Source: an optimization exercise on an open RTL-to-GDS flow (aim: small area, a short achievable clock period and few clock cycles). Production flows keep margins and buffers that such runs may drop. At most, simulation tests tie the RTL to the original design; equivalence was not proved. The series may have gaps, and a smaller design here may also do less where the tests do not look. No functional check of the RTL was part of runs 4 and 5. No activity file was given, so power comes from the tool's default toggle rates.

Run 1, routed metal per tile:
31 x 31 tiles, from dark purple (low) to yellow (high), scaled to the fullest tile. Values are wire area over tile area, all layers added.
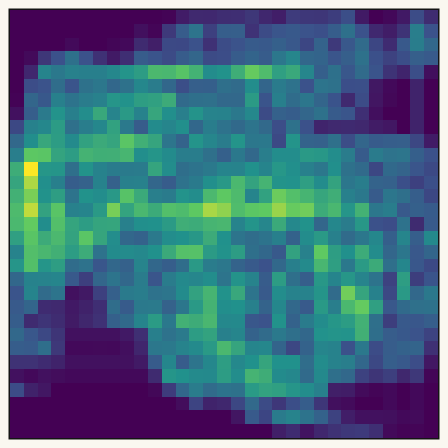
Run 1, metal layers overlaid:
Scale bar: 100 um.
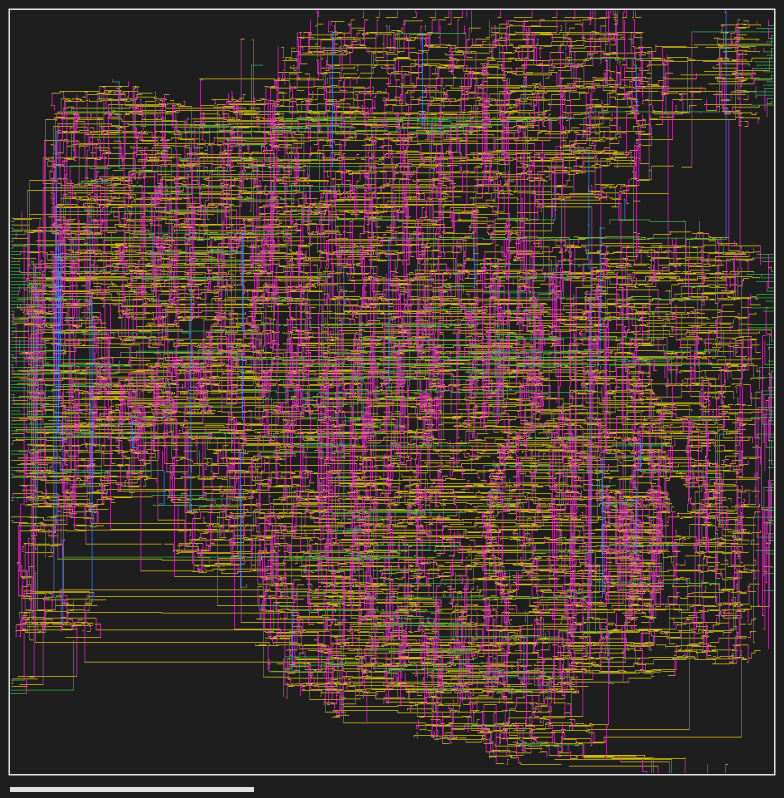
Run 1, a small window of the routed layout:
Window x 146 to 166, y 146 to 166 um. Cells in grey, sequential cells in the stronger grey; small squares are vias.
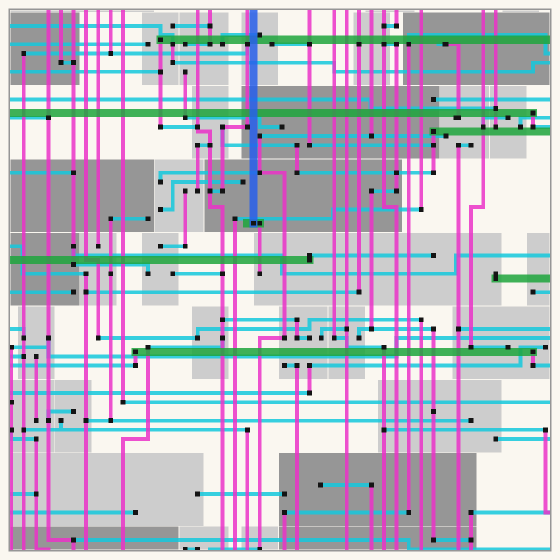
Run 1, signal routing as the flow saved it:
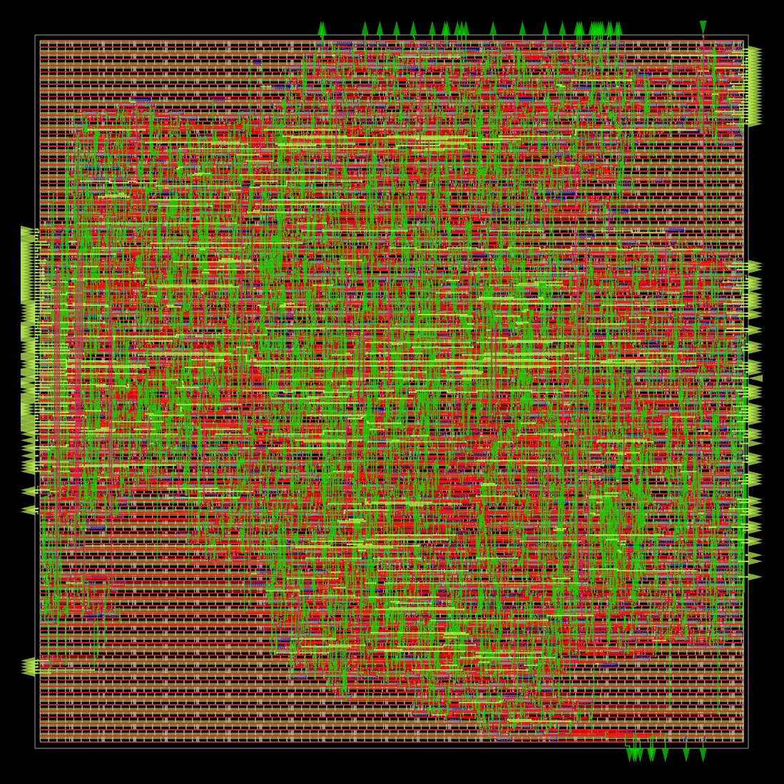
File: design.v
`timescale 1ns/1ps
module rdma_hdr_validator #(
    parameter [47:0] LOCAL_MAC  = 48'h000A35010203,
    parameter [15:0] LOCAL_PORT = 16'd5005
)(
    input  wire        clk,
    input  wire        rst_n,       
    input  wire [47:0] i_dst_mac,
    input  wire [47:0] i_src_mac,
    input  wire [15:0] i_ethertype,
    input  wire [3:0]  i_ip_version,
    input  wire [3:0]  i_ip_ihl,
    input  wire [7:0]  i_ip_protocol,
    input  wire [15:0] i_ip_total_len,
    input  wire [15:0] i_ip_checksum,
    input  wire [31:0] i_src_ip,
    input  wire [31:0] i_dst_ip,
    input  wire [15:0] i_src_port,
    input  wire [15:0] i_dst_port,
    input  wire [15:0] i_udp_len,
    input  wire [31:0] i_checksum_accum,   
    input  wire        i_hdr_valid,        
    output reg         o_hdr_ready,        
    output reg  [31:0] o_src_ip,
    output reg  [31:0] o_dst_ip,
    output reg  [15:0] o_src_port,
    output reg  [15:0] o_dst_port,
    output reg  [15:0] o_payload_len,
    output reg         o_valid,            
    input  wire        i_ready,            
    output reg         o_error,
    output reg  [3:0]  o_error_code
);
    wire rst = ~rst_n;
    localparam [3:0] ERR_NONE           = 4'd0,
                     ERR_MAC_MISMATCH   = 4'd1,
                     ERR_NOT_IPV4       = 4'd2,
                     ERR_IP_VERSION     = 4'd3,
                     ERR_IP_OPTIONS     = 4'd4,
                     ERR_IP_CHECKSUM    = 4'd5,
                     ERR_NOT_UDP        = 4'd6,
                     ERR_PORT_MISMATCH  = 4'd7,
                     ERR_LENGTH         = 4'd8,
                     ERR_FRAME_ERROR    = 4'd9;
    localparam [1:0] IDLE     = 2'b00,
                     VALIDATE = 2'b01,
                     FORWARD  = 2'b10,
                     ERROR_ST = 2'b11;
    reg [1:0] state;
    reg [47:0] lat_dst_mac;
    reg [47:0] lat_src_mac;
    reg [15:0] lat_ethertype;
    reg [3:0]  lat_ip_version;
    reg [3:0]  lat_ip_ihl;
    reg [7:0]  lat_ip_protocol;
    reg [15:0] lat_ip_total_len;
    reg [31:0] lat_checksum_accum;
    reg [31:0] lat_src_ip;
    reg [31:0] lat_dst_ip;
    reg [15:0] lat_src_port;
    reg [15:0] lat_dst_port;
    reg [15:0] lat_udp_len;
    wire mac_match      = (lat_dst_mac == LOCAL_MAC) || (lat_dst_mac == 48'hFFFFFFFFFFFF);
    wire ethertype_ok   = (lat_ethertype == 16'h0800);
    wire ip_version_ok  = (lat_ip_version == 4'd4);
    wire ip_ihl_ok      = (lat_ip_ihl == 4'd5);
    wire ip_protocol_ok = (lat_ip_protocol == 8'h11);   
    wire udp_port_ok    = (lat_dst_port == LOCAL_PORT);
    wire length_ok      = (lat_ip_total_len >= 16'd28);   
    wire [31:0] cksum_fold1 = lat_checksum_accum[15:0] + lat_checksum_accum[31:16];
    wire [15:0] cksum_final = cksum_fold1[15:0] + cksum_fold1[16];
    wire cksum_valid = (cksum_final == 16'hFFFF);
    wire all_valid = mac_match && ethertype_ok && ip_version_ok && ip_ihl_ok &&
                     ip_protocol_ok && cksum_valid && udp_port_ok && length_ok;
    wire [15:0] payload_len = lat_udp_len - 16'd8;
    function [3:0] get_error_code;
        input mac_ok, etype_ok, ipver_ok, ihl_ok, proto_ok, cksum_ok, port_ok, len_ok;
        begin
            if (!mac_ok)        get_error_code = ERR_MAC_MISMATCH;
            else if (!etype_ok) get_error_code = ERR_NOT_IPV4;
            else if (!ipver_ok) get_error_code = ERR_IP_VERSION;
            else if (!ihl_ok)   get_error_code = ERR_IP_OPTIONS;
            else if (!cksum_ok) get_error_code = ERR_IP_CHECKSUM;
            else if (!proto_ok) get_error_code = ERR_NOT_UDP;
            else if (!port_ok)  get_error_code = ERR_PORT_MISMATCH;
            else if (!len_ok)   get_error_code = ERR_LENGTH;
            else                get_error_code = ERR_NONE;
        end
    endfunction
    always @(posedge clk) begin
        if (rst) begin
            state           <= IDLE;
            o_hdr_ready     <= 1'b0;
            o_valid         <= 1'b0;
            o_error         <= 1'b0;
            o_error_code    <= ERR_NONE;
            o_src_ip        <= 32'd0;
            o_dst_ip        <= 32'd0;
            o_src_port      <= 16'd0;
            o_dst_port      <= 16'd0;
            o_payload_len   <= 16'd0;
            lat_dst_mac     <= 48'd0;
            lat_src_mac     <= 48'd0;
            lat_ethertype   <= 16'd0;
            lat_ip_version  <= 4'd0;
            lat_ip_ihl      <= 4'd0;
            lat_ip_protocol <= 8'd0;
            lat_ip_total_len <= 16'd0;
            lat_checksum_accum <= 32'd0;
            lat_src_ip      <= 32'd0;
            lat_dst_ip      <= 32'd0;
            lat_src_port    <= 16'd0;
            lat_dst_port    <= 16'd0;
            lat_udp_len     <= 16'd0;
        end else begin
            case (state)
                IDLE: begin
                    o_hdr_ready  <= 1'b1;
                    o_valid      <= 1'b0;
                    o_error      <= 1'b0;
                    o_error_code <= ERR_NONE;
                    if (i_hdr_valid && o_hdr_ready) begin
                        lat_dst_mac     <= i_dst_mac;
                        lat_src_mac     <= i_src_mac;
                        lat_ethertype   <= i_ethertype;
                        lat_ip_version  <= i_ip_version;
                        lat_ip_ihl      <= i_ip_ihl;
                        lat_ip_protocol <= i_ip_protocol;
                        lat_ip_total_len <= i_ip_total_len;
                        lat_checksum_accum <= i_checksum_accum;
                        lat_src_ip      <= i_src_ip;
                        lat_dst_ip      <= i_dst_ip;
                        lat_src_port    <= i_src_port;
                        lat_dst_port    <= i_dst_port;
                        lat_udp_len     <= i_udp_len;
                        o_hdr_ready <= 1'b0;
                        state <= VALIDATE;
                    end
                end
                VALIDATE: begin
                    if (all_valid) begin
                        o_src_ip      <= lat_src_ip;
                        o_dst_ip      <= lat_dst_ip;
                        o_src_port    <= lat_src_port;
                        o_dst_port    <= lat_dst_port;
                        o_payload_len <= payload_len;
                        o_valid       <= 1'b1;
                        state         <= FORWARD;
                    end else begin
                        o_error      <= 1'b1;
                        o_error_code <= get_error_code(mac_match, ethertype_ok, ip_version_ok,
                                                       ip_ihl_ok, ip_protocol_ok, cksum_valid,
                                                       udp_port_ok, length_ok);
                        state        <= ERROR_ST;
                    end
                end
                FORWARD: begin
                    if (i_ready && o_valid) begin
                        o_valid <= 1'b0;
                        state   <= IDLE;
                    end
                end
                ERROR_ST: begin
                    o_error <= 1'b0;
                    state   <= IDLE;
                end
                default: state <= IDLE;
            endcase
        end
    end
endmodule
`timescale 1ns/1ps
module ip_eth_rx_64_rdma (
    input  wire        iClk,
    input  wire        iRst,         
    input  wire [31:0] s_eth_tdata,
    input  wire [3:0]  s_eth_tkeep,
    input  wire        s_eth_tvalid,
    output wire        s_eth_tready,
    input  wire        s_eth_tlast,
    input  wire        s_eth_tuser,   
    output wire [31:0] m_payload_tdata,
    output wire [3:0]  m_payload_tkeep,
    output wire        m_payload_tvalid,
    input  wire        m_payload_tready,
    output wire        m_payload_tlast,
    output wire        m_payload_tuser,   
    output wire [47:0] m_hdr_dst_mac,
    output wire [47:0] m_hdr_src_mac,
    output wire [15:0] m_hdr_ethertype,
    output wire [3:0]  m_hdr_ip_version,
    output wire [3:0]  m_hdr_ip_ihl,
    output wire [7:0]  m_hdr_ip_protocol,
    output wire [15:0] m_hdr_ip_total_len,
    output wire [31:0] m_hdr_src_ip,
    output wire [31:0] m_hdr_dst_ip,
    output wire [15:0] m_hdr_src_port,
    output wire [15:0] m_hdr_dst_port,
    output wire [15:0] m_hdr_udp_len,
    output wire [31:0] m_hdr_checksum_accum,   
    output wire [15:0] m_hdr_payload_len,
    output wire        m_hdr_valid,            
    input  wire        m_hdr_ready,            
    input  wire        i_packet_accept,   
    input  wire        i_packet_drop,     
    output wire        busy,
    output wire [2:0]  o_debug_state,
    output wire        stat_pkt_received,    
    output wire        stat_pkt_dropped      
);
localparam [3:0]
    ST_IDLE       = 4'd0,    
    ST_HDR_0      = 4'd1,    
    ST_HDR_1      = 4'd2,    
    ST_HDR_2      = 4'd3,    
    ST_HDR_3      = 4'd4,    
    ST_HDR_4      = 4'd5,    
    ST_HDR_5      = 4'd6,    
    ST_HDR_6      = 4'd7,    
    ST_HDR_7      = 4'd8,    
    ST_HDR_8      = 4'd9,    
    ST_HDR_9      = 4'd10,   
    ST_TRANSITION = 4'd11,   
    ST_PAYLOAD    = 4'd12;   
reg [3:0] state_reg;
reg drop_mode;
reg waiting_validator;   
reg [31:0] hdr_beat0, hdr_beat1, hdr_beat2, hdr_beat3, hdr_beat4;
reg [31:0] hdr_beat5, hdr_beat6, hdr_beat7, hdr_beat8, hdr_beat9;
wire [47:0] rx_dst_mac_w = {hdr_beat0[7:0],   hdr_beat0[15:8],  hdr_beat0[23:16],
                            hdr_beat0[31:24], hdr_beat1[7:0],   hdr_beat1[15:8]};
wire [47:0] rx_src_mac_w = {hdr_beat1[23:16], hdr_beat1[31:24], hdr_beat2[7:0],
                            hdr_beat2[15:8],  hdr_beat2[23:16], hdr_beat2[31:24]};
wire [15:0] rx_ethertype = {hdr_beat3[7:0], hdr_beat3[15:8]};
wire [7:0]  rx_ip_ver_ihl = hdr_beat3[23:16];
wire [3:0]  rx_ip_version = rx_ip_ver_ihl[7:4];
wire [3:0]  rx_ip_ihl     = rx_ip_ver_ihl[3:0];
wire [7:0]  rx_ip_dscp_ecn = hdr_beat3[31:24];
wire [15:0] rx_ip_total_len = {hdr_beat4[7:0], hdr_beat4[15:8]};
wire [15:0] rx_ip_id = {hdr_beat4[23:16], hdr_beat4[31:24]};
wire [15:0] rx_ip_flags_frag = {hdr_beat5[7:0], hdr_beat5[15:8]};
wire [7:0]  rx_ip_ttl = hdr_beat5[23:16];
wire [7:0]  rx_ip_protocol = hdr_beat5[31:24];
wire [15:0] rx_ip_checksum = {hdr_beat6[7:0], hdr_beat6[15:8]};
wire [31:0] rx_src_ip = {hdr_beat6[23:16], hdr_beat6[31:24],
                         hdr_beat7[7:0],   hdr_beat7[15:8]};
wire [31:0] rx_dst_ip = {hdr_beat7[23:16], hdr_beat7[31:24],
                         hdr_beat8[7:0],   hdr_beat8[15:8]};
wire [15:0] rx_udp_src_port = {hdr_beat8[23:16], hdr_beat8[31:24]};
wire [15:0] rx_udp_dst_port = {hdr_beat9[7:0], hdr_beat9[15:8]};
wire [15:0] rx_udp_len = {hdr_beat9[23:16], hdr_beat9[31:24]};
wire [15:0] rx_payload_len = rx_udp_len - 16'd8;   
wire [31:0] checksum_accum =
    {rx_ip_ver_ihl, rx_ip_dscp_ecn} +      
    rx_ip_total_len +                       
    rx_ip_id +                              
    rx_ip_flags_frag +                      
    {rx_ip_ttl, rx_ip_protocol} +           
    rx_ip_checksum +                        
    rx_src_ip[31:16] + rx_src_ip[15:0] +    
    rx_dst_ip[31:16] + rx_dst_ip[15:0];     
reg [15:0] shift_reg;        
reg [2:0]  shift_count;      
reg        last_pending;     
reg        last_tuser;       
reg [31:0] m_payload_tdata_reg;
reg [3:0]  m_payload_tkeep_reg;
reg        m_payload_tvalid_reg;
reg        m_payload_tlast_reg;
reg        m_payload_tuser_reg;
reg        s_eth_tready_reg;
reg        busy_reg;
reg [47:0] hdr_dst_mac_reg;
reg [47:0] hdr_src_mac_reg;
reg [15:0] hdr_ethertype_reg;
reg [3:0]  hdr_ip_version_reg;
reg [3:0]  hdr_ip_ihl_reg;
reg [7:0]  hdr_ip_protocol_reg;
reg [15:0] hdr_ip_total_len_reg;
reg [31:0] hdr_src_ip_reg;
reg [31:0] hdr_dst_ip_reg;
reg [15:0] hdr_src_port_reg;
reg [15:0] hdr_dst_port_reg;
reg [15:0] hdr_udp_len_reg;
reg [31:0] hdr_checksum_accum_reg;
reg [15:0] hdr_payload_len_reg;
reg        hdr_valid_reg;
reg        stat_received_reg;
reg        stat_dropped_reg;
assign m_payload_tdata  = m_payload_tdata_reg;
assign m_payload_tkeep  = m_payload_tkeep_reg;
assign m_payload_tvalid = m_payload_tvalid_reg;
assign m_payload_tlast  = m_payload_tlast_reg;
assign m_payload_tuser  = m_payload_tuser_reg;
assign s_eth_tready = (state_reg == ST_PAYLOAD && !drop_mode && !last_pending) ?
                      (!m_payload_tvalid_reg || m_payload_tready) : s_eth_tready_reg;
assign busy         = busy_reg;
assign m_hdr_dst_mac        = hdr_dst_mac_reg;
assign m_hdr_src_mac        = hdr_src_mac_reg;
assign m_hdr_ethertype      = hdr_ethertype_reg;
assign m_hdr_ip_version     = hdr_ip_version_reg;
assign m_hdr_ip_ihl         = hdr_ip_ihl_reg;
assign m_hdr_ip_protocol    = hdr_ip_protocol_reg;
assign m_hdr_ip_total_len   = hdr_ip_total_len_reg;
assign m_hdr_src_ip         = hdr_src_ip_reg;
assign m_hdr_dst_ip         = hdr_dst_ip_reg;
assign m_hdr_src_port       = hdr_src_port_reg;
assign m_hdr_dst_port       = hdr_dst_port_reg;
assign m_hdr_udp_len        = hdr_udp_len_reg;
assign m_hdr_checksum_accum = hdr_checksum_accum_reg;
assign m_hdr_payload_len    = hdr_payload_len_reg;
assign m_hdr_valid          = hdr_valid_reg;
assign o_debug_state     = state_reg[2:0];   
assign stat_pkt_received = stat_received_reg;
assign stat_pkt_dropped  = stat_dropped_reg;
function [2:0] count_ones;
    input [3:0] keep;
    begin
        count_ones = keep[0] + keep[1] + keep[2] + keep[3];
    end
endfunction
always @(posedge iClk) begin
    if (!iRst) begin
        state_reg <= ST_IDLE;
        drop_mode <= 1'b0;
        waiting_validator <= 1'b0;
        hdr_beat0 <= 32'd0;
        hdr_beat1 <= 32'd0;
        hdr_beat2 <= 32'd0;
        hdr_beat3 <= 32'd0;
        hdr_beat4 <= 32'd0;
        hdr_beat5 <= 32'd0;
        hdr_beat6 <= 32'd0;
        hdr_beat7 <= 32'd0;
        hdr_beat8 <= 32'd0;
        hdr_beat9 <= 32'd0;
        m_payload_tdata_reg  <= 32'd0;
        m_payload_tkeep_reg  <= 4'd0;
        m_payload_tvalid_reg <= 1'b0;
        m_payload_tlast_reg  <= 1'b0;
        m_payload_tuser_reg  <= 1'b0;
        s_eth_tready_reg <= 1'b0;
        busy_reg         <= 1'b0;
        hdr_dst_mac_reg        <= 48'd0;
        hdr_src_mac_reg        <= 48'd0;
        hdr_ethertype_reg      <= 16'd0;
        hdr_ip_version_reg     <= 4'd0;
        hdr_ip_ihl_reg         <= 4'd0;
        hdr_ip_protocol_reg    <= 8'd0;
        hdr_ip_total_len_reg   <= 16'd0;
        hdr_src_ip_reg         <= 32'd0;
        hdr_dst_ip_reg         <= 32'd0;
        hdr_src_port_reg       <= 16'd0;
        hdr_dst_port_reg       <= 16'd0;
        hdr_udp_len_reg        <= 16'd0;
        hdr_checksum_accum_reg <= 32'd0;
        hdr_payload_len_reg    <= 16'd0;
        hdr_valid_reg          <= 1'b0;
        stat_received_reg <= 1'b0;
        stat_dropped_reg  <= 1'b0;
        shift_reg    <= 16'd0;
        shift_count  <= 3'd0;
        last_pending <= 1'b0;
        last_tuser   <= 1'b0;
    end else begin
        hdr_valid_reg     <= 1'b0;
        stat_received_reg <= 1'b0;
        stat_dropped_reg  <= 1'b0;
        if (m_payload_tvalid_reg && m_payload_tready) begin
            m_payload_tvalid_reg <= 1'b0;
            m_payload_tlast_reg  <= 1'b0;
        end
        case (state_reg)
            ST_IDLE: begin
                s_eth_tready_reg <= 1'b1;
                busy_reg         <= 1'b0;
                drop_mode        <= 1'b0;
                last_pending     <= 1'b0;
                waiting_validator <= 1'b0;
                if (s_eth_tvalid && s_eth_tready_reg) begin
                    busy_reg <= 1'b1;
                    if (s_eth_tuser) begin
                        stat_dropped_reg <= 1'b1;
                        if (s_eth_tlast) begin
                            state_reg <= ST_IDLE;
                        end else begin
                            drop_mode <= 1'b1;
                            state_reg <= ST_PAYLOAD;
                        end
                    end else if (s_eth_tlast) begin
                        stat_dropped_reg <= 1'b1;
                        state_reg        <= ST_IDLE;
                    end else begin
                        hdr_beat0 <= s_eth_tdata;
                        state_reg <= ST_HDR_0;
                    end
                end
            end
            ST_HDR_0: begin
                if (s_eth_tvalid && s_eth_tready_reg) begin
                    hdr_beat1 <= s_eth_tdata;
                    if (s_eth_tlast || s_eth_tuser) begin
                        stat_dropped_reg <= 1'b1;
                        if (s_eth_tlast) begin
                            state_reg <= ST_IDLE;
                        end else begin
                            drop_mode <= 1'b1;
                            state_reg <= ST_PAYLOAD;
                        end
                    end else begin
                        state_reg <= ST_HDR_1;
                    end
                end
            end
            ST_HDR_1: begin
                if (s_eth_tvalid && s_eth_tready_reg) begin
                    hdr_beat2 <= s_eth_tdata;
                    if (s_eth_tlast || s_eth_tuser) begin
                        stat_dropped_reg <= 1'b1;
                        if (s_eth_tlast) begin
                            state_reg <= ST_IDLE;
                        end else begin
                            drop_mode <= 1'b1;
                            state_reg <= ST_PAYLOAD;
                        end
                    end else begin
                        state_reg <= ST_HDR_2;
                    end
                end
            end
            ST_HDR_2: begin
                if (s_eth_tvalid && s_eth_tready_reg) begin
                    hdr_beat3 <= s_eth_tdata;
                    if (s_eth_tlast || s_eth_tuser) begin
                        stat_dropped_reg <= 1'b1;
                        if (s_eth_tlast) begin
                            state_reg <= ST_IDLE;
                        end else begin
                            drop_mode <= 1'b1;
                            state_reg <= ST_PAYLOAD;
                        end
                    end else begin
                        state_reg <= ST_HDR_3;
                    end
                end
            end
            ST_HDR_3: begin
                if (s_eth_tvalid && s_eth_tready_reg) begin
                    hdr_beat4 <= s_eth_tdata;
                    if (s_eth_tlast || s_eth_tuser) begin
                        stat_dropped_reg <= 1'b1;
                        if (s_eth_tlast) begin
                            state_reg <= ST_IDLE;
                        end else begin
                            drop_mode <= 1'b1;
                            state_reg <= ST_PAYLOAD;
                        end
                    end else begin
                        state_reg <= ST_HDR_4;
                    end
                end
            end
            ST_HDR_4: begin
                if (s_eth_tvalid && s_eth_tready_reg) begin
                    hdr_beat5 <= s_eth_tdata;
                    if (s_eth_tlast || s_eth_tuser) begin
                        stat_dropped_reg <= 1'b1;
                        if (s_eth_tlast) begin
                            state_reg <= ST_IDLE;
                        end else begin
                            drop_mode <= 1'b1;
                            state_reg <= ST_PAYLOAD;
                        end
                    end else begin
                        state_reg <= ST_HDR_5;
                    end
                end
            end
            ST_HDR_5: begin
                if (s_eth_tvalid && s_eth_tready_reg) begin
                    hdr_beat6 <= s_eth_tdata;
                    if (s_eth_tlast || s_eth_tuser) begin
                        stat_dropped_reg <= 1'b1;
                        if (s_eth_tlast) begin
                            state_reg <= ST_IDLE;
                        end else begin
                            drop_mode <= 1'b1;
                            state_reg <= ST_PAYLOAD;
                        end
                    end else begin
                        state_reg <= ST_HDR_6;
                    end
                end
            end
            ST_HDR_6: begin
                if (s_eth_tvalid && s_eth_tready_reg) begin
                    hdr_beat7 <= s_eth_tdata;
                    if (s_eth_tlast || s_eth_tuser) begin
                        stat_dropped_reg <= 1'b1;
                        if (s_eth_tlast) begin
                            state_reg <= ST_IDLE;
                        end else begin
                            drop_mode <= 1'b1;
                            state_reg <= ST_PAYLOAD;
                        end
                    end else begin
                        state_reg <= ST_HDR_7;
                    end
                end
            end
            ST_HDR_7: begin
                if (s_eth_tvalid && s_eth_tready_reg) begin
                    hdr_beat8 <= s_eth_tdata;
                    if (s_eth_tlast || s_eth_tuser) begin
                        stat_dropped_reg <= 1'b1;
                        if (s_eth_tlast) begin
                            state_reg <= ST_IDLE;
                        end else begin
                            drop_mode <= 1'b1;
                            state_reg <= ST_PAYLOAD;
                        end
                    end else begin
                        state_reg <= ST_HDR_8;
                    end
                end
            end
            ST_HDR_8: begin
                if (s_eth_tvalid && s_eth_tready_reg) begin
                    hdr_beat9 <= s_eth_tdata;
                    if (s_eth_tlast || s_eth_tuser) begin
                        stat_dropped_reg <= 1'b1;
                        if (s_eth_tlast) begin
                            state_reg <= ST_IDLE;
                        end else begin
                            drop_mode <= 1'b1;
                            state_reg <= ST_PAYLOAD;
                        end
                    end else begin
                        s_eth_tready_reg <= 1'b0;
                        state_reg <= ST_HDR_9;
                    end
                end
            end
            ST_HDR_9: begin
                if (!waiting_validator) begin
                    hdr_dst_mac_reg        <= rx_dst_mac_w;
                    hdr_src_mac_reg        <= rx_src_mac_w;
                    hdr_ethertype_reg      <= rx_ethertype;
                    hdr_ip_version_reg     <= rx_ip_version;
                    hdr_ip_ihl_reg         <= rx_ip_ihl;
                    hdr_ip_protocol_reg    <= rx_ip_protocol;
                    hdr_ip_total_len_reg   <= rx_ip_total_len;
                    hdr_src_ip_reg         <= rx_src_ip;
                    hdr_dst_ip_reg         <= rx_dst_ip;
                    hdr_src_port_reg       <= rx_udp_src_port;
                    hdr_dst_port_reg       <= rx_udp_dst_port;
                    hdr_udp_len_reg        <= rx_udp_len;
                    hdr_checksum_accum_reg <= checksum_accum;
                    hdr_payload_len_reg    <= rx_payload_len;
                    hdr_valid_reg          <= 1'b1;
                    waiting_validator      <= 1'b1;
                end else begin
                    if (i_packet_accept) begin
                        s_eth_tready_reg  <= 1'b1;
                        drop_mode         <= 1'b0;
                        waiting_validator <= 1'b0;
                        state_reg         <= ST_TRANSITION;
                    end else if (i_packet_drop) begin
                        s_eth_tready_reg  <= 1'b1;
                        drop_mode         <= 1'b1;
                        waiting_validator <= 1'b0;
                        stat_dropped_reg  <= 1'b1;
                        state_reg         <= ST_TRANSITION;
                    end
                end
            end
            ST_TRANSITION: begin
                if (s_eth_tvalid && s_eth_tready_reg) begin
                    if (drop_mode) begin
                        if (s_eth_tlast) begin
                            drop_mode <= 1'b0;
                            state_reg <= ST_IDLE;
                        end else begin
                            state_reg <= ST_PAYLOAD;
                        end
                    end else begin
                        shift_reg <= s_eth_tdata[31:16];
                        if (s_eth_tlast) begin
                            s_eth_tready_reg <= 1'b0;   
                            if (!m_payload_tvalid_reg || m_payload_tready) begin
                                m_payload_tdata_reg  <= {16'd0, s_eth_tdata[31:16]};
                                m_payload_tkeep_reg  <= {2'b00, s_eth_tkeep[3:2]};
                                m_payload_tvalid_reg <= (s_eth_tkeep[3:2] != 2'd0);
                                m_payload_tlast_reg  <= 1'b1;
                                m_payload_tuser_reg  <= s_eth_tuser;
                                stat_received_reg    <= 1'b1;
                                state_reg            <= ST_IDLE;
                            end else begin
                                last_pending <= 1'b1;
                                last_tuser   <= s_eth_tuser;
                                shift_count  <= {2'b00, s_eth_tkeep[3]} + {2'b00, s_eth_tkeep[2]};
                                state_reg    <= ST_PAYLOAD;
                            end
                        end else begin
                            state_reg <= ST_PAYLOAD;
                        end
                    end
                end
            end
            ST_PAYLOAD: begin
                if (drop_mode) begin
                    s_eth_tready_reg <= 1'b1;   
                    if (s_eth_tvalid && s_eth_tready_reg) begin
                        if (s_eth_tlast) begin
                            drop_mode <= 1'b0;
                            state_reg <= ST_IDLE;
                        end
                    end
                end else begin
                    s_eth_tready_reg <= !m_payload_tvalid_reg || m_payload_tready;
                    if (!m_payload_tvalid_reg || m_payload_tready) begin
                        if (last_pending) begin
                            if (shift_count > 3'd0) begin
                                m_payload_tdata_reg  <= {16'd0, shift_reg};
                                m_payload_tkeep_reg  <= (4'hF >> (3'd4 - shift_count));
                                m_payload_tvalid_reg <= 1'b1;
                                m_payload_tlast_reg  <= 1'b1;
                                m_payload_tuser_reg  <= last_tuser;
                            end
                            stat_received_reg    <= 1'b1;
                            last_pending         <= 1'b0;
                            state_reg            <= ST_IDLE;
                        end else if (s_eth_tvalid) begin
                            m_payload_tdata_reg  <= {s_eth_tdata[15:0], shift_reg};
                            m_payload_tkeep_reg  <= 4'hF;
                            m_payload_tvalid_reg <= 1'b1;
                            m_payload_tlast_reg  <= 1'b0;
                            shift_reg <= s_eth_tdata[31:16];
                            if (s_eth_tlast) begin
                                s_eth_tready_reg <= 1'b0;
                                if (count_ones(s_eth_tkeep) <= 3'd2) begin
                                    m_payload_tkeep_reg <= {s_eth_tkeep[1:0], 2'b11};
                                    m_payload_tlast_reg <= 1'b1;
                                    m_payload_tuser_reg <= s_eth_tuser;
                                    stat_received_reg   <= 1'b1;
                                    state_reg           <= ST_IDLE;
                                end else begin
                                    last_pending <= 1'b1;
                                    last_tuser   <= s_eth_tuser;
                                    shift_count  <= count_ones(s_eth_tkeep) - 3'd2;
                                end
                            end
                        end
                    end   
                end   
            end   
            default: state_reg <= ST_IDLE;
        endcase
    end
end
endmodule
`timescale 1ns/1ps
module rdma_ip_decap_integrated #(
    parameter [47:0] LOCAL_MAC  = 48'h000A35010203,
    parameter [15:0] LOCAL_PORT = 16'd5005
)(
    input  wire        iClk,
    input  wire        iRst,         
    input  wire [31:0] i_eth_axis_tdata,
    input  wire [3:0]  i_eth_axis_tkeep,
    input  wire        i_eth_axis_tvalid,
    output wire        o_eth_axis_tready,
    input  wire        i_eth_axis_tlast,
    input  wire        i_eth_axis_tuser,
    output wire [31:0] o_payload_axis_tdata,
    output wire [3:0]  o_payload_axis_tkeep,
    output wire        o_payload_axis_tvalid,
    input  wire        i_payload_axis_tready,
    output wire        o_payload_axis_tlast,
    output wire        o_payload_axis_tuser,
    output wire [31:0] o_hdr_src_ip,
    output wire [31:0] o_hdr_dst_ip,
    output wire [15:0] o_hdr_src_port,
    output wire [15:0] o_hdr_dst_port,
    output wire [15:0] o_hdr_payload_len,
    output wire        o_hdr_valid,
    output wire        o_busy,
    output wire        o_error,
    output wire [3:0]  o_error_code,
    output wire        o_stat_pkt_received,
    output wire        o_stat_pkt_dropped,
    output wire [2:0]  o_debug_state
);
wire [47:0] w_raw_dst_mac;
wire [47:0] w_raw_src_mac;
wire [15:0] w_raw_ethertype;
wire [3:0]  w_raw_ip_version;
wire [3:0]  w_raw_ip_ihl;
wire [7:0]  w_raw_ip_protocol;
wire [15:0] w_raw_ip_total_len;
wire [31:0] w_raw_src_ip;
wire [31:0] w_raw_dst_ip;
wire [15:0] w_raw_src_port;
wire [15:0] w_raw_dst_port;
wire [15:0] w_raw_udp_len;
wire [31:0] w_raw_checksum_accum;
wire [15:0] w_raw_payload_len;
wire        w_raw_hdr_valid;
wire        w_raw_hdr_ready;
wire        w_packet_accept;
wire        w_packet_drop;
wire [31:0] w_val_src_ip;
wire [31:0] w_val_dst_ip;
wire [15:0] w_val_src_port;
wire [15:0] w_val_dst_port;
wire [15:0] w_val_payload_len;
wire        w_val_valid;
wire        w_val_error;
wire [3:0]  w_val_error_code;
ip_eth_rx_64_rdma u_streaming_rx (
    .iClk(iClk),
    .iRst(iRst),
    .s_eth_tdata(i_eth_axis_tdata),
    .s_eth_tkeep(i_eth_axis_tkeep),
    .s_eth_tvalid(i_eth_axis_tvalid),
    .s_eth_tready(o_eth_axis_tready),
    .s_eth_tlast(i_eth_axis_tlast),
    .s_eth_tuser(i_eth_axis_tuser),
    .m_payload_tdata(o_payload_axis_tdata),
    .m_payload_tkeep(o_payload_axis_tkeep),
    .m_payload_tvalid(o_payload_axis_tvalid),
    .m_payload_tready(i_payload_axis_tready),
    .m_payload_tlast(o_payload_axis_tlast),
    .m_payload_tuser(o_payload_axis_tuser),
    .m_hdr_dst_mac(w_raw_dst_mac),
    .m_hdr_src_mac(w_raw_src_mac),
    .m_hdr_ethertype(w_raw_ethertype),
    .m_hdr_ip_version(w_raw_ip_version),
    .m_hdr_ip_ihl(w_raw_ip_ihl),
    .m_hdr_ip_protocol(w_raw_ip_protocol),
    .m_hdr_ip_total_len(w_raw_ip_total_len),
    .m_hdr_src_ip(w_raw_src_ip),
    .m_hdr_dst_ip(w_raw_dst_ip),
    .m_hdr_src_port(w_raw_src_port),
    .m_hdr_dst_port(w_raw_dst_port),
    .m_hdr_udp_len(w_raw_udp_len),
    .m_hdr_checksum_accum(w_raw_checksum_accum),
    .m_hdr_payload_len(w_raw_payload_len),
    .m_hdr_valid(w_raw_hdr_valid),
    .m_hdr_ready(w_raw_hdr_ready),
    .i_packet_accept(w_packet_accept),
    .i_packet_drop(w_packet_drop),
    .busy(o_busy),
    .o_debug_state(),
    .stat_pkt_received(o_stat_pkt_received),
    .stat_pkt_dropped(o_stat_pkt_dropped)
);
rdma_hdr_validator #(
    .LOCAL_MAC(LOCAL_MAC),
    .LOCAL_PORT(LOCAL_PORT)
) u_validator (
    .clk(iClk),
    .rst_n(iRst),
    .i_dst_mac(w_raw_dst_mac),
    .i_src_mac(w_raw_src_mac),
    .i_ethertype(w_raw_ethertype),
    .i_ip_version(w_raw_ip_version),
    .i_ip_ihl(w_raw_ip_ihl),
    .i_ip_protocol(w_raw_ip_protocol),
    .i_ip_total_len(w_raw_ip_total_len),
    .i_ip_checksum(16'd0),   
    .i_src_ip(w_raw_src_ip),
    .i_dst_ip(w_raw_dst_ip),
    .i_src_port(w_raw_src_port),
    .i_dst_port(w_raw_dst_port),
    .i_udp_len(w_raw_udp_len),
    .i_checksum_accum(w_raw_checksum_accum),
    .i_hdr_valid(w_raw_hdr_valid),
    .o_hdr_ready(w_raw_hdr_ready),
    .o_src_ip(w_val_src_ip),
    .o_dst_ip(w_val_dst_ip),
    .o_src_port(w_val_src_port),
    .o_dst_port(w_val_dst_port),
    .o_payload_len(w_val_payload_len),
    .o_valid(w_val_valid),
    .i_ready(1'b1),   
    .o_error(w_val_error),
    .o_error_code(w_val_error_code)
);
assign w_packet_accept = w_val_valid;
assign w_packet_drop   = w_val_error;
assign o_debug_state = 3'b000;
assign o_hdr_src_ip      = w_val_src_ip;
assign o_hdr_dst_ip      = w_val_dst_ip;
assign o_hdr_src_port    = w_val_src_port;
assign o_hdr_dst_port    = w_val_dst_port;
assign o_hdr_payload_len = w_val_payload_len;
assign o_hdr_valid       = w_val_valid;
assign o_error      = w_val_error;
assign o_error_code = w_val_error_code;
endmodule
File: run.sh
#!/bin/bash
# synth_recipe.tcl (not shown) runs the flow's synth.tcl, then flattens the netlist and writes it again
# the make line also repeats each setting of config.mk as NAME=value (left out here)
make -C /OpenROAD-flow-scripts/flow DESIGN_CONFIG=/design/flow/config.mk WORK_HOME=/design/flow/orfs CLKGATE_MAP_FILE= SYNTH_SCRIPT=/design/flow/synth_recipe.tcl finish
File: constraint.sdc
create_clock -name core_clock -period 9.0 [get_ports {iClk}]
set_input_delay 1.8000 -clock core_clock [delete_from_list [all_inputs] [get_ports {iClk}]]
set_output_delay 1.8000 -clock core_clock [all_outputs]
set_load 0.01 [all_outputs]
File: config.mk
export PLATFORM = sky130hd
export DESIGN_NAME = rdma_ip_decap_integrated
export DESIGN_NICKNAME = rdma_ip_decap_integrated
export VERILOG_FILES = /design/flow/design.v
export SDC_FILE = /design/flow/constraint.sdc
export NUM_CORES = 4
export LEC_CHECK = 0
export CAP_MARGIN = 20
export CORE_MARGIN = 2
export CORE_UTILIZATION = 40
export SLEW_MARGIN = 20
==> flow_metrics.tcl, run 1 <==
set metrics [dict create \
    status "no timing/DRC/antenna violations" \
    hold_class "reg -> reg" \
    power_leakage_uw 0.0148 \
    regToRegEndpoint "u_streaming_rx.hdr_checksum_accum_reg[17]" \
    crit_slowest_cell "fa_1" \
    wl_per_cell_um 18.2 \
    critical_path.top_delay_family "adder cells" \
    synth_ff_type "dfxtp_1" \
    drt_iter0_drc 2722 \
    die-area_mm2 0.0977 \
    rows 113 \
    synth_mux_area_share_pct 0.578 \
    cap_violations 0 \
    inverters_excl_clock 144 \
    critical_path_class "reg -> reg" \
    tap_cells 1265 \
    timing.final.crit_share_pct 70.1 \
    ff2ff_path_depth 24 \
    power_leader "sequential cells" \
    pre_cts_slack_ns 2.67 \
    end_kind "register" \
    cp.required_ns 9.59 \
    power.density_mw_per_mm2 192 \
    ys_seq_elements 916 \
    area_growth_pct 15.7 \
    vdd_drop_max_mv 0.164 \
    synth_top_family_by_area "simple AND/OR/NAND/NOR gates" \
    wl_um 111000 \
    buf_share_pct 5.50 \
    rsz0062_at_grt "no" \
    cp.depth 24 \
    seq_power_share_pct 48.3 \
    cts_buffer_depth 3 \
    cts.sinks 916 \
    final_layout_size_suffix_gt1_share_pct 5.71 \
    ys_types 73 \
    n_fill_cell 9473 \
    overflow 0 \
    layout_commonest_cell "nand2_1" \
    clk_pin_slew_ns 0.06 \
    start_util_pct 40.2 \
    ctsResizeCount 0 \
    multi_input_gates 3359 \
    seq-power_uw 4090 \
    clk-power_uw 4090 \
    synth_top_area_share_pct 48.1 \
    synth_xor_xnor_area_share_pct 1.15 \
    comb_power_uw 285 \
    netlist_top_cells_count "nand2_1 (1,715), dfxtp_1 (916), a21oi_1 (825)" \
    drc 0 \
    worstSetupStartpointType "register" \
    ys_warn_count 2 \
    critPathCapture "u_streaming_rx.hdr_checksum_accum_reg[17]" \
    multi_input_area_share_pct 40.6 \
    timing.rr.start "u_streaming_rx.hdr_beat3[24]" \
    yosysSeqAreaShare_pct 48.1 \
    syn_area_mm2 0.0381 \
    synth_compound_area_share_pct 15.3 \
    seq_area_mm2 0.0183 \
    multi_input_area_mm2 0.0179 \
    grt_pass1_wl_um 173000 \
    p_clk_share_pct 48.3 \
    cpMostUsedCell "o21ai_0" \
    clock_latency_ns 0.68 \
    grt_max_degree 206 \
    avgSynthCellArea_um2 7.98 \
    switchingPower_uw 1920 \
    slew_headroom_pct 17.4 \
    antenna_found_initial 2 \
    seq_share_pct 41.6 \
    crit_path_start "u_streaming_rx.hdr_beat3[24]" \
    buffers 246 \
    synth_edf_count 0 \
    dpl-instance-area_mm2 0.0408 \
    first_pass_iters 5 \
    die_width_um 313 \
    finalSetupViolCount 0 \
    netlist_instances 4774 \
    layout_min_cycle_time_ns 6.31 \
    cp_num_buf_inv 3 \
    hold_buffers 0 \
    via_count 31400 \
    design_area_mm2 0.0441 \
    finalHoldViolations 0 \
    synth_top_area_cell "dfxtp_1" \
    worstMarginPinSlew_ns 1.23 \
    p_int_uw 6540 \
    ant_nets 0 \
    skew_ns 0.0408 \
    gp_congestion 0.906 \
    reg2reg_slack_ns 2.69 \
    clk_share_pct 7.42 \
    synth_fa_ha_area_share_pct 7.90 \
    cts_tree "done" \
    critPathArrivalTime_ns 6.89 \
    fin_hold_ws_ns 0.436 \
    path_max_fanout 5 \
    path_cells "ha_1 -> inv_1 -> fa_1 -> nor2b_1 -> o21ai_0 -> a21oi_1 -> o21ai_0 -> a211oi_1 -> nor3_1 -> xnor2_1 -> fa_1 -> inv_1 -> fa_1 -> fa_1 -> fa_1 -> inv_1 -> ha_1 -> o21ai_0 -> o21ai_0 -> o41ai_1 -> o21a_1 -> o21ai_0 -> xnor2_1 -> o21ai_0" \
    slowest_delay_ns 0.54 \
    clock_buffers 136 \
    coreArea_mm2 0.0947 \
    post-route-util_pct 46.5 \
    synth_area_leaders "dfxtp_1 (48%), nand2_1 (17%), a21oi_1 (11%)" \
    comb_power_share_pct 3.4 \
    setup_slack_ns 2.69 \
    cts_root_buffer "clkbuf_16" \
    p_total_uw 8470 \
    synth_most_common_cell "nand2_1" \
    final_cell_mix "nand2_1 (1,713), dfxtp_1 (916), a21oi_1 (825), clkdlybuf4s50_1 (201), inv_1 (143)" \
    via_per_inst 5.15 \
    place_hpwl_um 70600 \
    final_nets 4979 \
    largest_cell_class "sequential cells" \
]
Testbench counts for the RTL of run 1, summed over its fixed seeds: cycles 49,527.
About 'routed metal per tile':
emptiest ninth of the die = bottom left
mean over tiles = 0.18
fullest tile = 0.55
tiles over half the peak = 22%
nearly empty tiles = 11%

About 'metal layers overlaid':
M4 -> blue  # wire length 2,610 um
M3 -> green  # wire length 7,270 um
M1 -> yellow  # wire length 53.7 mm
M2 -> magenta  # wire length 47.6 mm

About 'a small window of the routed layout':
M4 -> blue
M2 -> magenta
M3 -> green
M1 -> cyan
most frequent = nand2_1 (11), a21oi_1 (5), dfxtp_1 (5)
sequential cells in the window = 5
cells with their middle in the window = 25
netlist names of flops here include = `u_streaming_rx.hdr_beat4` (2)

About 'signal routing as the flow saved it':
metal3 WL: 7270 um
met1 WL: 53,700 um
Tot GR Track Use: 22.4%
max layer used: met4

==> run 1: tightest hold or removal path: stages, from the launching register on <==
cell and delay (ns):
dfxtp_1 0.31, nand2_1 0.05, a21oi_1 0.05
==> run 1: per-layer routing <==
layer / share of wire [%] / vias to the layer above / global-route usage, % / routed length, um
li1: - / 15500 / - / -
met5: 0 / - / 0 / 0
met3: 6.5 / 127 / 3.84 / 7270
met2: 43 / 842 / 33.7 / 47600
met1: 48 / 14900 / 32.9 / 53700
met4: 2.3 / 0 / 6.13 / 2610
==> run 1: worst min-delay path by stage <==
stage / start / to / slack, ns / depth (start not counted)
floorplan: u_validator.lat_dst_port[14] / u_validator.lat_dst_port[14] / 0.43 / 2
CTS: u_streaming_rx.hdr_dst_port_reg[9] / u_validator.lat_dst_port[9] / 0.43 / 2
detailed placement: u_streaming_rx.hdr_beat1[15] / u_streaming_rx.hdr_dst_mac_reg[7] / 0.44 / 2
global route: u_streaming_rx.hdr_beat0[4] / u_streaming_rx.hdr_dst_mac_reg[44] / 0.44 / 2
finish: u_streaming_rx.hdr_dst_port_reg[9] / u_validator.lat_dst_port[9] / 0.44 / 2
global placement: u_streaming_rx.hdr_dst_port_reg[4] / u_validator.lat_dst_port[4] / 0.44 / 2
--- run 2 (changed files replaced; the others as in run 1) ---
==> design.v <==
`timescale 1ns/1ps
module rdma_ip_decap_integrated #(
    parameter [47:0] LOCAL_MAC  = 48'h000A35010203,
    parameter [15:0] LOCAL_PORT = 16'd5005
)(
    input  wire        iClk,
    input  wire        iRst,
    input  wire [31:0] i_eth_axis_tdata,
    input  wire [3:0]  i_eth_axis_tkeep,
    input  wire        i_eth_axis_tvalid,
    output wire        o_eth_axis_tready,
    input  wire        i_eth_axis_tlast,
    input  wire        i_eth_axis_tuser,
    output wire [31:0] o_payload_axis_tdata,
    output wire [3:0]  o_payload_axis_tkeep,
    output wire        o_payload_axis_tvalid,
    input  wire        i_payload_axis_tready,
    output wire        o_payload_axis_tlast,
    output wire        o_payload_axis_tuser,
    output wire [31:0] o_hdr_src_ip,
    output wire [31:0] o_hdr_dst_ip,
    output wire [15:0] o_hdr_src_port,
    output wire [15:0] o_hdr_dst_port,
    output wire [15:0] o_hdr_payload_len,
    output wire        o_hdr_valid,
    output wire        o_busy,
    output wire        o_error,
    output wire [3:0]  o_error_code,
    output wire        o_stat_pkt_received,
    output wire        o_stat_pkt_dropped,
    output wire [2:0]  o_debug_state
);
wire [31:0] d    = i_eth_axis_tdata;
wire [3:0]  k    = i_eth_axis_tkeep;
wire        tl   = i_eth_axis_tlast;
wire        tu   = i_eth_axis_tuser;
reg  [3:0] bc;       
reg        drop;     
reg        pay;      
reg        v1;       
reg        pend;     
reg        pk3;      
reg        pu;       
wire hdr_mode = !drop && !pay;
wire b10      = hdr_mode && (bc == 4'd10);
reg [31:0] o_data; reg [3:0] o_keep; reg o_last, o_user, o_valid;
reg [31:0] q_data; reg [3:0] q_keep; reg q_last, q_user, q_valid;
wire tready = (hdr_mode && bc != 4'd10) || drop || (!pend && !q_valid);
wire hs     = i_eth_axis_tvalid && tready;
reg        ml, mb;           
reg        mac_bad, et_bad, ver_bad, ihl_bad, len_bad, pr_bad, port_bad;
reg [15:0] ca, cb;           
reg [31:0] src_ip, dst_ip;
reg [15:0] src_port, plen;
reg [15:0] s_reg;            
reg        hv_r, er_r, rc_r, dr_r;
reg [3:0]  code_r;
wire [15:0] cx = (bc == 4'd3) ? 16'd0 : d[15:0];
wire [15:0] ya = (bc == 4'd3) ? 16'd0 : ca;
wire [15:0] yb = (bc == 4'd3) ? 16'd0 : cb;
wire [15:0] cw2 = (bc == 4'd8) ? 16'd0 : d[31:16];
wire [15:0] s1 = ya ^ yb ^ cx;
wire [15:0] c1 = (ya & yb) | (ya & cx) | (yb & cx);
wire [15:0] c1r = {c1[14:0], c1[15]};
wire [15:0] s2 = s1 ^ c1r ^ cw2;
wire [15:0] c2 = (s1 & c1r) | (s1 & cw2) | (c1r & cw2);
wire [15:0] c2r = {c2[14:0], c2[15]};
wire ck_ok = (ca == ~cb) || ((ca == 16'h0000) && (cb == 16'h0000)) ||
             ((ca == 16'hFFFF) && (cb == 16'hFFFF));
wire good  = !mac_bad && !et_bad && !ver_bad && !ihl_bad && ck_ok &&
             !pr_bad && !port_bad && !len_bad;
wire [3:0] code = mac_bad  ? 4'd1 : et_bad ? 4'd2 : ver_bad ? 4'd3 :
                  ihl_bad  ? 4'd4 : !ck_ok ? 4'd5 : pr_bad  ? 4'd6 :
                  port_bad ? 4'd7 : 4'd8;
wire drop_eff = drop || (v1 && !good);
wire [15:0] w_lo = {d[7:0],   d[15:8]};     
wire [15:0] w_hi = {d[23:16], d[31:24]};    
always @(posedge iClk) begin
    if (hdr_mode) begin
        case (bc)
            4'd0: begin
                ml <= (d == {LOCAL_MAC[23:16], LOCAL_MAC[31:24], LOCAL_MAC[39:32], LOCAL_MAC[47:40]});
                mb <= (d == 32'hFFFFFFFF);
            end
            4'd1: mac_bad <= !((ml && w_lo == LOCAL_MAC[15:0]) || (mb && w_lo == 16'hFFFF));
            4'd3: begin
                et_bad  <= (w_lo != 16'h0800);
                ver_bad <= (d[23:20] != 4'd4);
                ihl_bad <= (d[19:16] != 4'd5);
            end
            4'd4: len_bad  <= (w_lo < 16'd28);
            4'd5: pr_bad   <= (d[31:24] != 8'h11);
            4'd6: src_ip[31:16] <= w_hi;
            4'd7: begin
                src_ip[15:0]   <= w_lo;
                dst_ip[31:16]  <= w_hi;
            end
            4'd8: begin
                dst_ip[15:0] <= w_lo;
                src_port     <= w_hi;
            end
            4'd9: begin
                port_bad <= (w_lo != LOCAL_PORT);
            end
            default: ;
        endcase
    end
    if (hdr_mode && bc == 4'd9)
        plen <= w_hi;
    else if (v1)
        plen <= plen - 16'd8;
    if (hs && hdr_mode && bc >= 4'd3 && bc <= 4'd8) begin
        ca <= s2;
        cb <= c2r;
    end
    if (hs && (pay || (b10 && !drop_eff)))
        s_reg <= d[31:16];
end
wire push_in = hs && pay;
wire push_fl = pend && !q_valid;
wire push    = push_in || push_fl;
wire pop     = o_valid && i_payload_axis_tready;
wire [31:0] w_data = push_in ? {d[15:0], s_reg} : {16'd0, s_reg};
wire        w_last = push_in ? (tl && !k[2]) : 1'b1;
wire [3:0]  w_keep = push_in ? (w_last ? {k[1:0], 2'b11} : 4'hF) : {2'b00, pk3, 1'b1};
wire        w_user = push_in ? tu : pu;
always @(posedge iClk) begin
    if (!iRst) begin
        bc <= 4'd0; drop <= 1'b0; pay <= 1'b0; v1 <= 1'b0;
        pend <= 1'b0; o_valid <= 1'b0; q_valid <= 1'b0;
        hv_r <= 1'b0; er_r <= 1'b0; rc_r <= 1'b0; dr_r <= 1'b0;
    end else begin
        hv_r <= 1'b0; er_r <= 1'b0; rc_r <= 1'b0; dr_r <= 1'b0;
        v1 <= 1'b0;
        if (v1) begin
            if (good) begin
                hv_r <= 1'b1;
            end else begin
                er_r <= 1'b1;
                dr_r <= 1'b1;
                drop <= 1'b1;
                bc   <= 4'd0;
            end
        end
        if (push_fl) pend <= 1'b0;
        if (hs) begin
            if (drop_eff) begin
                if (tl) begin drop <= 1'b0; bc <= 4'd0; end
            end else if (pay) begin
                if (tl) begin
                    pay  <= 1'b0;
                    rc_r <= 1'b1;
                    if (k[2]) begin pend <= 1'b1; pk3 <= k[3]; pu <= tu; end
                end
            end else if (bc == 4'd10) begin
                bc <= 4'd0;
                if (tl) begin
                    rc_r <= 1'b1;
                    if (k[2]) begin pend <= 1'b1; pk3 <= k[3]; pu <= tu; end
                end else begin
                    pay <= 1'b1;
                end
            end else if (tl || tu) begin
                dr_r <= 1'b1;
                bc   <= 4'd0;
                if (!tl) drop <= 1'b1;
            end else begin
                bc <= bc + 4'd1;
                if (bc == 4'd9) v1 <= 1'b1;
            end
        end
        if (q_valid) begin
            if (pop) begin
                o_valid <= 1'b1;
                q_valid <= 1'b0;
            end
        end else if (push) begin
            if (!o_valid || pop) o_valid <= 1'b1;
            else                 q_valid <= 1'b1;
        end else if (pop) begin
            o_valid <= 1'b0;
        end
    end
end
always @(posedge iClk) begin
    if (v1) code_r <= code;
    if (q_valid) begin
        if (pop) begin
            o_data <= q_data; o_keep <= q_keep; o_last <= q_last; o_user <= q_user;
        end
    end else if (push) begin
        if (!o_valid || pop) begin
            o_data <= w_data; o_keep <= w_keep; o_last <= w_last; o_user <= w_user;
        end else begin
            q_data <= w_data; q_keep <= w_keep; q_last <= w_last; q_user <= w_user;
        end
    end
end
assign o_eth_axis_tready     = tready;
assign o_payload_axis_tdata  = o_data;
assign o_payload_axis_tkeep  = o_keep;
assign o_payload_axis_tvalid = o_valid;
assign o_payload_axis_tlast  = o_last;
assign o_payload_axis_tuser  = o_user;
assign o_hdr_src_ip      = src_ip;
assign o_hdr_dst_ip      = dst_ip;
assign o_hdr_src_port    = src_port;
assign o_hdr_dst_port    = LOCAL_PORT;    
assign o_hdr_payload_len = plen;
assign o_hdr_valid       = hv_r;
assign o_busy       = drop || pay || (bc != 4'd0);
assign o_error      = er_r;
assign o_error_code = code_r;
assign o_stat_pkt_received = rc_r;
assign o_stat_pkt_dropped  = dr_r;
assign o_debug_state       = 3'b000;
endmodule
Run 2, routed metal per tile:
33 x 33 tiles, from dark purple (low) to yellow (high), scaled to the fullest tile. Values are wire area over tile area, all layers added.
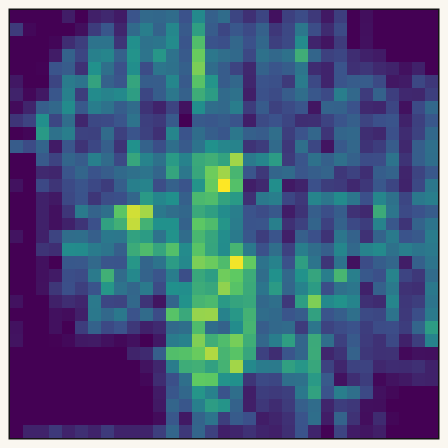
nearly empty tiles = 14%
tiles over half the peak = 13%
emptiest ninth of the die = bottom left
densest ninth of the die = middle
fullest tile = 0.56
mean over tiles = 0.15

Run 2, a small window of the routed layout:
Window x 74 to 94, y 74 to 94 um. Cells in grey, sequential cells in the stronger grey; small squares are vias.
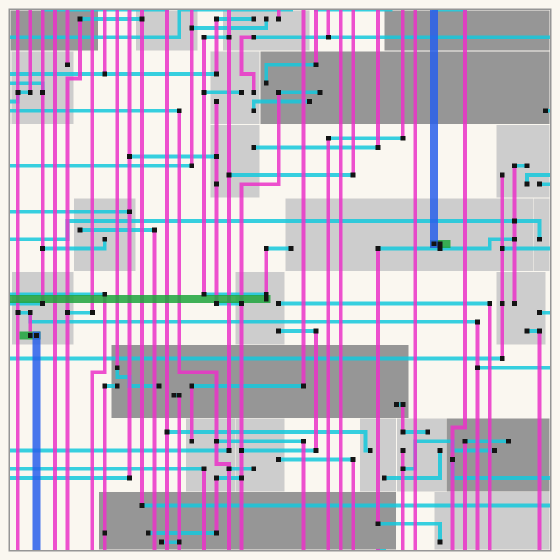
M4 -> blue
M1 -> cyan
M3 -> green
M2 -> magenta
most frequent = and2_1 (4), edfxtp_1 (4), nand3_1 (3)
cells with their middle in the window = 19
sequential cells in the window = 4

==> flow_metrics.tcl, run 2 <==
set metrics [dict create \
    met3_usage_pct 2.69 \
    htreeDepth 1 \
    gr-usage-met1_pct 26.3 \
    synth_most_common_cell "edfxtp_1" \
    skew_ns 0.0213 \
    seq-power_uw 1250 \
    p_int_uw 1900 \
    netlist_top_cells_count "edfxtp_1 (233), and2_1 (69), nand2_1 (39)" \
    slew_headroom_pct 36.6 \
    synth_area_leaders "edfxtp_1 (66%), fa_1 (6.0%), and2_1 (4.1%)" \
    clock_latency_ns 0.53 \
    design_area_mm2 0.0136 \
    area_growth_pct 28.2 \
    netlist_instances 704 \
    wl_per_cell_um 21.1 \
    gp_congestion 0.865 \
    clk_pin_slew_ns 0.06 \
    drc 0 \
    drt_iter0_drc 442 \
    ys_seq_elements 247 \
    die_width_um 167 \
    route.met2.wl_um 12900 \
    p_clk_share_pct 43.8 \
    final_cell_mix "edfxtp_1 (233), clkdlybuf4s50_1 (185), and2_1 (68), nand2_1 (38), mux2_2 (36)" \
    finalHoldViolations 0 \
    via_per_inst 5.24 \
    timing.final.crit_share_pct 48.2 \
    dpl-instance-area_mm2 0.0128 \
    grt_busiest_layer "met2" \
    ff2ff_path_depth 8 \
    worstMarginPinSlew_ns 0.952 \
    ant_nets 0 \
    grt_pass1_vias 6425 \
    end_kind "register" \
    grtUsageMet2_pct 30.9 \
    overflow 0 \
    cts_buffer_depth 3 \
    grt_pass1_wl_um 40100 \
    n_fill_cell 2171 \
    swShare_pct 20.3 \
    p_total_uw 2380 \
    cts_root_buffer "clkbuf_16" \
    start_util_pct 40.8 \
    cts_buffers 26 \
    cts.sinks 247 \
    async_flop_share_pct 0 \
    power.density_mw_per_mm2 175 \
    layout_min_cycle_time_ns 4.34 \
    synth_edf_count 233 \
    place_hpwl_um 18300 \
    regToRegEndpoint "q_data[5]" \
    comb_power_uw 86.8 \
    grt_max_degree 50 \
    final_nets 978 \
    avgSynthCellArea_um2 15.1 \
    port_buffers 185 \
    clk-power_uw 1040 \
    rows 59 \
    whs_path_depth 0 \
    final_layout_size_suffix_gt1_share_pct 10.0 \
    coreArea_mm2 0.0261 \
    top_layer_used "met4" \
    crit_path_start "i_eth_axis_tvalid" \
    cts_tree "done" \
    ctsResizeCount 0 \
    hold_buffers 0 \
    post-route-util_pct 52.4 \
    synth_top_area_cell "edfxtp_1" \
    rsz0062_at_grt "no" \
    syn_area_mm2 0.0106 \
    critPathArrivalTime_ns 4.53 \
    met1Wirelength_um 11400 \
    reg2reg_slack_ns 5.42 \
    wl_um 26400 \
    switchingPower_uw 484 \
    path_max_fanout 21 \
    worstSetupStartpointType "input pin" \
    synth_ff_type "edfxtp_1" \
    power_leakage_uw 0.00472 \
    first_pass_iters 5 \
    status "no timing/DRC/antenna violations" \
    hp-start "s_reg[4]" \
    setup_slack_ns 4.66 \
    via_count 6566 \
    finalSetupViolCount 0 \
    whs_endpoint "q_data[4]" \
    ys_warn_count 1 \
    pre_cts_slack_ns 4.11 \
    die-area_mm2 0.0279 \
    grt_usage_pct 18.7 \
    fin_hold_ws_ns 0.448 \
    ioPinCount 206 \
    cap_violations 0 \
    cp.required_ns 9.19 \
    wl_met3_um 1570 \
    hold_class "reg -> reg" \
    final_cells 1252 \
    vdd_drop_max_mv 0.134 \
    comb_power_share_pct 3.6 \
    power_leader "sequential cells" \
    timing.rr.start "bc[0]" \
    layout_commonest_cell "edfxtp_1" \
    ys_types 52 \
    critical_path_class "in -> reg" \
    synth_top_area_share_pct 65.7 \
    yosysSeqAreaShare_pct 68.4 \
    antenna_found_initial 1 \
    seq_power_share_pct 52.6 \
]
Testbench counts for the RTL of run 2, summed over its fixed seeds: cycles 43,647.
## run 2: how the worst max path moves through the flow
stage | slack, ns | cells past startpoint | to
3_5_place_dp | 4.11 | 6 | q_data[2]
2_1_floorplan | 3.43 | 5 | q_data[0]
3_3_place_gp | 4.20 | 6 | q_data[2]
6_report | 4.66 | 6 | q_data[5]
4_1_cts | 4.64 | 6 | q_data[3]
5_1_grt | 4.36 | 6 | q_data[5]
## run 2: logic make-up after synthesis
logic type	Yosys count	synth area share (%)
xor+xnor	15	1.23
compound gates	65	3.80
buf+inv	58	2.86
other cells	2	0.0706
flops	247	68.4
mux	39	4.19
fa+ha+maj	37	6.61
simple gates	241	12.9
## run 2: critical path, stage by stage
cell and delay (ns):
clkdlybuf4s50_1 0.50, o31a_1 0.58, and2_1 0.37, o21ai_0 0.22, nor3b_2 0.64, buf_4 0.41
## run 2: area by class of cell
type | count | area (um2) | share of cell area (%)
repair buffers | 192 | 1900 | 14.0
clock buffers | 31 | 669 | 4.91
multi-input cells | 417 | 3160 | 23.1
clock inverters | 15 | 164 | 1.20
well taps | 335 | 419 | 3.07
flip-flops and latches | 247 | 7280 | 53.3
inverters | 15 | 56.3 | 0.413
## Run 3: files that changed since run 2, shown whole
==> design.v <==
`timescale 1ns/1ps
module rdma_ip_decap_integrated #(
    parameter [47:0] LOCAL_MAC  = 48'h000A35010203,
    parameter [15:0] LOCAL_PORT = 16'd5005
)(
    input  wire        iClk,
    input  wire        iRst,
    input  wire [31:0] i_eth_axis_tdata,
    input  wire [3:0]  i_eth_axis_tkeep,
    input  wire        i_eth_axis_tvalid,
    output wire        o_eth_axis_tready,
    input  wire        i_eth_axis_tlast,
    input  wire        i_eth_axis_tuser,
    output wire [31:0] o_payload_axis_tdata,
    output wire [3:0]  o_payload_axis_tkeep,
    output wire        o_payload_axis_tvalid,
    input  wire        i_payload_axis_tready,
    output wire        o_payload_axis_tlast,
    output wire        o_payload_axis_tuser,
    output wire [31:0] o_hdr_src_ip,
    output wire [31:0] o_hdr_dst_ip,
    output wire [15:0] o_hdr_src_port,
    output wire [15:0] o_hdr_dst_port,
    output wire [15:0] o_hdr_payload_len,
    output wire        o_hdr_valid,
    output wire        o_busy,
    output wire        o_error,
    output wire [3:0]  o_error_code,
    output wire        o_stat_pkt_received,
    output wire        o_stat_pkt_dropped,
    output wire [2:0]  o_debug_state
);
wire [31:0] d    = i_eth_axis_tdata;
wire [3:0]  k    = i_eth_axis_tkeep;
wire        tl   = i_eth_axis_tlast;
wire        tu   = i_eth_axis_tuser;
reg  [3:0] bc;       
reg        drop;     
reg        pay;      
reg        pend;     
reg        pk3;      
reg        pu;       
wire hdr_mode = !drop && !pay;
reg [31:0] o_data; reg [3:0] o_keep; reg o_last, o_user, o_valid;
reg [31:0] q_data; reg [3:0] q_keep; reg q_last, q_user, q_valid;
wire out_idle = !pend && !o_valid && !q_valid;
wire tready = drop || (pay ? !q_valid : (!(bc == 4'd6 || bc == 4'd7) || out_idle));
wire hs     = i_eth_axis_tvalid && tready;
wire hh     = hs && hdr_mode;      
reg [3:0]  ec;               
reg [15:0] ca, cb;           
reg [15:0] s_reg;            
reg        hv_r, er_r, rc_r, dr_r;
wire [15:0] cw2 = (bc == 4'd8) ? 16'd0 : d[31:16];
wire [15:0] s1  = ca ^ cb ^ d[15:0];
wire [15:0] c1  = (ca & cb) | (ca & d[15:0]) | (cb & d[15:0]);
wire [15:0] c1r = {c1[14:0], c1[15]};
wire [15:0] s2  = s1 ^ c1r ^ cw2;
wire [15:0] c2  = (s1 & c1r) | (s1 & cw2) | (c1r & cw2);
wire [15:0] c2r = {c2[14:0], c2[15]};
wire ck_ok = (ca == ~cb) || ((ca == 16'h0000) && (cb == 16'h0000)) ||
             ((ca == 16'hFFFF) && (cb == 16'hFFFF));
wire [15:0] w_lo = {d[7:0],   d[15:8]};     
wire [15:0] w_hi = {d[23:16], d[31:24]};    
wire mac_ok = (ec[1] && w_lo == LOCAL_MAC[15:0]) || (ec[0] && w_lo == 16'hFFFF);
wire [3:0] ec3 = (w_lo != 16'h0800)  ? 4'd2 : (d[23:20] != 4'd4) ? 4'd3 :
                 (d[19:16] != 4'd5)  ? 4'd4 : 4'd0;
wire [3:0] ec9 = (ec != 4'd0 && ec < 4'd5) ? ec :
                 !ck_ok               ? 4'd5 :
                 (ec == 4'd6)         ? 4'd6 :
                 (w_lo != LOCAL_PORT) ? 4'd7 : ec;
wire       good9 = (ec9 == 4'd0);
wire       hfail = tl || tu;            
always @(posedge iClk) begin
    if (hh) begin
        case (bc)
            4'd0: ec <= {2'b00,
                         d == {LOCAL_MAC[23:16], LOCAL_MAC[31:24], LOCAL_MAC[39:32], LOCAL_MAC[47:40]},
                         d == 32'hFFFFFFFF};
            4'd1: ec <= mac_ok ? 4'd0 : 4'd1;
            4'd3: if (ec == 4'd0) ec <= ec3;
            4'd4: if (ec == 4'd0 && w_lo < 16'd28) ec <= 4'd8;
            4'd5: if ((ec == 4'd0 || ec == 4'd8) && d[31:24] != 8'h11) ec <= 4'd6;
            4'd9: ec <= ec9;
            default: ;
        endcase
        if (bc == 4'd3) begin
            ca <= d[31:16];
            cb <= 16'd0;
        end else if (bc >= 4'd4 && bc <= 4'd8) begin
            ca <= s2;
            cb <= c2r;
        end else if (bc == 4'd9) begin
            ca <= {w_hi[15:3] - 13'd1, w_hi[2:0]};
        end
    end
    if (hs && (pay || (hdr_mode && (bc == 4'd6 || bc == 4'd7 || bc == 4'd8 || bc == 4'd10))))
        s_reg <= d[31:16];
end
wire push_in = hs && pay;
wire push_fl = pend && !q_valid;
wire push    = push_in || push_fl;
wire pop     = o_valid && i_payload_axis_tready;
wire [31:0] w_data = {d[15:0], s_reg};
wire        w_last = push_in ? (tl && !k[2]) : 1'b1;
wire [3:0]  w_keep = push_in ? (w_last ? {k[1:0], 2'b11} : 4'hF) : {2'b00, pk3, 1'b1};
wire        w_user = push_in ? tu : pu;
always @(posedge iClk) begin
    if (!iRst) begin
        bc <= 4'd0; drop <= 1'b0; pay <= 1'b0;
        pend <= 1'b0; o_valid <= 1'b0; q_valid <= 1'b0;
        hv_r <= 1'b0; er_r <= 1'b0; rc_r <= 1'b0; dr_r <= 1'b0;
    end else begin
        hv_r <= 1'b0; er_r <= 1'b0; rc_r <= 1'b0; dr_r <= 1'b0;
        if (push_fl) pend <= 1'b0;
        if (hs) begin
            if (drop) begin
                if (tl) drop <= 1'b0;
            end else if (pay) begin
                if (tl) begin
                    pay  <= 1'b0;
                    rc_r <= 1'b1;
                    if (k[2]) begin pend <= 1'b1; pk3 <= k[3]; pu <= tu; end
                end
            end else if (bc == 4'd10) begin
                bc <= 4'd0;
                if (tl) begin
                    rc_r <= 1'b1;
                    if (k[2]) begin pend <= 1'b1; pk3 <= k[3]; pu <= tu; end
                end else begin
                    pay <= 1'b1;
                end
            end else if (hfail) begin
                dr_r <= 1'b1;
                bc   <= 4'd0;
                if (!tl) drop <= 1'b1;
            end else if (bc == 4'd9) begin
                if (good9) begin
                    hv_r <= 1'b1;
                    bc   <= 4'd10;
                end else begin
                    er_r <= 1'b1;
                    dr_r <= 1'b1;
                    drop <= 1'b1;
                    bc   <= 4'd0;
                end
            end else begin
                bc <= bc + 4'd1;
            end
        end
        if (q_valid) begin
            if (pop) begin
                o_valid <= 1'b1;
                q_valid <= 1'b0;
            end
        end else if (push) begin
            if (!o_valid || pop) o_valid <= 1'b1;
            else                 q_valid <= 1'b1;
        end else if (pop) begin
            o_valid <= 1'b0;
        end
    end
end
wire hdr7 = hh && bc == 4'd7;
wire hdr8 = hh && bc == 4'd8;
always @(posedge iClk) begin
    if (q_valid) begin
        if (pop) begin
            o_data <= q_data; o_keep <= q_keep; o_last <= q_last; o_user <= q_user;
        end
    end else if (push) begin
        if (!o_valid || pop) begin
            o_data <= w_data; o_keep <= w_keep; o_last <= w_last; o_user <= w_user;
        end else begin
            q_data <= w_data; q_keep <= w_keep; q_last <= w_last; q_user <= w_user;
        end
    end else begin
        if (hdr7) o_data <= w_data;
        if (hdr8) q_data <= w_data;
    end
end
assign o_eth_axis_tready     = tready;
assign o_payload_axis_tdata  = o_data;
assign o_payload_axis_tkeep  = o_keep;
assign o_payload_axis_tvalid = o_valid;
assign o_payload_axis_tlast  = o_last;
assign o_payload_axis_tuser  = o_user;
assign o_hdr_src_ip      = {o_data[7:0], o_data[15:8], o_data[23:16], o_data[31:24]};
assign o_hdr_dst_ip      = {q_data[7:0], q_data[15:8], q_data[23:16], q_data[31:24]};
assign o_hdr_src_port    = {s_reg[7:0], s_reg[15:8]};
assign o_hdr_dst_port    = LOCAL_PORT;    
assign o_hdr_payload_len = ca;
assign o_hdr_valid       = hv_r;
assign o_busy       = drop || pay || (bc != 4'd0);
assign o_error      = er_r;
assign o_error_code = ec;
assign o_stat_pkt_received = rc_r;
assign o_stat_pkt_dropped  = dr_r;
assign o_debug_state       = 3'b000;
endmodule
Run 3, gate families picked out:
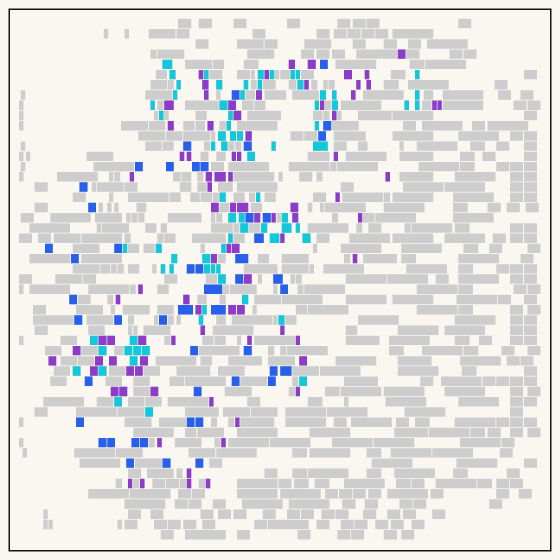
nand cells -> purple  # cells 86, most used nand2_1
nor cells -> cyan  # cells 75, most used nor2_1
and/or cells -> blue  # cells 49, most used and2_1

Run 3, metal layers overlaid:
Scale bar: 50 um.
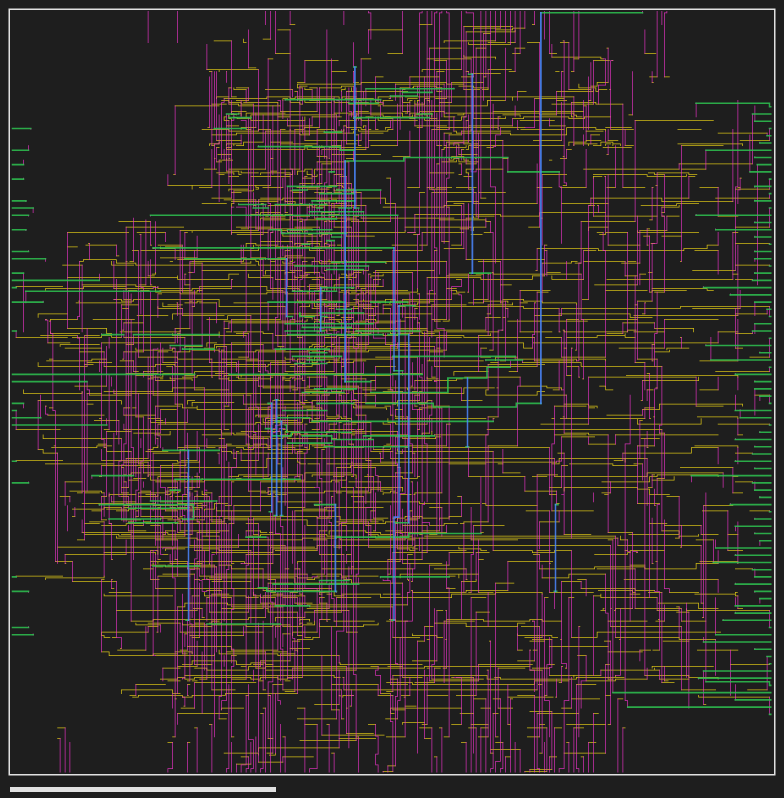
M3 -> green  # wire length 1,720 um
M1 -> yellow  # wire length 9,740 um
M2 -> magenta  # wire length 10,700 um
M4 -> blue  # wire length 454 um

==> flow_metrics.tcl, run 3 <==
set metrics [dict create \
    p_clk_share_pct 46.2 \
    antenna_found_initial 0 \
    hp-start "s_reg[7]" \
    synth_fa_ha_area_share_pct 11.6 \
    start_util_pct 40.5 \
    synth_top_area_cell "edfxtp_1" \
    path_max_fanout 4 \
    crit_slowest_cell "clkdlybuf4s50_1" \
    via_per_inst 5.38 \
    p_total_uw 1530 \
    drc 0 \
    ant_nets 0 \
    htreeDepth 4 \
    yosysSeqAreaShare_pct 52.6 \
    hold_class "reg -> reg" \
    dp_cells 1050 \
    worstSetupStartpointType "register" \
    netlist_instances 652 \
    cts_tree "done" \
    postCtsSetupBuffers 0 \
    ctsResizeCount 0 \
    critical_path_class "reg -> out" \
    cts_root_buffer "clkbuf_16" \
    worstMarginPinSlew_ns 1.09 \
    whs_path_depth 0 \
    crit_path_start "bc[0]" \
    finalSetupViolCount 0 \
    seq-power_uw 715 \
    cts_buffers 17 \
    final_layout_size_suffix_gt1_share_pct 9.67 \
    rows 51 \
    wl_um 22600 \
    synth_compound_area_share_pct 7.65 \
    critPathArrivalTime_ns 2.35 \
    grt_pass1_vias 5566 \
    ioPinCount 206 \
    final_cell_mix "clkdlybuf4s50_1 (185), edfxtp_1 (128), nand2_1 (44), inv_1 (36), and2_1 (36)" \
    grt_pass1_wl_um 34100 \
    comb_power_uw 107 \
    cp.required_ns 7.20 \
    synth_top_area_share_pct 49.3 \
    cap_violations 0 \
    max_freq_ghz 0.241 \
    avgSynthCellArea_um2 12.0 \
    place_hpwl_um 16900 \
    critical_path.top_delay_family "buffers and inverters" \
    drv_slew 0 \
    pre_cts_slack_ns 4.65 \
    path_cells "inv_1 -> ha_1 -> nor2_1 -> nor2_1 -> o22ai_1 -> nand2b_1 -> clkdlybuf4s50_1" \
    clk-power_uw 706 \
    slew_headroom_pct 27.2 \
    status "no timing/DRC/antenna violations" \
    die_width_um 144 \
    timing.rr.start "bc[3]" \
    synth_mux_area_share_pct 4.84 \
    netlist_top_cells_count "edfxtp_1 (128), buf_4 (52), nand2_1 (44)" \
    final_cells 1083 \
    synth_most_common_cell "edfxtp_1" \
    design_area_mm2 0.0102 \
    finalHoldViolations 0 \
    synth_area_leaders "edfxtp_1 (49%), fa_1 (8.2%), buf_4 (5.0%)" \
    n_fill_cell 1687 \
    vdd_drop_max_mv 0.131 \
    grt_usage_pct 22.3 \
    syn_area_mm2 0.00780 \
    cts.sinks 141 \
    layout_commonest_cell "clkdlybuf4s50_1" \
    cpMostUsedCell "nor2_1" \
    via_count 5830 \
    fin_setup_tns_ns 0 \
    synth_top_family_by_area "simple AND/OR/NAND/NOR gates" \
    cp_num_buf_inv 2 \
    area_growth_pct 31.1 \
    fin_hold_ws_ns 0.489 \
    setup_slack_ns 4.85 \
    dpl-instance-area_mm2 0.00963 \
    first_pass_iters 5 \
    overflow 0 \
    dieHeight_um 144 \
    ys_warn_count 1 \
    gp_congestion 0.970 \
    drt_iter0_drc 528 \
    synth_edf_count 128 \
    comb_power_share_pct 7.0 \
    end_kind "output pin" \
    rsz0062_at_grt "no" \
    swShare_pct 23.4 \
    layout_min_cycle_time_ns 4.15 \
    synth_ff_type "edfxtp_1" \
    timing.final.crit_share_pct 46.1 \
    async_flop_share_pct 0 \
    cp.depth 7 \
    final_nets 899 \
    grt_max_degree 53 \
    clk_pin_slew_ns 0.06 \
    switchingPower_uw 358 \
    ys_types 59 \
    ff2ff_path_depth 5 \
    coreArea_mm2 0.0193 \
    hold_buffers 0 \
    synth_simple_gate_area_share_pct 14.3 \
    cts_buffer_depth 2 \
    skew_ns 0.00901 \
    p_int_uw 1170 \
    port_buffers 185 \
    post-route-util_pct 53.1 \
    slowest_delay_ns 0.54 \
    die-area_mm2 0.0206 \
    clock_latency_ns 0.43 \
    power_leakage_uw 0.00360 \
    power.density_mw_per_mm2 149 \
    seq_power_share_pct 46.8 \
    wl_per_cell_um 20.9 \
    synth_xor_xnor_area_share_pct 1.23 \
    ys_seq_elements 141 \
    power_leader "sequential cells" \
]
Testbench counts for the RTL of run 3, summed over its fixed seeds: cycles 43,647.
==> run 3: changes by cell type after synthesis, sizes merged, moves of 7 or more <==
cell,delta
edfxtp,-105
a21oi,+7
o21ai,+14
and2,-32
mux2,-8
inv,+21
ha,+16
nor2,+18
buf,+29
and3,-19
==> run 3: final cells by class <==
| class | count | area, um2 | area share [%] |
|---|---|---|---|
| Sequential cell | 141 | 4110 | 40.2 |
| Multi-Input combinational cell | 421 | 3200 | 31.2 |
| Timing Repair Buffer | 187 | 1870 | 18.3 |
| Clock buffer | 17 | 425 | 4.16 |
| Tap cell | 265 | 332 | 3.24 |
| Clock inverter | 15 | 164 | 1.60 |
| Inverter | 36 | 135 | 1.32 |
| Antenna cell | 1 | 2.50 | 0.0245 |
==> run 3: layer usage <==
layer | vias to the layer above | wire, um | track usage (%)
met2 | 342 | 10700 | 36.0
met5 | - | 0 | 0
met1 | 2858 | 9740 | 30.2
met4 | 0 | 453 | 6.97
met3 | 35 | 1720 | 5.00
li1 | 2595 | - | -
==> run 3: final timing paths <==
| check | to | slack [ns] |
|---|---|---|
| min reg2reg | q_data[7] | 0.49 |
| max reg2reg | q_data[22] | 5.78 |
| max | o_eth_axis_tready | 4.85 |
| min | q_data[7] | 0.49 |
--- run 4 (changed files replaced; the others as in run 3) ---
removed: run.sh
==> design.v <==
`timescale 1ns/1ps
module rdma_ip_decap_integrated #(
    parameter [47:0] LOCAL_MAC  = 48'h000A35010203,
    parameter [15:0] LOCAL_PORT = 16'd5005
)(
    input  wire        iClk,
    input  wire        iRst,
    input  wire [31:0] i_eth_axis_tdata,
    input  wire [3:0]  i_eth_axis_tkeep,
    input  wire        i_eth_axis_tvalid,
    output wire        o_eth_axis_tready,
    input  wire        i_eth_axis_tlast,
    input  wire        i_eth_axis_tuser,
    output wire [31:0] o_payload_axis_tdata,
    output wire [3:0]  o_payload_axis_tkeep,
    output wire        o_payload_axis_tvalid,
    input  wire        i_payload_axis_tready,
    output wire        o_payload_axis_tlast,
    output wire        o_payload_axis_tuser,
    output wire [31:0] o_hdr_src_ip,
    output wire [31:0] o_hdr_dst_ip,
    output wire [15:0] o_hdr_src_port,
    output wire [15:0] o_hdr_dst_port,
    output wire [15:0] o_hdr_payload_len,
    output wire        o_hdr_valid,
    output wire        o_busy,
    output wire        o_error,
    output wire [3:0]  o_error_code,
    output wire        o_stat_pkt_received,
    output wire        o_stat_pkt_dropped,
    output wire [2:0]  o_debug_state
);
wire [31:0] d    = i_eth_axis_tdata;
wire [3:0]  k    = i_eth_axis_tkeep;
wire        tl   = i_eth_axis_tlast;
wire        tu   = i_eth_axis_tuser;
reg  [3:0] bc;       
reg        drop;     
reg        pay;      
reg        pend;     
reg        pk3;      
reg        pu;       
wire hdr_mode = !drop && !pay;
reg [31:0] o_data; reg [3:1] o_keep; reg o_last, o_user, o_valid;
reg [31:0] q_data; reg [3:1] q_keep; reg q_last, q_user, q_valid;
reg  tready;          
reg  busy_r;
wire hs     = i_eth_axis_tvalid && tready;
wire hh     = hs && hdr_mode;      
reg [3:0]  ec;               
reg [15:0] ca, cb;           
reg [15:0] s_reg;            
reg        hv_r, er_r, rc_r, dr_r;
wire [15:0] cw2 = (bc == 4'd8) ? 16'd0 : d[31:16];
wire [15:0] s1  = ca ^ cb ^ d[15:0];
wire [15:0] c1  = (ca & cb) | (ca & d[15:0]) | (cb & d[15:0]);
wire [15:0] c1r = {c1[14:0], c1[15]};
wire [15:0] s2  = s1 ^ c1r ^ cw2;
wire [15:0] c2  = (s1 & c1r) | (s1 & cw2) | (c1r & cw2);
wire [15:0] c2r = {c2[14:0], c2[15]};
wire ck_ok = (ca == ~cb) || ((ca == 16'h0000) && (cb == 16'h0000)) ||
             ((ca == 16'hFFFF) && (cb == 16'hFFFF));
wire [15:0] w_lo = {d[7:0],   d[15:8]};     
wire [15:0] w_hi = {d[23:16], d[31:24]};    
wire mac_ok = (ec[1] && w_lo == LOCAL_MAC[15:0]) || (ec[0] && w_lo == 16'hFFFF);
wire [3:0] ec3 = (w_lo != 16'h0800)  ? 4'd2 : (d[23:20] != 4'd4) ? 4'd3 :
                 (d[19:16] != 4'd5)  ? 4'd4 : 4'd0;
wire [3:0] ec9 = (ec != 4'd0 && ec < 4'd5) ? ec :
                 !ck_ok               ? 4'd5 :
                 (ec == 4'd6)         ? 4'd6 :
                 (w_lo != LOCAL_PORT) ? 4'd7 : ec;
wire       good9 = (ec9 == 4'd0);
wire       hfail = tl || tu;            
always @(posedge iClk) begin
    if (hh) begin
        case (bc)
            4'd0: ec <= {2'b00,
                         d == {LOCAL_MAC[23:16], LOCAL_MAC[31:24], LOCAL_MAC[39:32], LOCAL_MAC[47:40]},
                         d == 32'hFFFFFFFF};
            4'd1: ec <= mac_ok ? 4'd0 : 4'd1;
            4'd3: if (ec == 4'd0) ec <= ec3;
            4'd4: if (ec == 4'd0 && w_lo < 16'd28) ec <= 4'd8;
            4'd5: if ((ec == 4'd0 || ec == 4'd8) && d[31:24] != 8'h11) ec <= 4'd6;
            4'd9: ec <= ec9;
            default: ;
        endcase
        if (bc == 4'd3) begin
            ca <= d[31:16];
            cb <= 16'd0;
        end else if (bc >= 4'd4 && bc <= 4'd8) begin
            ca <= s2;
            cb <= c2r;
        end else if (bc == 4'd9) begin
            ca <= {w_hi[15:3] - 13'd1, w_hi[2:0]};
        end
    end
    if (hs && (pay || (hdr_mode && (bc == 4'd6 || bc == 4'd7 || bc == 4'd8 || bc == 4'd10))))
        s_reg <= d[31:16];
end
wire push_in = hs && pay;
wire push_fl = pend && !q_valid;
wire push    = push_in || push_fl;
wire pop     = o_valid && i_payload_axis_tready;
wire [31:0] w_data = {d[15:0], s_reg};
wire        w_last = push_in ? (tl && !k[2]) : 1'b1;
wire [3:1]  w_keep = push_in ? (w_last ? {k[1], 2'b11} : 3'b111) : {2'b00, pk3};
wire        w_user = push_in ? tu : pu;
reg  [3:0] bc_n;
reg        drop_n, pay_n, pend_n, o_valid_n, q_valid_n;
reg        hv_n, er_n, rc_n, dr_n, set_pend;
always @* begin
    bc_n = bc; drop_n = drop; pay_n = pay;
    hv_n = 1'b0; er_n = 1'b0; rc_n = 1'b0; dr_n = 1'b0; set_pend = 1'b0;
    if (hs) begin
        if (drop) begin
            if (tl) drop_n = 1'b0;
        end else if (pay) begin
            if (tl) begin
                pay_n    = 1'b0;
                rc_n     = 1'b1;
                set_pend = k[2];
            end
        end else if (bc == 4'd10) begin
            bc_n = 4'd0;
            if (tl) begin
                rc_n     = 1'b1;
                set_pend = k[2];
            end else begin
                pay_n = 1'b1;
            end
        end else if (hfail) begin
            dr_n = 1'b1;
            bc_n = 4'd0;
            if (!tl) drop_n = 1'b1;
        end else if (bc == 4'd9) begin
            if (good9) begin
                hv_n = 1'b1;
                bc_n = 4'd10;
            end else begin
                er_n   = 1'b1;
                dr_n   = 1'b1;
                drop_n = 1'b1;
                bc_n   = 4'd0;
            end
        end else begin
            bc_n = bc + 4'd1;
        end
    end
    pend_n = set_pend || (pend && !push_fl);
    o_valid_n = o_valid; q_valid_n = q_valid;
    if (q_valid) begin
        if (pop) q_valid_n = 1'b0;
    end else if (push) begin
        if (!o_valid || pop) o_valid_n = 1'b1;
        else                 q_valid_n = 1'b1;
    end else if (pop) begin
        o_valid_n = 1'b0;
    end
end
wire tready_n = drop_n ||
                (pay_n ? !q_valid_n
                       : !(bc_n == 4'd6 && (pend_n || o_valid_n || q_valid_n)));
always @(posedge iClk) begin
    if (!iRst) begin
        bc <= 4'd0; drop <= 1'b0; pay <= 1'b0;
        pend <= 1'b0; o_valid <= 1'b0; q_valid <= 1'b0;
        hv_r <= 1'b0; er_r <= 1'b0; rc_r <= 1'b0; dr_r <= 1'b0;
        tready <= 1'b1; busy_r <= 1'b0;
    end else begin
        bc <= bc_n; drop <= drop_n; pay <= pay_n;
        pend <= pend_n; o_valid <= o_valid_n; q_valid <= q_valid_n;
        hv_r <= hv_n; er_r <= er_n; rc_r <= rc_n; dr_r <= dr_n;
        tready <= tready_n;
        busy_r <= drop_n || pay_n || (bc_n != 4'd0);
    end
end
always @(posedge iClk) begin
    if (set_pend) begin
        pk3 <= k[3];
        pu  <= tu;
    end
end
wire hdr7 = hh && bc == 4'd7;
wire hdr8 = hh && bc == 4'd8;
always @(posedge iClk) begin
    if (q_valid) begin
        if (pop) begin
            o_data <= q_data; o_keep <= q_keep; o_last <= q_last; o_user <= q_user;
        end
    end else if (push) begin
        if (!o_valid || pop) begin
            o_data <= w_data; o_keep <= w_keep; o_last <= w_last; o_user <= w_user;
        end else begin
            q_data <= w_data; q_keep <= w_keep; q_last <= w_last; q_user <= w_user;
        end
    end else begin
        if (hdr7) o_data <= w_data;
        if (hdr8) q_data <= w_data;
    end
end
assign o_eth_axis_tready     = tready;
assign o_payload_axis_tdata  = o_data;
assign o_payload_axis_tkeep  = {o_keep, 1'b1};    
assign o_payload_axis_tvalid = o_valid;
assign o_payload_axis_tlast  = o_last;
assign o_payload_axis_tuser  = o_user;
assign o_hdr_src_ip      = {o_data[7:0], o_data[15:8], o_data[23:16], o_data[31:24]};
assign o_hdr_dst_ip      = {q_data[7:0], q_data[15:8], q_data[23:16], q_data[31:24]};
assign o_hdr_src_port    = {s_reg[7:0], s_reg[15:8]};
assign o_hdr_dst_port    = LOCAL_PORT;    
assign o_hdr_payload_len = ca;
assign o_hdr_valid       = hv_r;
assign o_busy       = busy_r;
assign o_error      = er_r;
assign o_error_code = ec;
assign o_stat_pkt_received = rc_r;
assign o_stat_pkt_dropped  = dr_r;
assign o_debug_state       = 3'b000;
endmodule
==> flow/run.sh <==
#!/bin/bash
# The standard layout, except that the port buffers inserted before global
# placement are plain buf_1 cells instead of the default delay-cell choice.
set -euo pipefail
export BUFFER_PORTS_ARGS="-buffer_cell sky130_fd_sc_hd__buf_1"
bash standard.sh > standard_flow.log 2>&1
==> standard.sh <==
#!/bin/bash
# synth_recipe.tcl (not shown) runs the flow's synth.tcl, then flattens the netlist and writes it again
# the make line also repeats each setting of config.mk as NAME=value (left out here)
make -C /OpenROAD-flow-scripts/flow DESIGN_CONFIG=/design/flow/config.mk WORK_HOME=/design/flow/orfs CLKGATE_MAP_FILE= SYNTH_SCRIPT=/design/flow/synth_recipe.tcl "${@:-finish}"
==> config.mk <==
export PLATFORM = sky130hd
export DESIGN_NAME = rdma_ip_decap_integrated
export DESIGN_NICKNAME = rdma_ip_decap_integrated
export VERILOG_FILES = /design/flow/design.v
export SDC_FILE = /design/flow/constraint.sdc
export NUM_CORES = 4
export LEC_CHECK = 0
export ABC_CLOCK_PERIOD_IN_PS = 2500
export CAP_MARGIN = 20
export CORE_MARGIN = 2
export CORE_UTILIZATION = 40
export SETUP_SLACK_MARGIN = 5
export SLEW_MARGIN = 20
Run 4, top view of the die:
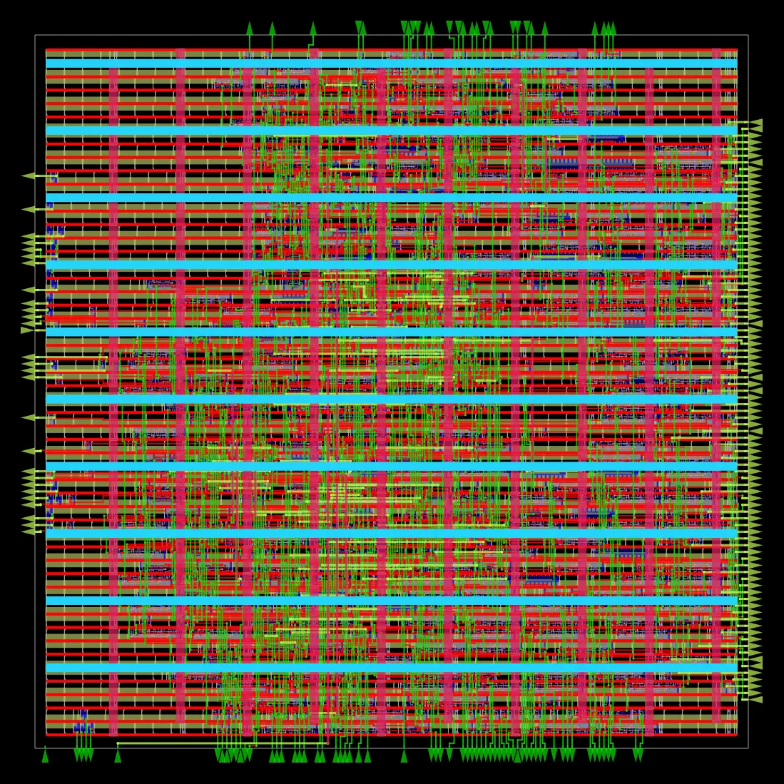
Routed WL: 21,100 um
Final Non-Filler Cells: 1,091
I/O Pins: 206
standard-cell rows: 51

Run 4, routed metal per tile:
29 x 29 tiles, from dark purple (low) to yellow (high), scaled to the fullest tile. Values are wire area over tile area, all layers added.
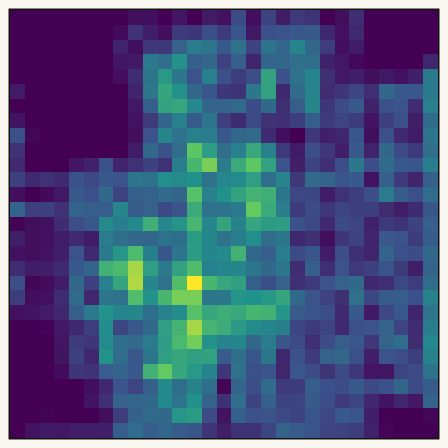
tiles over half the peak = 10%
emptiest ninth of the die = top left
fullest tile = 0.66
nearly empty tiles = 17%
mean over tiles = 0.16
densest ninth of the die = middle

==> flow_metrics.tcl, run 4 <==
set metrics [dict create \
    status "no timing/DRC/antenna violations" \
    vdd_drop_max_mv 0.104 \
    inverters_excl_clock 29 \
    cts_root_buffer "clkbuf_16" \
    synth_simple_gate_area_share_pct 15.8 \
    critical_path.top_delay_family "simple AND/OR/NAND/NOR gates" \
    postCtsSetupBuffers 0 \
    netlist_top_cells_count "edfxtp_1 (128), nand2_1 (57), buf_4 (52)" \
    synth_top_family_by_area "simple AND/OR/NAND/NOR gates" \
    slew_headroom_pct 30.1 \
    p_clk_share_pct 47.3 \
    regToRegEndpoint "cb[0]" \
    avgSynthCellArea_um2 12.0 \
    timing.final.crit_share_pct 42.7 \
    cts.sinks 143 \
    finalSetupViolCount 0 \
    design_area_mm2 0.00922 \
    pre_cts_slack_ns 4.60 \
    yosysSeqAreaShare_pct 52.5 \
    synth_fa_ha_area_share_pct 11.4 \
    buf_share_pct 8.03 \
    swShare_pct 22.8 \
    drv_slew 0 \
    grt_max_degree 52 \
    final_nets 908 \
    grt_usage_pct 20.4 \
    synth_area_leaders "edfxtp_1 (49%), fa_1 (8.1%), buf_4 (4.9%)" \
    synth_mux_area_share_pct 4.93 \
    rsz0062_at_grt "yes" \
    fin_hold_ws_ns 0.483 \
    via_per_inst 5.18 \
    power_leakage_uw 0.00312 \
    port_buffers 184 \
    end_kind "register" \
    buffers 188 \
    synth_compound_area_share_pct 6.72 \
    setup_slack_ns 5.15 \
    p_total_uw 1550 \
    worstMarginPinSlew_ns 1.05 \
    final_cell_mix "buf_1 (184), edfxtp_1 (128), nand2_1 (57), nor2_1 (35), and2_1 (34)" \
    worstSetupStartpointType "input pin" \
    htreeDepth 4 \
    die-area_mm2 0.0209 \
    drt_iter0_drc 350 \
    drc 0 \
    clock_buffers 17 \
    grt_pass1_vias 5332 \
    cts_tree "done" \
    netlist_instances 658 \
    hold_class "reg -> reg" \
    synth_top_area_cell "edfxtp_1" \
    dpl-instance-area_mm2 0.00856 \
    overflow 0 \
    cts_buffer_depth 2 \
    antenna_found_initial 0 \
    syn_area_mm2 0.00789 \
    start_util_pct 40.7 \
    via_count 5656 \
    grt_pass1_wl_um 31200 \
    fin_setup_tns_ns 0 \
    antenna_cells 0 \
    comb_power_share_pct 5.9 \
    synth_ff_type "edfxtp_1" \
    path_max_fanout 16 \
    cts_buffers 17 \
    synth_edf_count 128 \
    seq_cell_count 143 \
    async_flop_share_pct 0 \
    wl_per_cell_um 19.3 \
    coreArea_mm2 0.0194 \
    final_layout_size_suffix_gt1_share_pct 10.4 \
    n_fill_cell 1807 \
    clk_share_pct 6.62 \
    cp.required_ns 9.05 \
    ys_types 58 \
    dp_cells 1057 \
    ant_nets 0 \
    hold_buffers 0 \
    power.density_mw_per_mm2 168 \
    timing.rr.start "bc[0]" \
    critPathArrivalTime_ns 3.90 \
    max_freq_ghz 0.260 \
    cp_num_buf_inv 1 \
    switchingPower_uw 353 \
    ys_seq_elements 143 \
    multi_input_area_share_pct 35.6 \
    reg2reg_slack_ns 6.20 \
    gp_congestion 0.887 \
    layout_min_cycle_time_ns 3.85 \
    path_cells "buf_1 -> nand2_1 -> nor3_1 -> nand3_1 -> a21oi_4" \
    synth_most_common_cell "edfxtp_1" \
    crit_slowest_cell "a21oi_4" \
    ff2ff_path_depth 3 \
    finalHoldViolations 0 \
    dieHeight_um 144 \
    first_pass_iters 5 \
    synth_xor_xnor_area_share_pct 1.11 \
    p_int_uw 1190 \
    synth_top_area_share_pct 48.7 \
    seq_power_share_pct 46.9 \
    largest_cell_class "sequential cells" \
    ctsResizeCount 0 \
    seq_share_pct 45.0 \
    clk_pin_slew_ns 0.06 \
    area_growth_pct 16.8 \
    cap_violations 0 \
    multi_input_area_mm2 0.00328 \
    die_width_um 144 \
    multi_input_gates 434 \
    post-route-util_pct 47.5 \
    crit_path_start "i_eth_axis_tvalid" \
    critical_path_class "in -> reg" \
    slowest_delay_ns 0.67 \
    cp.depth 5 \
    place_hpwl_um 15500 \
    tap_cells 265 \
    clock_latency_ns 0.43 \
    seq_area_mm2 0.00415 \
    critPathCapture "o_data[26]" \
]
run 4: cell types whose count changed after synthesis, sizes merged, moves of 4 or more:
cell,delta
a21oi,-5
buf,+4
clkbuf,-5
inv,-8
nand2,+13
nand4,+4
nor3,-7
nor4b,+4
o21ai,+5
or4,+4
run 4: per-layer routing:
metal / vias up / track usage (%) / wire length (um)
li1: 2633 / - / -
met1: 2746 / 28.0 / 9220
met2: 252 / 33.0 / 10100
met3: 25 / 3.34 / 1400
met4: 0 / 7.20 / 358
met5: - / 0 / 0
run 4: worst min-delay path by stage:
stage,startpoint,to,slack [ns],cells past startpoint
detailed placement,s_reg[8],q_data[8],0.46,0
finish,s_reg[8],q_data[8],0.48,0
global placement,s_reg[8],q_data[8],0.46,0
floorplan,pend,pend,0.49,2
global route,s_reg[13],q_data[13],0.50,0
CTS,s_reg[8],q_data[8],0.48,0
run 4: power groups by stage:
stage | combinational, uW | sequential (uW) | clock, uW
finish | 90.8 | 724 | 730
floorplan | 55.8 | 739 | 0
CTS | 91.0 | 724 | 743
global placement | 89.3 | 739 | 0
detailed placement | 90.0 | 739 | 0
global route | 102 | 724 | 767
--- run 5 (diff from run 4) ---
==> run.sh (new file) <==
#!/bin/bash
# synth_recipe.tcl (not shown) runs the flow's synth.tcl, then flattens the netlist and writes it again
# the make line also repeats each setting of config.mk as NAME=value (left out here)
make -C /OpenROAD-flow-scripts/flow DESIGN_CONFIG=/design/flow/config.mk WORK_HOME=/design/flow/orfs CLKGATE_MAP_FILE= SYNTH_SCRIPT=/design/flow/synth_recipe.tcl finish
removed: flow/run.sh
removed: standard.sh
Run 5, gate families picked out:
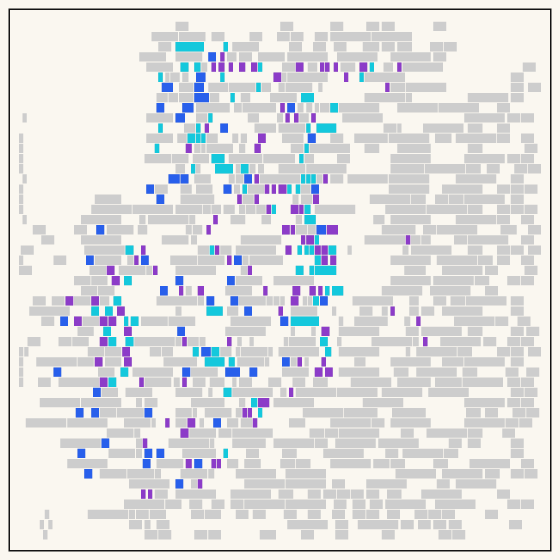
nor cells -> cyan  # cells 74, most used nor2_1
and/or cells -> blue  # cells 52, most used and2_1
nand cells -> purple  # cells 102, most used nand2_1

Run 5, signal routing as the flow saved it:
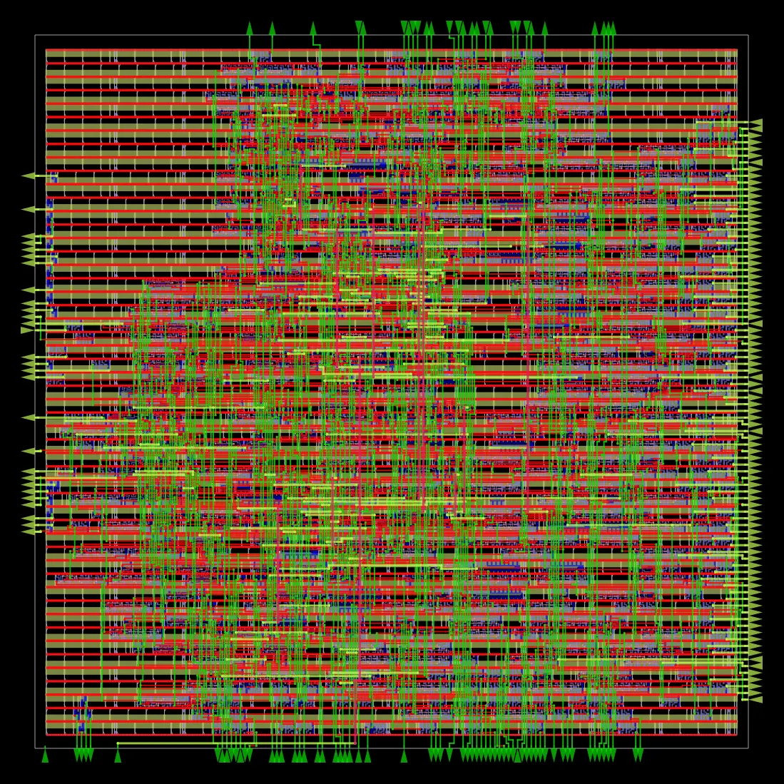
metal3 WL: 1820 um
Routed WL: 22,700 um
Tot GR Track Use: 22.1%
met2 WL post-DR: 11,100 um
Routed WL per cell: 20.7 um

==> flow_metrics.tcl, run 5 <==
set metrics [dict create \
    seq_area_mm2 0.00415 \
    buffers 194 \
    final_cell_mix "clkdlybuf4s50_1 (174), edfxtp_1 (128), nand2_1 (57), nor2_1 (35), and2_1 (34)" \
    synth_top_area_cell "edfxtp_1" \
    timing.final.crit_share_pct 43.3 \
    layout_min_cycle_time_ns 3.89 \
    post-route-util_pct 54.3 \
    die-area_mm2 0.0209 \
    dpl-instance-area_mm2 0.00970 \
    grt_max_degree 53 \
    critPathArrivalTime_ns 4.20 \
    tap_cells 265 \
    multi_input_area_mm2 0.00333 \
    first_pass_iters 5 \
    overflow 0 \
    critical_path.top_delay_family "simple AND/OR/NAND/NOR gates" \
    reg2reg_slack_ns 6.22 \
    power.density_mw_per_mm2 151 \
    cts_buffers 17 \
    p_total_uw 1600 \
    clock_buffers 18 \
    avgSynthCellArea_um2 12.0 \
    clock_latency_ns 0.43 \
    syn_area_mm2 0.00789 \
    comb_power_share_pct 6.6 \
    clk_share_pct 6.04 \
    setup_slack_ns 5.11 \
    hold_buffers 0 \
    via_count 5843 \
    status "no timing/DRC/antenna violations" \
    power_leakage_uw 0.00378 \
    area_growth_pct 33.5 \
    cp.required_ns 9.30 \
    gp_congestion 0.913 \
    inverters_excl_clock 29 \
    place_hpwl_um 16500 \
    whs_path_depth 0 \
    cpMostUsedCell "a2111o_1" \
    die_width_um 144 \
    grt_pass1_vias 5656 \
    ff2ff_path_depth 3 \
    comb_power_uw 106 \
    finalHoldViolations 0 \
    finalSetupViolCount 0 \
    design_area_mm2 0.0105 \
    n_fill_cell 1708 \
    antenna_found_initial 0 \
    critical_path_class "in -> reg" \
    seq-power_uw 724 \
    coreArea_mm2 0.0194 \
    seq_power_share_pct 45.4 \
    drc 0 \
    vdd_drop_max_mv 0.128 \
    synth_area_leaders "edfxtp_1 (49%), fa_1 (8.1%), buf_4 (4.9%)" \
    ys_warn_count 1 \
    via_per_inst 5.32 \
    multi_input_area_share_pct 31.6 \
    path_max_fanout 5 \
    fin_hold_ws_ns 0.483 \
    synth_edf_count 128 \
    pre_cts_slack_ns 4.20 \
    clk-power_uw 765 \
    port_buffers 184 \
    ant_nets 0 \
    postCtsSetupBuffers 7 \
    switchingPower_uw 359 \
    start_util_pct 40.7 \
    synth_ff_type "edfxtp_1" \
    swShare_pct 22.5 \
    cp_num_buf_inv 1 \
    power_leader "the clock network" \
    skew_ns 0.0132 \
    timing.rr.start "bc[0]" \
    clk_pin_slew_ns 0.06 \
    ctsResizeCount 7 \
    synth_top_area_share_pct 48.7 \
    path_cells "clkdlybuf4s50_1 -> and3_1 -> nand3_1 -> nor3_4 -> and4_1 -> a211oi_1 -> a2111o_1 -> a2111o_1" \
    ioPinCount 206 \
    cts_root_buffer "clkbuf_16" \
    netlist_top_cells_count "edfxtp_1 (128), nand2_1 (57), buf_4 (52)" \
    worstMarginPinSlew_ns 1.08 \
    rsz0062_at_grt "no" \
    cts_buffer_depth 2 \
    final_nets 915 \
    hold_class "reg -> reg" \
    worstSetupStartpointType "input pin" \
    crit_slowest_cell "clkdlybuf4s50_1" \
    async_flop_share_pct 0 \
    whs_endpoint "q_data[7]" \
    drt_iter0_drc 478 \
    grt_pass1_wl_um 34000 \
    antenna_cells 0 \
    ys_seq_elements 143 \
    fin_setup_tns_ns 0 \
    cts.sinks 143 \
    slew_headroom_pct 28.1 \
    multi_input_gates 435 \
    seq_share_pct 39.4 \
    p_clk_share_pct 48.0 \
    cts_tree "done" \
    yosysSeqAreaShare_pct 52.5 \
    largest_cell_class "sequential cells" \
    dp_cells 1056 \
    end_kind "register" \
    hp-start "s_reg[7]" \
    final_layout_size_suffix_gt1_share_pct 11.9 \
    seq_cell_count 143 \
    dieHeight_um 144 \
    max_freq_ghz 0.257 \
    final_cells 1098 \
    buf_share_pct 18.8 \
]
[run 5: changes by cell type in the layout (fill, tap and decap cells not counted), moves of 2 or more]
cell,before,now
buf_1,184,0
buf_12,0,3
buf_4,3,7
clkdlybuf4s50_1,0,174
dlymetal6s2s_1,0,10
inv_1,27,25
inv_2,1,3
nor3_1,10,8
[run 5: logic make-up after synthesis]
kind of cell | after synthesis | synth area share [%]
compound gates | 87 | 6.72
simple gates | 228 | 15.8
other cells | 2 | 0.0952
fa+ha+maj | 53 | 11.4
flops | 143 | 52.5
mux | 35 | 4.93
buf+inv | 100 | 7.43
xor+xnor | 10 | 1.11
[run 5: worst max path at each step]
stage	from	to	slack (ns)	cells after the start
floorplan	i_eth_axis_tvalid	q_data[0]	5.08	4
global placement	i_eth_axis_tvalid	q_data[18]	4.26	5
detailed placement	i_eth_axis_tvalid	q_data[19]	4.20	5
CTS	i_eth_axis_tdata[30]	ca[15]	5.02	8
global route	i_eth_axis_tdata[11]	tready	5.03	7
finish	i_eth_axis_tdata[0]	tready	5.11	8
[run 5: routing by layer]
layer	track usage [%]	wire (um)
met1	28.9	9440
met2	36.6	11100
met3	4.97	1820
met4	6.90	401
met5	0	0
--- run 6 (diff from run 5) ---
--- a/design.v
+++ b/design.v
@@ -51,9 +51,12 @@
 reg [15:0] ca, cb;           
 reg [15:0] s_reg;            
 reg        hv_r, er_r, rc_r, dr_r;
+wire        b3  = (bc == 4'd3);
+wire [15:0] ya  = b3 ? 16'hFFF7 : ca;
+wire [15:0] yb  = b3 ? 16'h0000 : cb;
 wire [15:0] cw2 = (bc == 4'd8) ? 16'd0 : d[31:16];
-wire [15:0] s1  = ca ^ cb ^ d[15:0];
-wire [15:0] c1  = (ca & cb) | (ca & d[15:0]) | (cb & d[15:0]);
+wire [15:0] s1  = ya ^ yb ^ d[15:0];
+wire [15:0] c1  = (ya & yb) | (ya & d[15:0]) | (yb & d[15:0]);
 wire [15:0] c1r = {c1[14:0], c1[15]};
 wire [15:0] s2  = s1 ^ c1r ^ cw2;
 wire [15:0] c2  = (s1 & c1r) | (s1 & cw2) | (c1r & cw2);
@@ -84,10 +87,7 @@
             4'd9: ec <= ec9;
             default: ;
         endcase
-        if (bc == 4'd3) begin
-            ca <= d[31:16];
-            cb <= 16'd0;
-        end else if (bc >= 4'd4 && bc <= 4'd8) begin
+        if (bc >= 4'd3 && bc <= 4'd8) begin
             ca <= s2;
             cb <= c2r;
         end else if (bc == 4'd9) begin
@@ -180,22 +180,19 @@
         pu  <= tu;
     end
 end
-wire hdr7 = hh && bc == 4'd7;
-wire hdr8 = hh && bc == 4'd8;
-always @(posedge iClk) begin
-    if (q_valid) begin
-        if (pop) begin
+wire hold_o = hdr_mode && (bc == 4'd8 || bc == 4'd9 || bc == 4'd10);
+wire o_load = q_valid ? pop : ((!o_valid || pop) && !hold_o);
+wire q_load = !q_valid && ((o_valid && !pop) || (hdr_mode && bc == 4'd8));
+always @(posedge iClk) begin
+    if (o_load) begin
+        if (q_valid) begin
             o_data <= q_data; o_keep <= q_keep; o_last <= q_last; o_user <= q_user;
+        end else begin
+            o_data <= w_data; o_keep <= w_keep; o_last <= w_last; o_user <= w_user;
         end
-    end else if (push) begin
-        if (!o_valid || pop) begin
-            o_data <= w_data; o_keep <= w_keep; o_last <= w_last; o_user <= w_user;
-        end else begin
-            q_data <= w_data; q_keep <= w_keep; q_last <= w_last; q_user <= w_user;
-        end
-    end else begin
-        if (hdr7) o_data <= w_data;
-        if (hdr8) q_data <= w_data;
+    end
+    if (q_load) begin
+        q_data <= w_data; q_keep <= w_keep; q_last <= w_last; q_user <= w_user;
     end
 end
 assign o_eth_axis_tready     = tready;
==> flow/run.sh (new file) <==
#!/bin/bash
# The standard layout (standard.sh), with two changes: the port buffers
# inserted before global placement are plain buf_1 cells instead of the
# default delay-cell choice, and timing repair aims for a setup slack of
# 6.0 ns at the 9 ns clock, i.e. a period well under the constraint.
set -euo pipefail
export BUFFER_PORTS_ARGS="-buffer_cell sky130_fd_sc_hd__buf_1"
bash standard.sh SETUP_SLACK_MARGIN=6.0 finish > standard_flow.log 2>&1
==> standard.sh (new file) <==
#!/bin/bash
# synth_recipe.tcl (not shown) runs the flow's synth.tcl, then flattens the netlist and writes it again
# the make line also repeats each setting of config.mk as NAME=value (left out here)
make -C /OpenROAD-flow-scripts/flow DESIGN_CONFIG=/design/flow/config.mk WORK_HOME=/design/flow/orfs CLKGATE_MAP_FILE= SYNTH_SCRIPT=/design/flow/synth_recipe.tcl "${@:-finish}"
--- a/config.mk
+++ b/config.mk
@@ -9,5 +9,4 @@
 export CAP_MARGIN = 20
 export CORE_MARGIN = 2
 export CORE_UTILIZATION = 40
-export SETUP_SLACK_MARGIN = 5
 export SLEW_MARGIN = 20
removed: run.sh
Run 6, signal routing as the flow saved it:
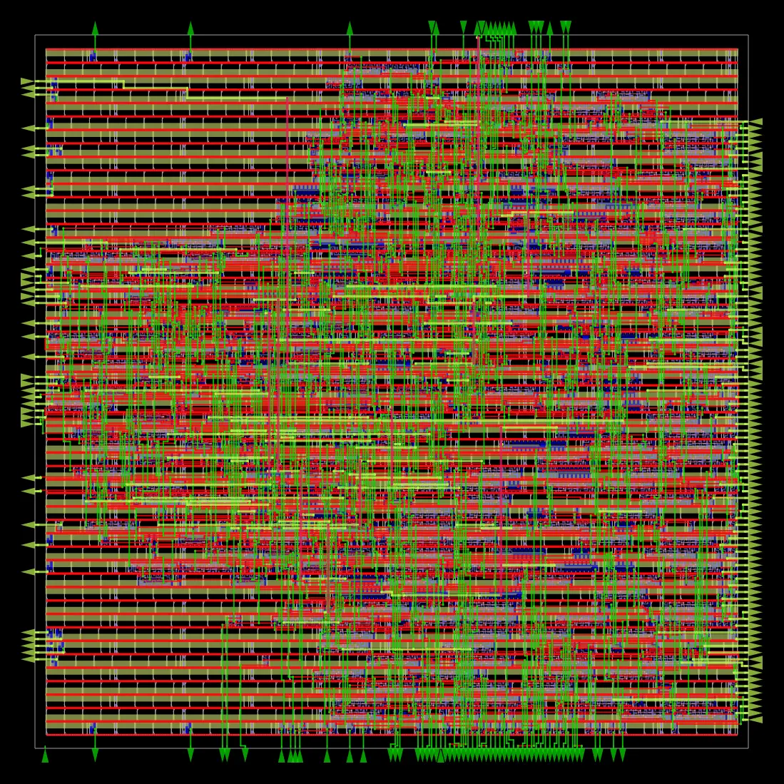
vias after detailed routing: 5,852
met1 WL: 9620 um
Tot GR Track Use: 21.1%
Routed WL per cell: 19.1 um
metal3 WL: 1590 um

Run 6, gate families picked out:
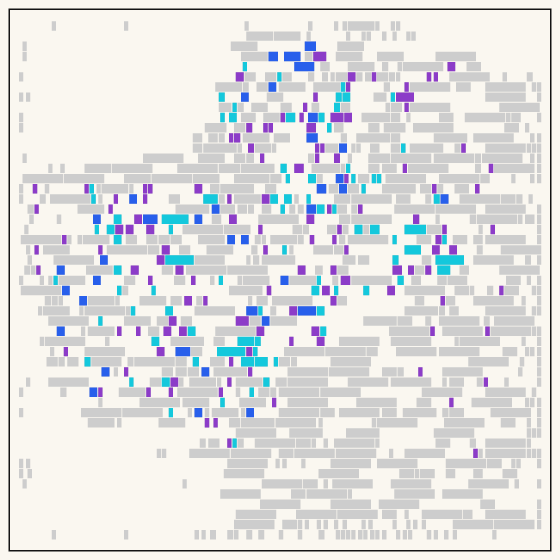
and/or cells -> blue  # cells 37, most used and2_1
nand cells -> purple  # cells 124, most used nand2_1
nor cells -> cyan  # cells 84, most used nor2_1

==> flow_metrics.tcl, run 6 <==
set metrics [dict create \
    vdd_drop_max_mv 0.130 \
    ys_types 60 \
    seq_power_share_pct 44.6 \
    wl_um 21600 \
    comb_power_share_pct 6.8 \
    gp_congestion 0.919 \
    switchingPower_uw 391 \
    die_width_um 144 \
    critical_path_class "in -> reg" \
    whs_path_depth 0 \
    synth_compound_area_share_pct 7.13 \
    ys_seq_elements 143 \
    p_clk_share_pct 48.6 \
    rsz0062_at_grt "yes" \
    p_int_uw 1240 \
    avgSynthCellArea_um2 11.4 \
    power_leakage_uw 0.00343 \
    design_area_mm2 0.00963 \
    cts_buffers 17 \
    clk_pin_slew_ns 0.07 \
    hp-start "s_reg[14]" \
    worstSetupStartpointType "input pin" \
    synth_most_common_cell "edfxtp_1" \
    synth_simple_gate_area_share_pct 16.1 \
    finalSetupViolCount 0 \
    setup_slack_ns 5.98 \
    ys_warn_count 1 \
    post-route-util_pct 49.6 \
    drt_iter0_drc 384 \
    layout_commonest_cell "buf_1" \
    skew_ns 0.0139 \
    cp.required_ns 9.31 \
    end_kind "register" \
    worstMarginPinSlew_ns 0.757 \
    start_util_pct 40.6 \
    gr-usage-met1_pct 29.6 \
    timing.final.crit_share_pct 33.5 \
    final_cell_mix "buf_1 (159), edfxtp_1 (128), nand2_1 (74), nor2_1 (40), inv_1 (33)" \
    first_pass_iters 5 \
    crit_path_start "i_eth_axis_tvalid" \
    grt_pass1_vias 5546 \
    critPathArrivalTime_ns 3.33 \
    met3_usage_pct 4.87 \
    grtUsageMet2_pct 33.3 \
    dp_cells 1086 \
    critPathCapture "busy_r" \
    drc 0 \
    cts.sinks 143 \
    hold_class "reg -> reg" \
    final_nets 933 \
    reg2reg_slack_ns 6.18 \
    area_growth_pct 22.2 \
    regToRegEndpoint "ca[15]" \
    rows 51 \
    clock_latency_ns 0.43 \
    async_flop_share_pct 0 \
    final_cells 1132 \
    coreArea_mm2 0.0194 \
    timing.rr.start "bc[0]" \
    final_layout_size_suffix_gt1_share_pct 17.6 \
    synth_fa_ha_area_share_pct 8.92 \
    grt_max_degree 53 \
    netlist_instances 693 \
    synth_edf_count 128 \
    antenna_found_initial 0 \
    swShare_pct 23.9 \
    antenna_cells 0 \
    htreeDepth 4 \
    syn_area_mm2 0.00788 \
    synth_top_area_share_pct 48.8 \
    dpl-instance-area_mm2 0.00872 \
    overflow 0 \
    p_total_uw 1640 \
    whs_endpoint "q_data[14]" \
    grt_busiest_layer "met2" \
    pre_cts_slack_ns 5.21 \
    die-area_mm2 0.0208 \
    path_max_fanout 7 \
    ff2ff_path_depth 7 \
    top_layer_used "met4" \
    cts_buffer_depth 2 \
    synth_xor_xnor_area_share_pct 3.33 \
    synth_top_family_by_area "simple AND/OR/NAND/NOR gates" \
    slew_headroom_pct 49.4 \
    route.met2.wl_um 10100 \
    via_per_inst 5.17 \
    fin_setup_tns_ns 0 \
    cts_root_buffer "clkbuf_16" \
    yosysSeqAreaShare_pct 52.6 \
    place_hpwl_um 16100 \
    netlist_top_cells_count "edfxtp_1 (128), nand2_1 (76), buf_4 (52)" \
    ant_nets 0 \
    synth_area_leaders "edfxtp_1 (49%), fa_1 (8.1%), buf_4 (5.0%)" \
    finalHoldViolations 0 \
    synth_mux_area_share_pct 3.41 \
    layout_min_cycle_time_ns 3.02 \
    synth_top_area_cell "edfxtp_1" \
    cap_violations 0 \
    ioPinCount 206 \
    fin_hold_ws_ns 0.490 \
    drv_slew 0 \
    grt_pass1_wl_um 32500 \
    power.density_mw_per_mm2 170 \
    dieHeight_um 144 \
    synth_ff_type "edfxtp_1" \
    port_buffers 184 \
    cts_tree "done" \
    status "no timing/DRC/antenna violations" \
    max_freq_ghz 0.331 \
]
Testbench counts for the RTL of run 6, summed over its fixed seeds: cycles 43,647.
run 6: cell types whose count changed in the layout (fill, tap and decap cells not counted), sizes merged, moves of 12 or more:
cell,delta
buf,+183
clkdlybuf4s50,-174
inv,+22
nand2,+19
xor2,+19
ha,-16
and2,-12
run 6: repair_timing:
| item | CTS | global route |
|---|---|---|
| setup buffers | 10 | 4 |
| endpoints found under the setup margin | 63 | 27 |
| pin swaps | 5 | 11 |
| gates resized for setup | 27 | 38 |
| cloned | 0 | 0 |
| hold buffers | 0 | 0 |
run 6: power by group through the flow:
stage | clock [uW] | sequential, uW | combinational [uW]
finish | 795 | 730 | 111
global route | 832 | 731 | 124
CTS | 806 | 730 | 106
detailed placement | 0 | 745 | 100
global placement | 0 | 745 | 99.4
floorplan | 0 | 747 | 65.4
run 6: final cells by class:
cell class              instances  area, um2
well taps                     265        332
clock buffers                  17        425
clock inverters                15        234
inverters                      46        248
repair buffers                202        900
flip-flops and latches        143       4150
multi-input cells             444       3340
fillers                      1782       9770
run 6: worst max-delay path, stage by stage:
cell	delay, ns
buf_1	0.16
or4bb_4	0.57
a32oi_1	0.21
o31ai_2	0.11
a211o_1	0.23
o31a_1	0.24
--- run 7 (diff from run 6) ---
==> flow/run.sh (replaced) <==
#!/bin/bash
# The standard layout (standard.sh), with two changes: the port buffers
# inserted before global placement are plain buf_1 cells instead of the
# default delay-cell choice, and timing repair aims for a setup slack of
# 6.5 ns at the 9 ns clock, i.e. a period well under the constraint.
set -euo pipefail
export BUFFER_PORTS_ARGS="-buffer_cell sky130_fd_sc_hd__buf_1"
bash standard.sh SETUP_SLACK_MARGIN=6.5 finish > standard_flow.log 2>&1
Run 7, top view of the die:
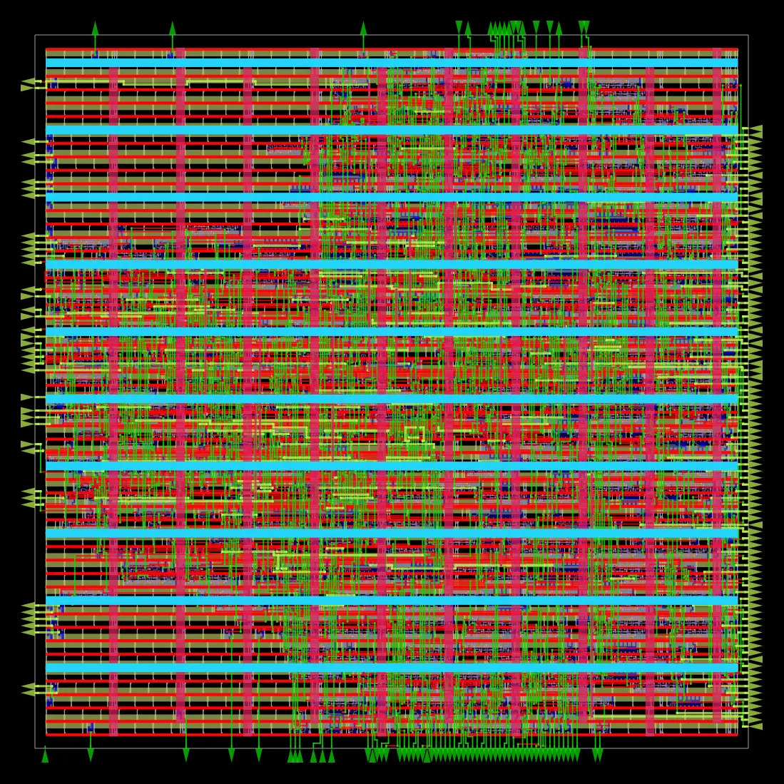
Routed WL: 24,300 um
die area: 0.0208 mm2
Final Non-Filler Cells: 1,203
Die H: 144 um
DIE WIDTH: 144 um

Run 7, signal routing as the flow saved it:
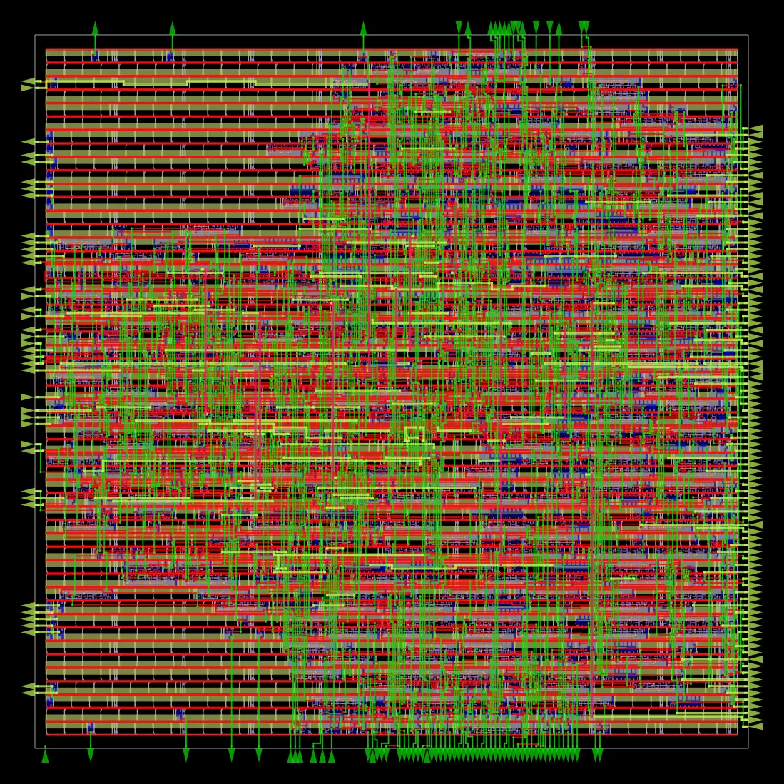
met2 WL post-DR: 11,700 um
metal3 WL: 1790 um
Routed WL per cell: 20.2 um
vias after detailed routing: 6,309

==> flow_metrics.tcl, run 7 <==
set metrics [dict create \
    status "no timing/DRC/antenna violations" \
    post-route-util_pct 57.0 \
    async_flop_share_pct 0 \
    fin_setup_tns_ns 0 \
    grt_usage_pct 23.2 \
    ys_warn_count 1 \
    ioPinCount 206 \
    crit_slowest_cell "fa_2" \
    cts_root_buffer "clkbuf_16" \
    cts_tree "done" \
    syn_area_mm2 0.00788 \
    port_buffers 184 \
    ys_types 60 \
    slew_headroom_pct 47.4 \
    timing.rr.start "bc[0]" \
    drt_iter0_drc 400 \
    grt_max_degree 53 \
    drc 0 \
    power.density_mw_per_mm2 149 \
    grt_pass1_wl_um 35300 \
    place_hpwl_um 16300 \
    critical_path_class "in -> reg" \
    synth_edf_count 128 \
    met3_usage_pct 5.40 \
    avgSynthCellArea_um2 11.4 \
    rsz0062_at_grt "yes" \
    drv_slew 0 \
    cp.required_ns 9.18 \
    crit_path_start "i_eth_axis_tdata[9]" \
    cts.sinks 143 \
    layout_min_cycle_time_ns 2.99 \
    start_util_pct 40.6 \
    regToRegEndpoint "ca[3]" \
    cp.depth 7 \
    ys_seq_elements 143 \
    finalHoldViolations 0 \
    met1Wirelength_um 10400 \
    netlist_instances 693 \
    dpl-instance-area_mm2 0.00884 \
    slowest_delay_ns 0.57 \
    cts_buffers 17 \
    pre_cts_slack_ns 5.24 \
    synth_top_area_cell "edfxtp_1" \
    path_max_fanout 3 \
    p_total_uw 1650 \
    htreeDepth 4 \
    antenna_cells 0 \
    gp_congestion 0.886 \
    power_leakage_uw 0.00435 \
    synth_top_area_share_pct 48.8 \
    finalSetupViolCount 0 \
    design_area_mm2 0.0110 \
    top_layer_used "met4" \
    antenna_found_initial 0 \
    critPathCapture "ca[9]" \
    critPathArrivalTime_ns 3.17 \
    layout_commonest_cell "edfxtp_1" \
    hold_class "reg -> reg" \
    grtUsageMet2_pct 37.2 \
    reg2reg_slack_ns 6.31 \
]
-- run 7: kinds of logic (layout without fill, tap and decap cells) --
| kind of cell | Yosys count | count (layout) | synth area share [%] |
|---|---|---|---|
| simple gates | 245 | 245 | 16.1 |
| xor+xnor | 30 | 30 | 3.34 |
| buf+inv | 124 | 351 | 8.38 |
| flops | 143 | 143 | 52.6 |
| mux | 24 | 24 | 3.41 |
| other cells | 2 | 20 | 0.0953 |
| fa+ha+maj | 37 | 37 | 8.92 |
| compound gates | 88 | 88 | 7.13 |
-- run 7: power by group --
part	internal, uW	switching, uW
logic	66.5	82.3
registers	725	4.65
clock network	451	318
total	1240	405
-- run 7: final cells by class --
type | instances | area, um2 | share of cell area (%)
tap | 265 | 332 | 3.00
sequential | 143 | 4150 | 37.6
clock buffer | 17 | 425 | 3.85
clock inverter | 15 | 219 | 1.98
multi-input combinational | 444 | 3610 | 32.7
timing repair buffer | 273 | 2060 | 18.6
inverter | 46 | 255 | 2.31
-- run 7: what timing repair did --
item | in CTS | in global routing
gates cloned | 1 | 0
pin swaps | 27 | 13
buffers inserted | 63 | 21
setup endpoints to repair | 319 | 268
hold buffers | 0 | 0
resized for setup | 196 | 145
--- run 8 (diff from run 7) ---
==> flow/run.sh (replaced) <==
#!/bin/bash
# The standard layout (standard.sh) with these changes: the port buffers
# inserted before global placement are plain buf_1 cells instead of the
# default delay-cell choice, and timing repair aims for a setup slack of
# 6.0 ns at the 9 ns clock, i.e. a period well under the constraint.
set -euo pipefail
export BUFFER_PORTS_ARGS="-buffer_cell sky130_fd_sc_hd__buf_1"
# Clock tree without dummy balancing loads.
export CTS_ARGS="-sink_clustering_enable -repair_clock_nets -dont_use_dummy_load"
bash standard.sh SETUP_SLACK_MARGIN=6.0 finish > standard_flow.log 2>&1
Run 8, a small window of the routed layout:
Window x 62 to 82, y 62 to 82 um. Cells in grey, sequential cells in the stronger grey; small squares are vias.
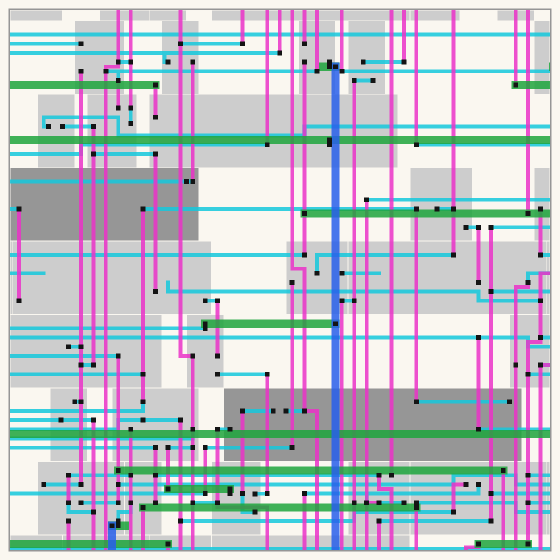
M3 -> green
M4 -> blue
M1 -> cyan
M2 -> magenta
cells with their middle in the window = 23
netlist names of flops here include = `ca` (1), `cb` (1)
most frequent = inv_1 (3)
sequential cells in the window = 2

Run 8, gate families picked out:
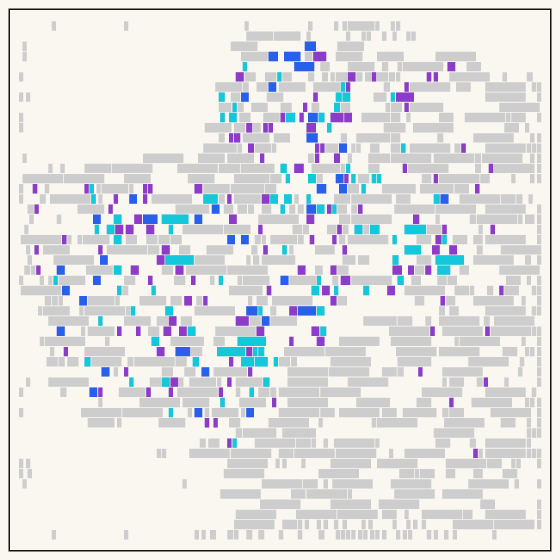
nor cells -> cyan  # cells 84, most used nor2_1
and/or cells -> blue  # cells 37, most used and2_1
nand cells -> purple  # cells 124, most used nand2_1

==> flow_metrics.tcl, run 8 <==
set metrics [dict create \
    grt_pass1_wl_um 32400 \
    via_per_inst 5.22 \
    clk_pin_slew_ns 0.06 \
    cts_buffer_depth 2 \
    comb_power_share_pct 7.9 \
    design_area_mm2 0.00940 \
    comb_power_uw 111 \
    grt_usage_pct 21.0 \
    ys_types 60 \
    drc 0 \
    via_count 5805 \
    dpl-instance-area_mm2 0.00872 \
    final_cells 1113 \
    ys_warn_count 1 \
    worstSetupStartpointType "input pin" \
    htreeDepth 4 \
    cts_buffers 17 \
    ioPinCount 206 \
    layout_min_cycle_time_ns 3.05 \
    worstMarginPinSlew_ns 0.748 \
    dieHeight_um 144 \
    synth_top_area_share_pct 48.8 \
    slew_headroom_pct 50.0 \
    dp_cells 1086 \
    hp-start "s_reg[8]" \
    critPathCapture "busy_r" \
    fin_hold_ws_ns 0.482 \
    syn_area_mm2 0.00788 \
    whs_endpoint "q_data[8]" \
    finalSetupViolCount 0 \
    critical_path_class "in -> reg" \
    hold_buffers 0 \
    synth_ff_type "edfxtp_1" \
    ctsResizeCount 31 \
    drv_slew 0 \
    netlist_instances 693 \
    wl_um 21500 \
    finalHoldViolations 0 \
    critical_path.top_delay_family "compound AO/OA/AOI/OAI gates" \
    setup_slack_ns 5.95 \
    path_cells "buf_2 -> and3_1 -> nand3_1 -> nor3_4 -> buf_6 -> o311ai_4 -> a211o_1 -> o31a_1" \
    reg2reg_slack_ns 6.23 \
    power.density_mw_per_mm2 149 \
    grt_max_degree 53 \
    pre_cts_slack_ns 5.21 \
    p_int_uw 1090 \
    crit_slowest_cell "a211o_1" \
    synth_edf_count 128 \
    vdd_drop_max_mv 0.128 \
    grt_pass1_vias 5519 \
    overflow 0 \
    ant_nets 0 \
    seq_power_share_pct 52.1 \
    p_clk_share_pct 40.0 \
    power_leakage_uw 0.00330 \
    synth_most_common_cell "edfxtp_1" \
    first_pass_iters 5 \
    ys_seq_elements 143 \
    timing.rr.start "bc[0]" \
    avgSynthCellArea_um2 11.4 \
    async_flop_share_pct 0 \
    coreArea_mm2 0.0194 \
    p_total_uw 1400 \
    critPathArrivalTime_ns 3.34 \
    regToRegEndpoint "ca[15]" \
    slowest_delay_ns 0.28 \
    postCtsSetupBuffers 8 \
    cp.depth 8 \
    seq-power_uw 731 \
    final_layout_size_suffix_gt1_share_pct 15.8 \
    gp_congestion 0.919 \
    status "no timing/DRC/antenna violations" \
    die_width_um 144 \
    die-area_mm2 0.0208 \
    yosysSeqAreaShare_pct 52.6 \
    layout_commonest_cell "buf_1" \
    rows 51 \
    cp.required_ns 9.29 \
    cp_num_buf_inv 2 \
    final_cell_mix "buf_1 (159), edfxtp_1 (128), nand2_1 (74), nor2_1 (40), inv_1 (33)" \
    place_hpwl_um 16100 \
    clk-power_uw 562 \
    rsz0062_at_grt "yes" \
    drt_iter0_drc 350 \
    netlist_top_cells_count "edfxtp_1 (128), nand2_1 (76), buf_4 (52)" \
    antenna_cells 0 \
    area_growth_pct 19.3 \
    port_buffers 184 \
    swShare_pct 22.2 \
    start_util_pct 40.6 \
    synth_top_area_cell "edfxtp_1" \
    clock_latency_ns 0.42 \
    ff2ff_path_depth 7 \
    switchingPower_uw 312 \
    max_freq_ghz 0.328 \
    skew_ns 0.0328 \
    cts_root_buffer "clkbuf_16" \
    n_fill_cell 1805 \
    cts.sinks 143 \
    power_leader "sequential cells" \
    fin_setup_tns_ns 0 \
    crit_path_start "i_eth_axis_tdata[15]" \
    path_max_fanout 5 \
    post-route-util_pct 48.4 \
    hold_class "reg -> reg" \
    antenna_found_initial 0 \
    wl_per_cell_um 19.3 \
    timing.final.crit_share_pct 33.9 \
    cts_tree "done" \
    end_kind "register" \
    final_nets 929 \
    cap_violations 0 \
    whs_path_depth 0 \
    synth_area_leaders "edfxtp_1 (49%), fa_1 (8.1%), buf_4 (5.0%)" \
]
-- run 8: logic make-up after synthesis --
kind of cell	share of synthesized area (%)
adder cells (fa/ha/maj)	8.92
buffers and inverters	8.38
multiplexers	3.41
XOR/XNOR	3.34
AND/OR/NAND/NOR	16.1
AO/OA/AOI/OAI	7.13
other	0.0953
flip-flops	52.6
-- run 8: metal layers --
layer | vias to the layer above | part of all wire [%] | track usage (%)
met5 | - | 0 | 0
met4 | 0 | 1.3 | 5.62
met3 | 25 | 6.6 | 4.80
met2 | 260 | 46 | 33.0
met1 | 2809 | 46 | 29.6
li1 | 2711 | - | -
-- run 8: worst register-to-register path, stage by stage (launching register included) --
cell and delay (ns):
dfxtp_1 0.42, ha_1 0.34, nand2_2 0.31, and2_1 0.30, fa_1 0.55, fa_1 0.42
nand2_1 0.06, o21ai_0 0.09
-- run 8: cell type report --
class / count / area (um2) / share of cell area (%)
multi-input combinational: 444 / 3350 / 35.7
sequential: 143 / 4150 / 44.1
inverter: 46 / 248 / 2.64
timing repair buffer: 198 / 897 / 9.55
tap: 265 / 332 / 3.53
clock buffer: 17 / 425 / 4.53

-- separate check: timing with driven ports --
Ports are ideal in the flow. The routed layouts listed here were re-timed in OpenROAD.
Step 1, drivers: a clkbuf_16 drives iClk and a buf_2 each remaining input, both assumed.
Step 2 adds t to the input delays and takes it off the output delays; t is the mean of the earliest and latest rising clock arrival at the registers after step 1. Input paths then give back, and output paths get back, about the clock's delay inside the block.
a / b / c = ideal ports / drivers / drivers and shift; a / b = the first two.
run	shift t [ns]	setup slack, ns	worst hold slack (ns)	worst setup path at the end	worst register clock-pin slew, ns
run 1	0.734	2.695 / 2.695 / 2.695	0.436 / 0.436 / 0.436	register to register	0.07 / 0.07
run 2	0.570	4.660 / 4.661 / 4.105	0.448 / 0.448 / 0.448	input to register	0.07 / 0.07
run 3	0.468	4.851 / 4.805 / 4.524	0.489 / 0.489 / 0.489	input to register	0.06 / 0.06
run 4	0.467	5.154 / 5.175 / 4.709	0.483 / 0.483 / 0.483	input to register	0.07 / 0.07
run 5	0.466	5.107 / 5.120 / 4.654	0.483 / 0.483 / 0.483	input to register	0.07 / 0.07
run 6	0.465	5.981 / 5.990 / 5.525	0.490 / 0.490 / 0.490	input to register	0.07 / 0.07
run 7	0.465	6.006 / 5.971 / 5.506	0.482 / 0.482 / 0.482	input to register	0.07 / 0.07
run 8	0.448	5.947 / 5.961 / 5.513	0.482 / 0.482 / 0.482	input to register	0.07 / 0.07
After both steps setup and hold are still met in every run listed. For run 2, which loses most, drivers alone change the setup slack by +0.001 ns; drivers and shift together by -0.555 ns.
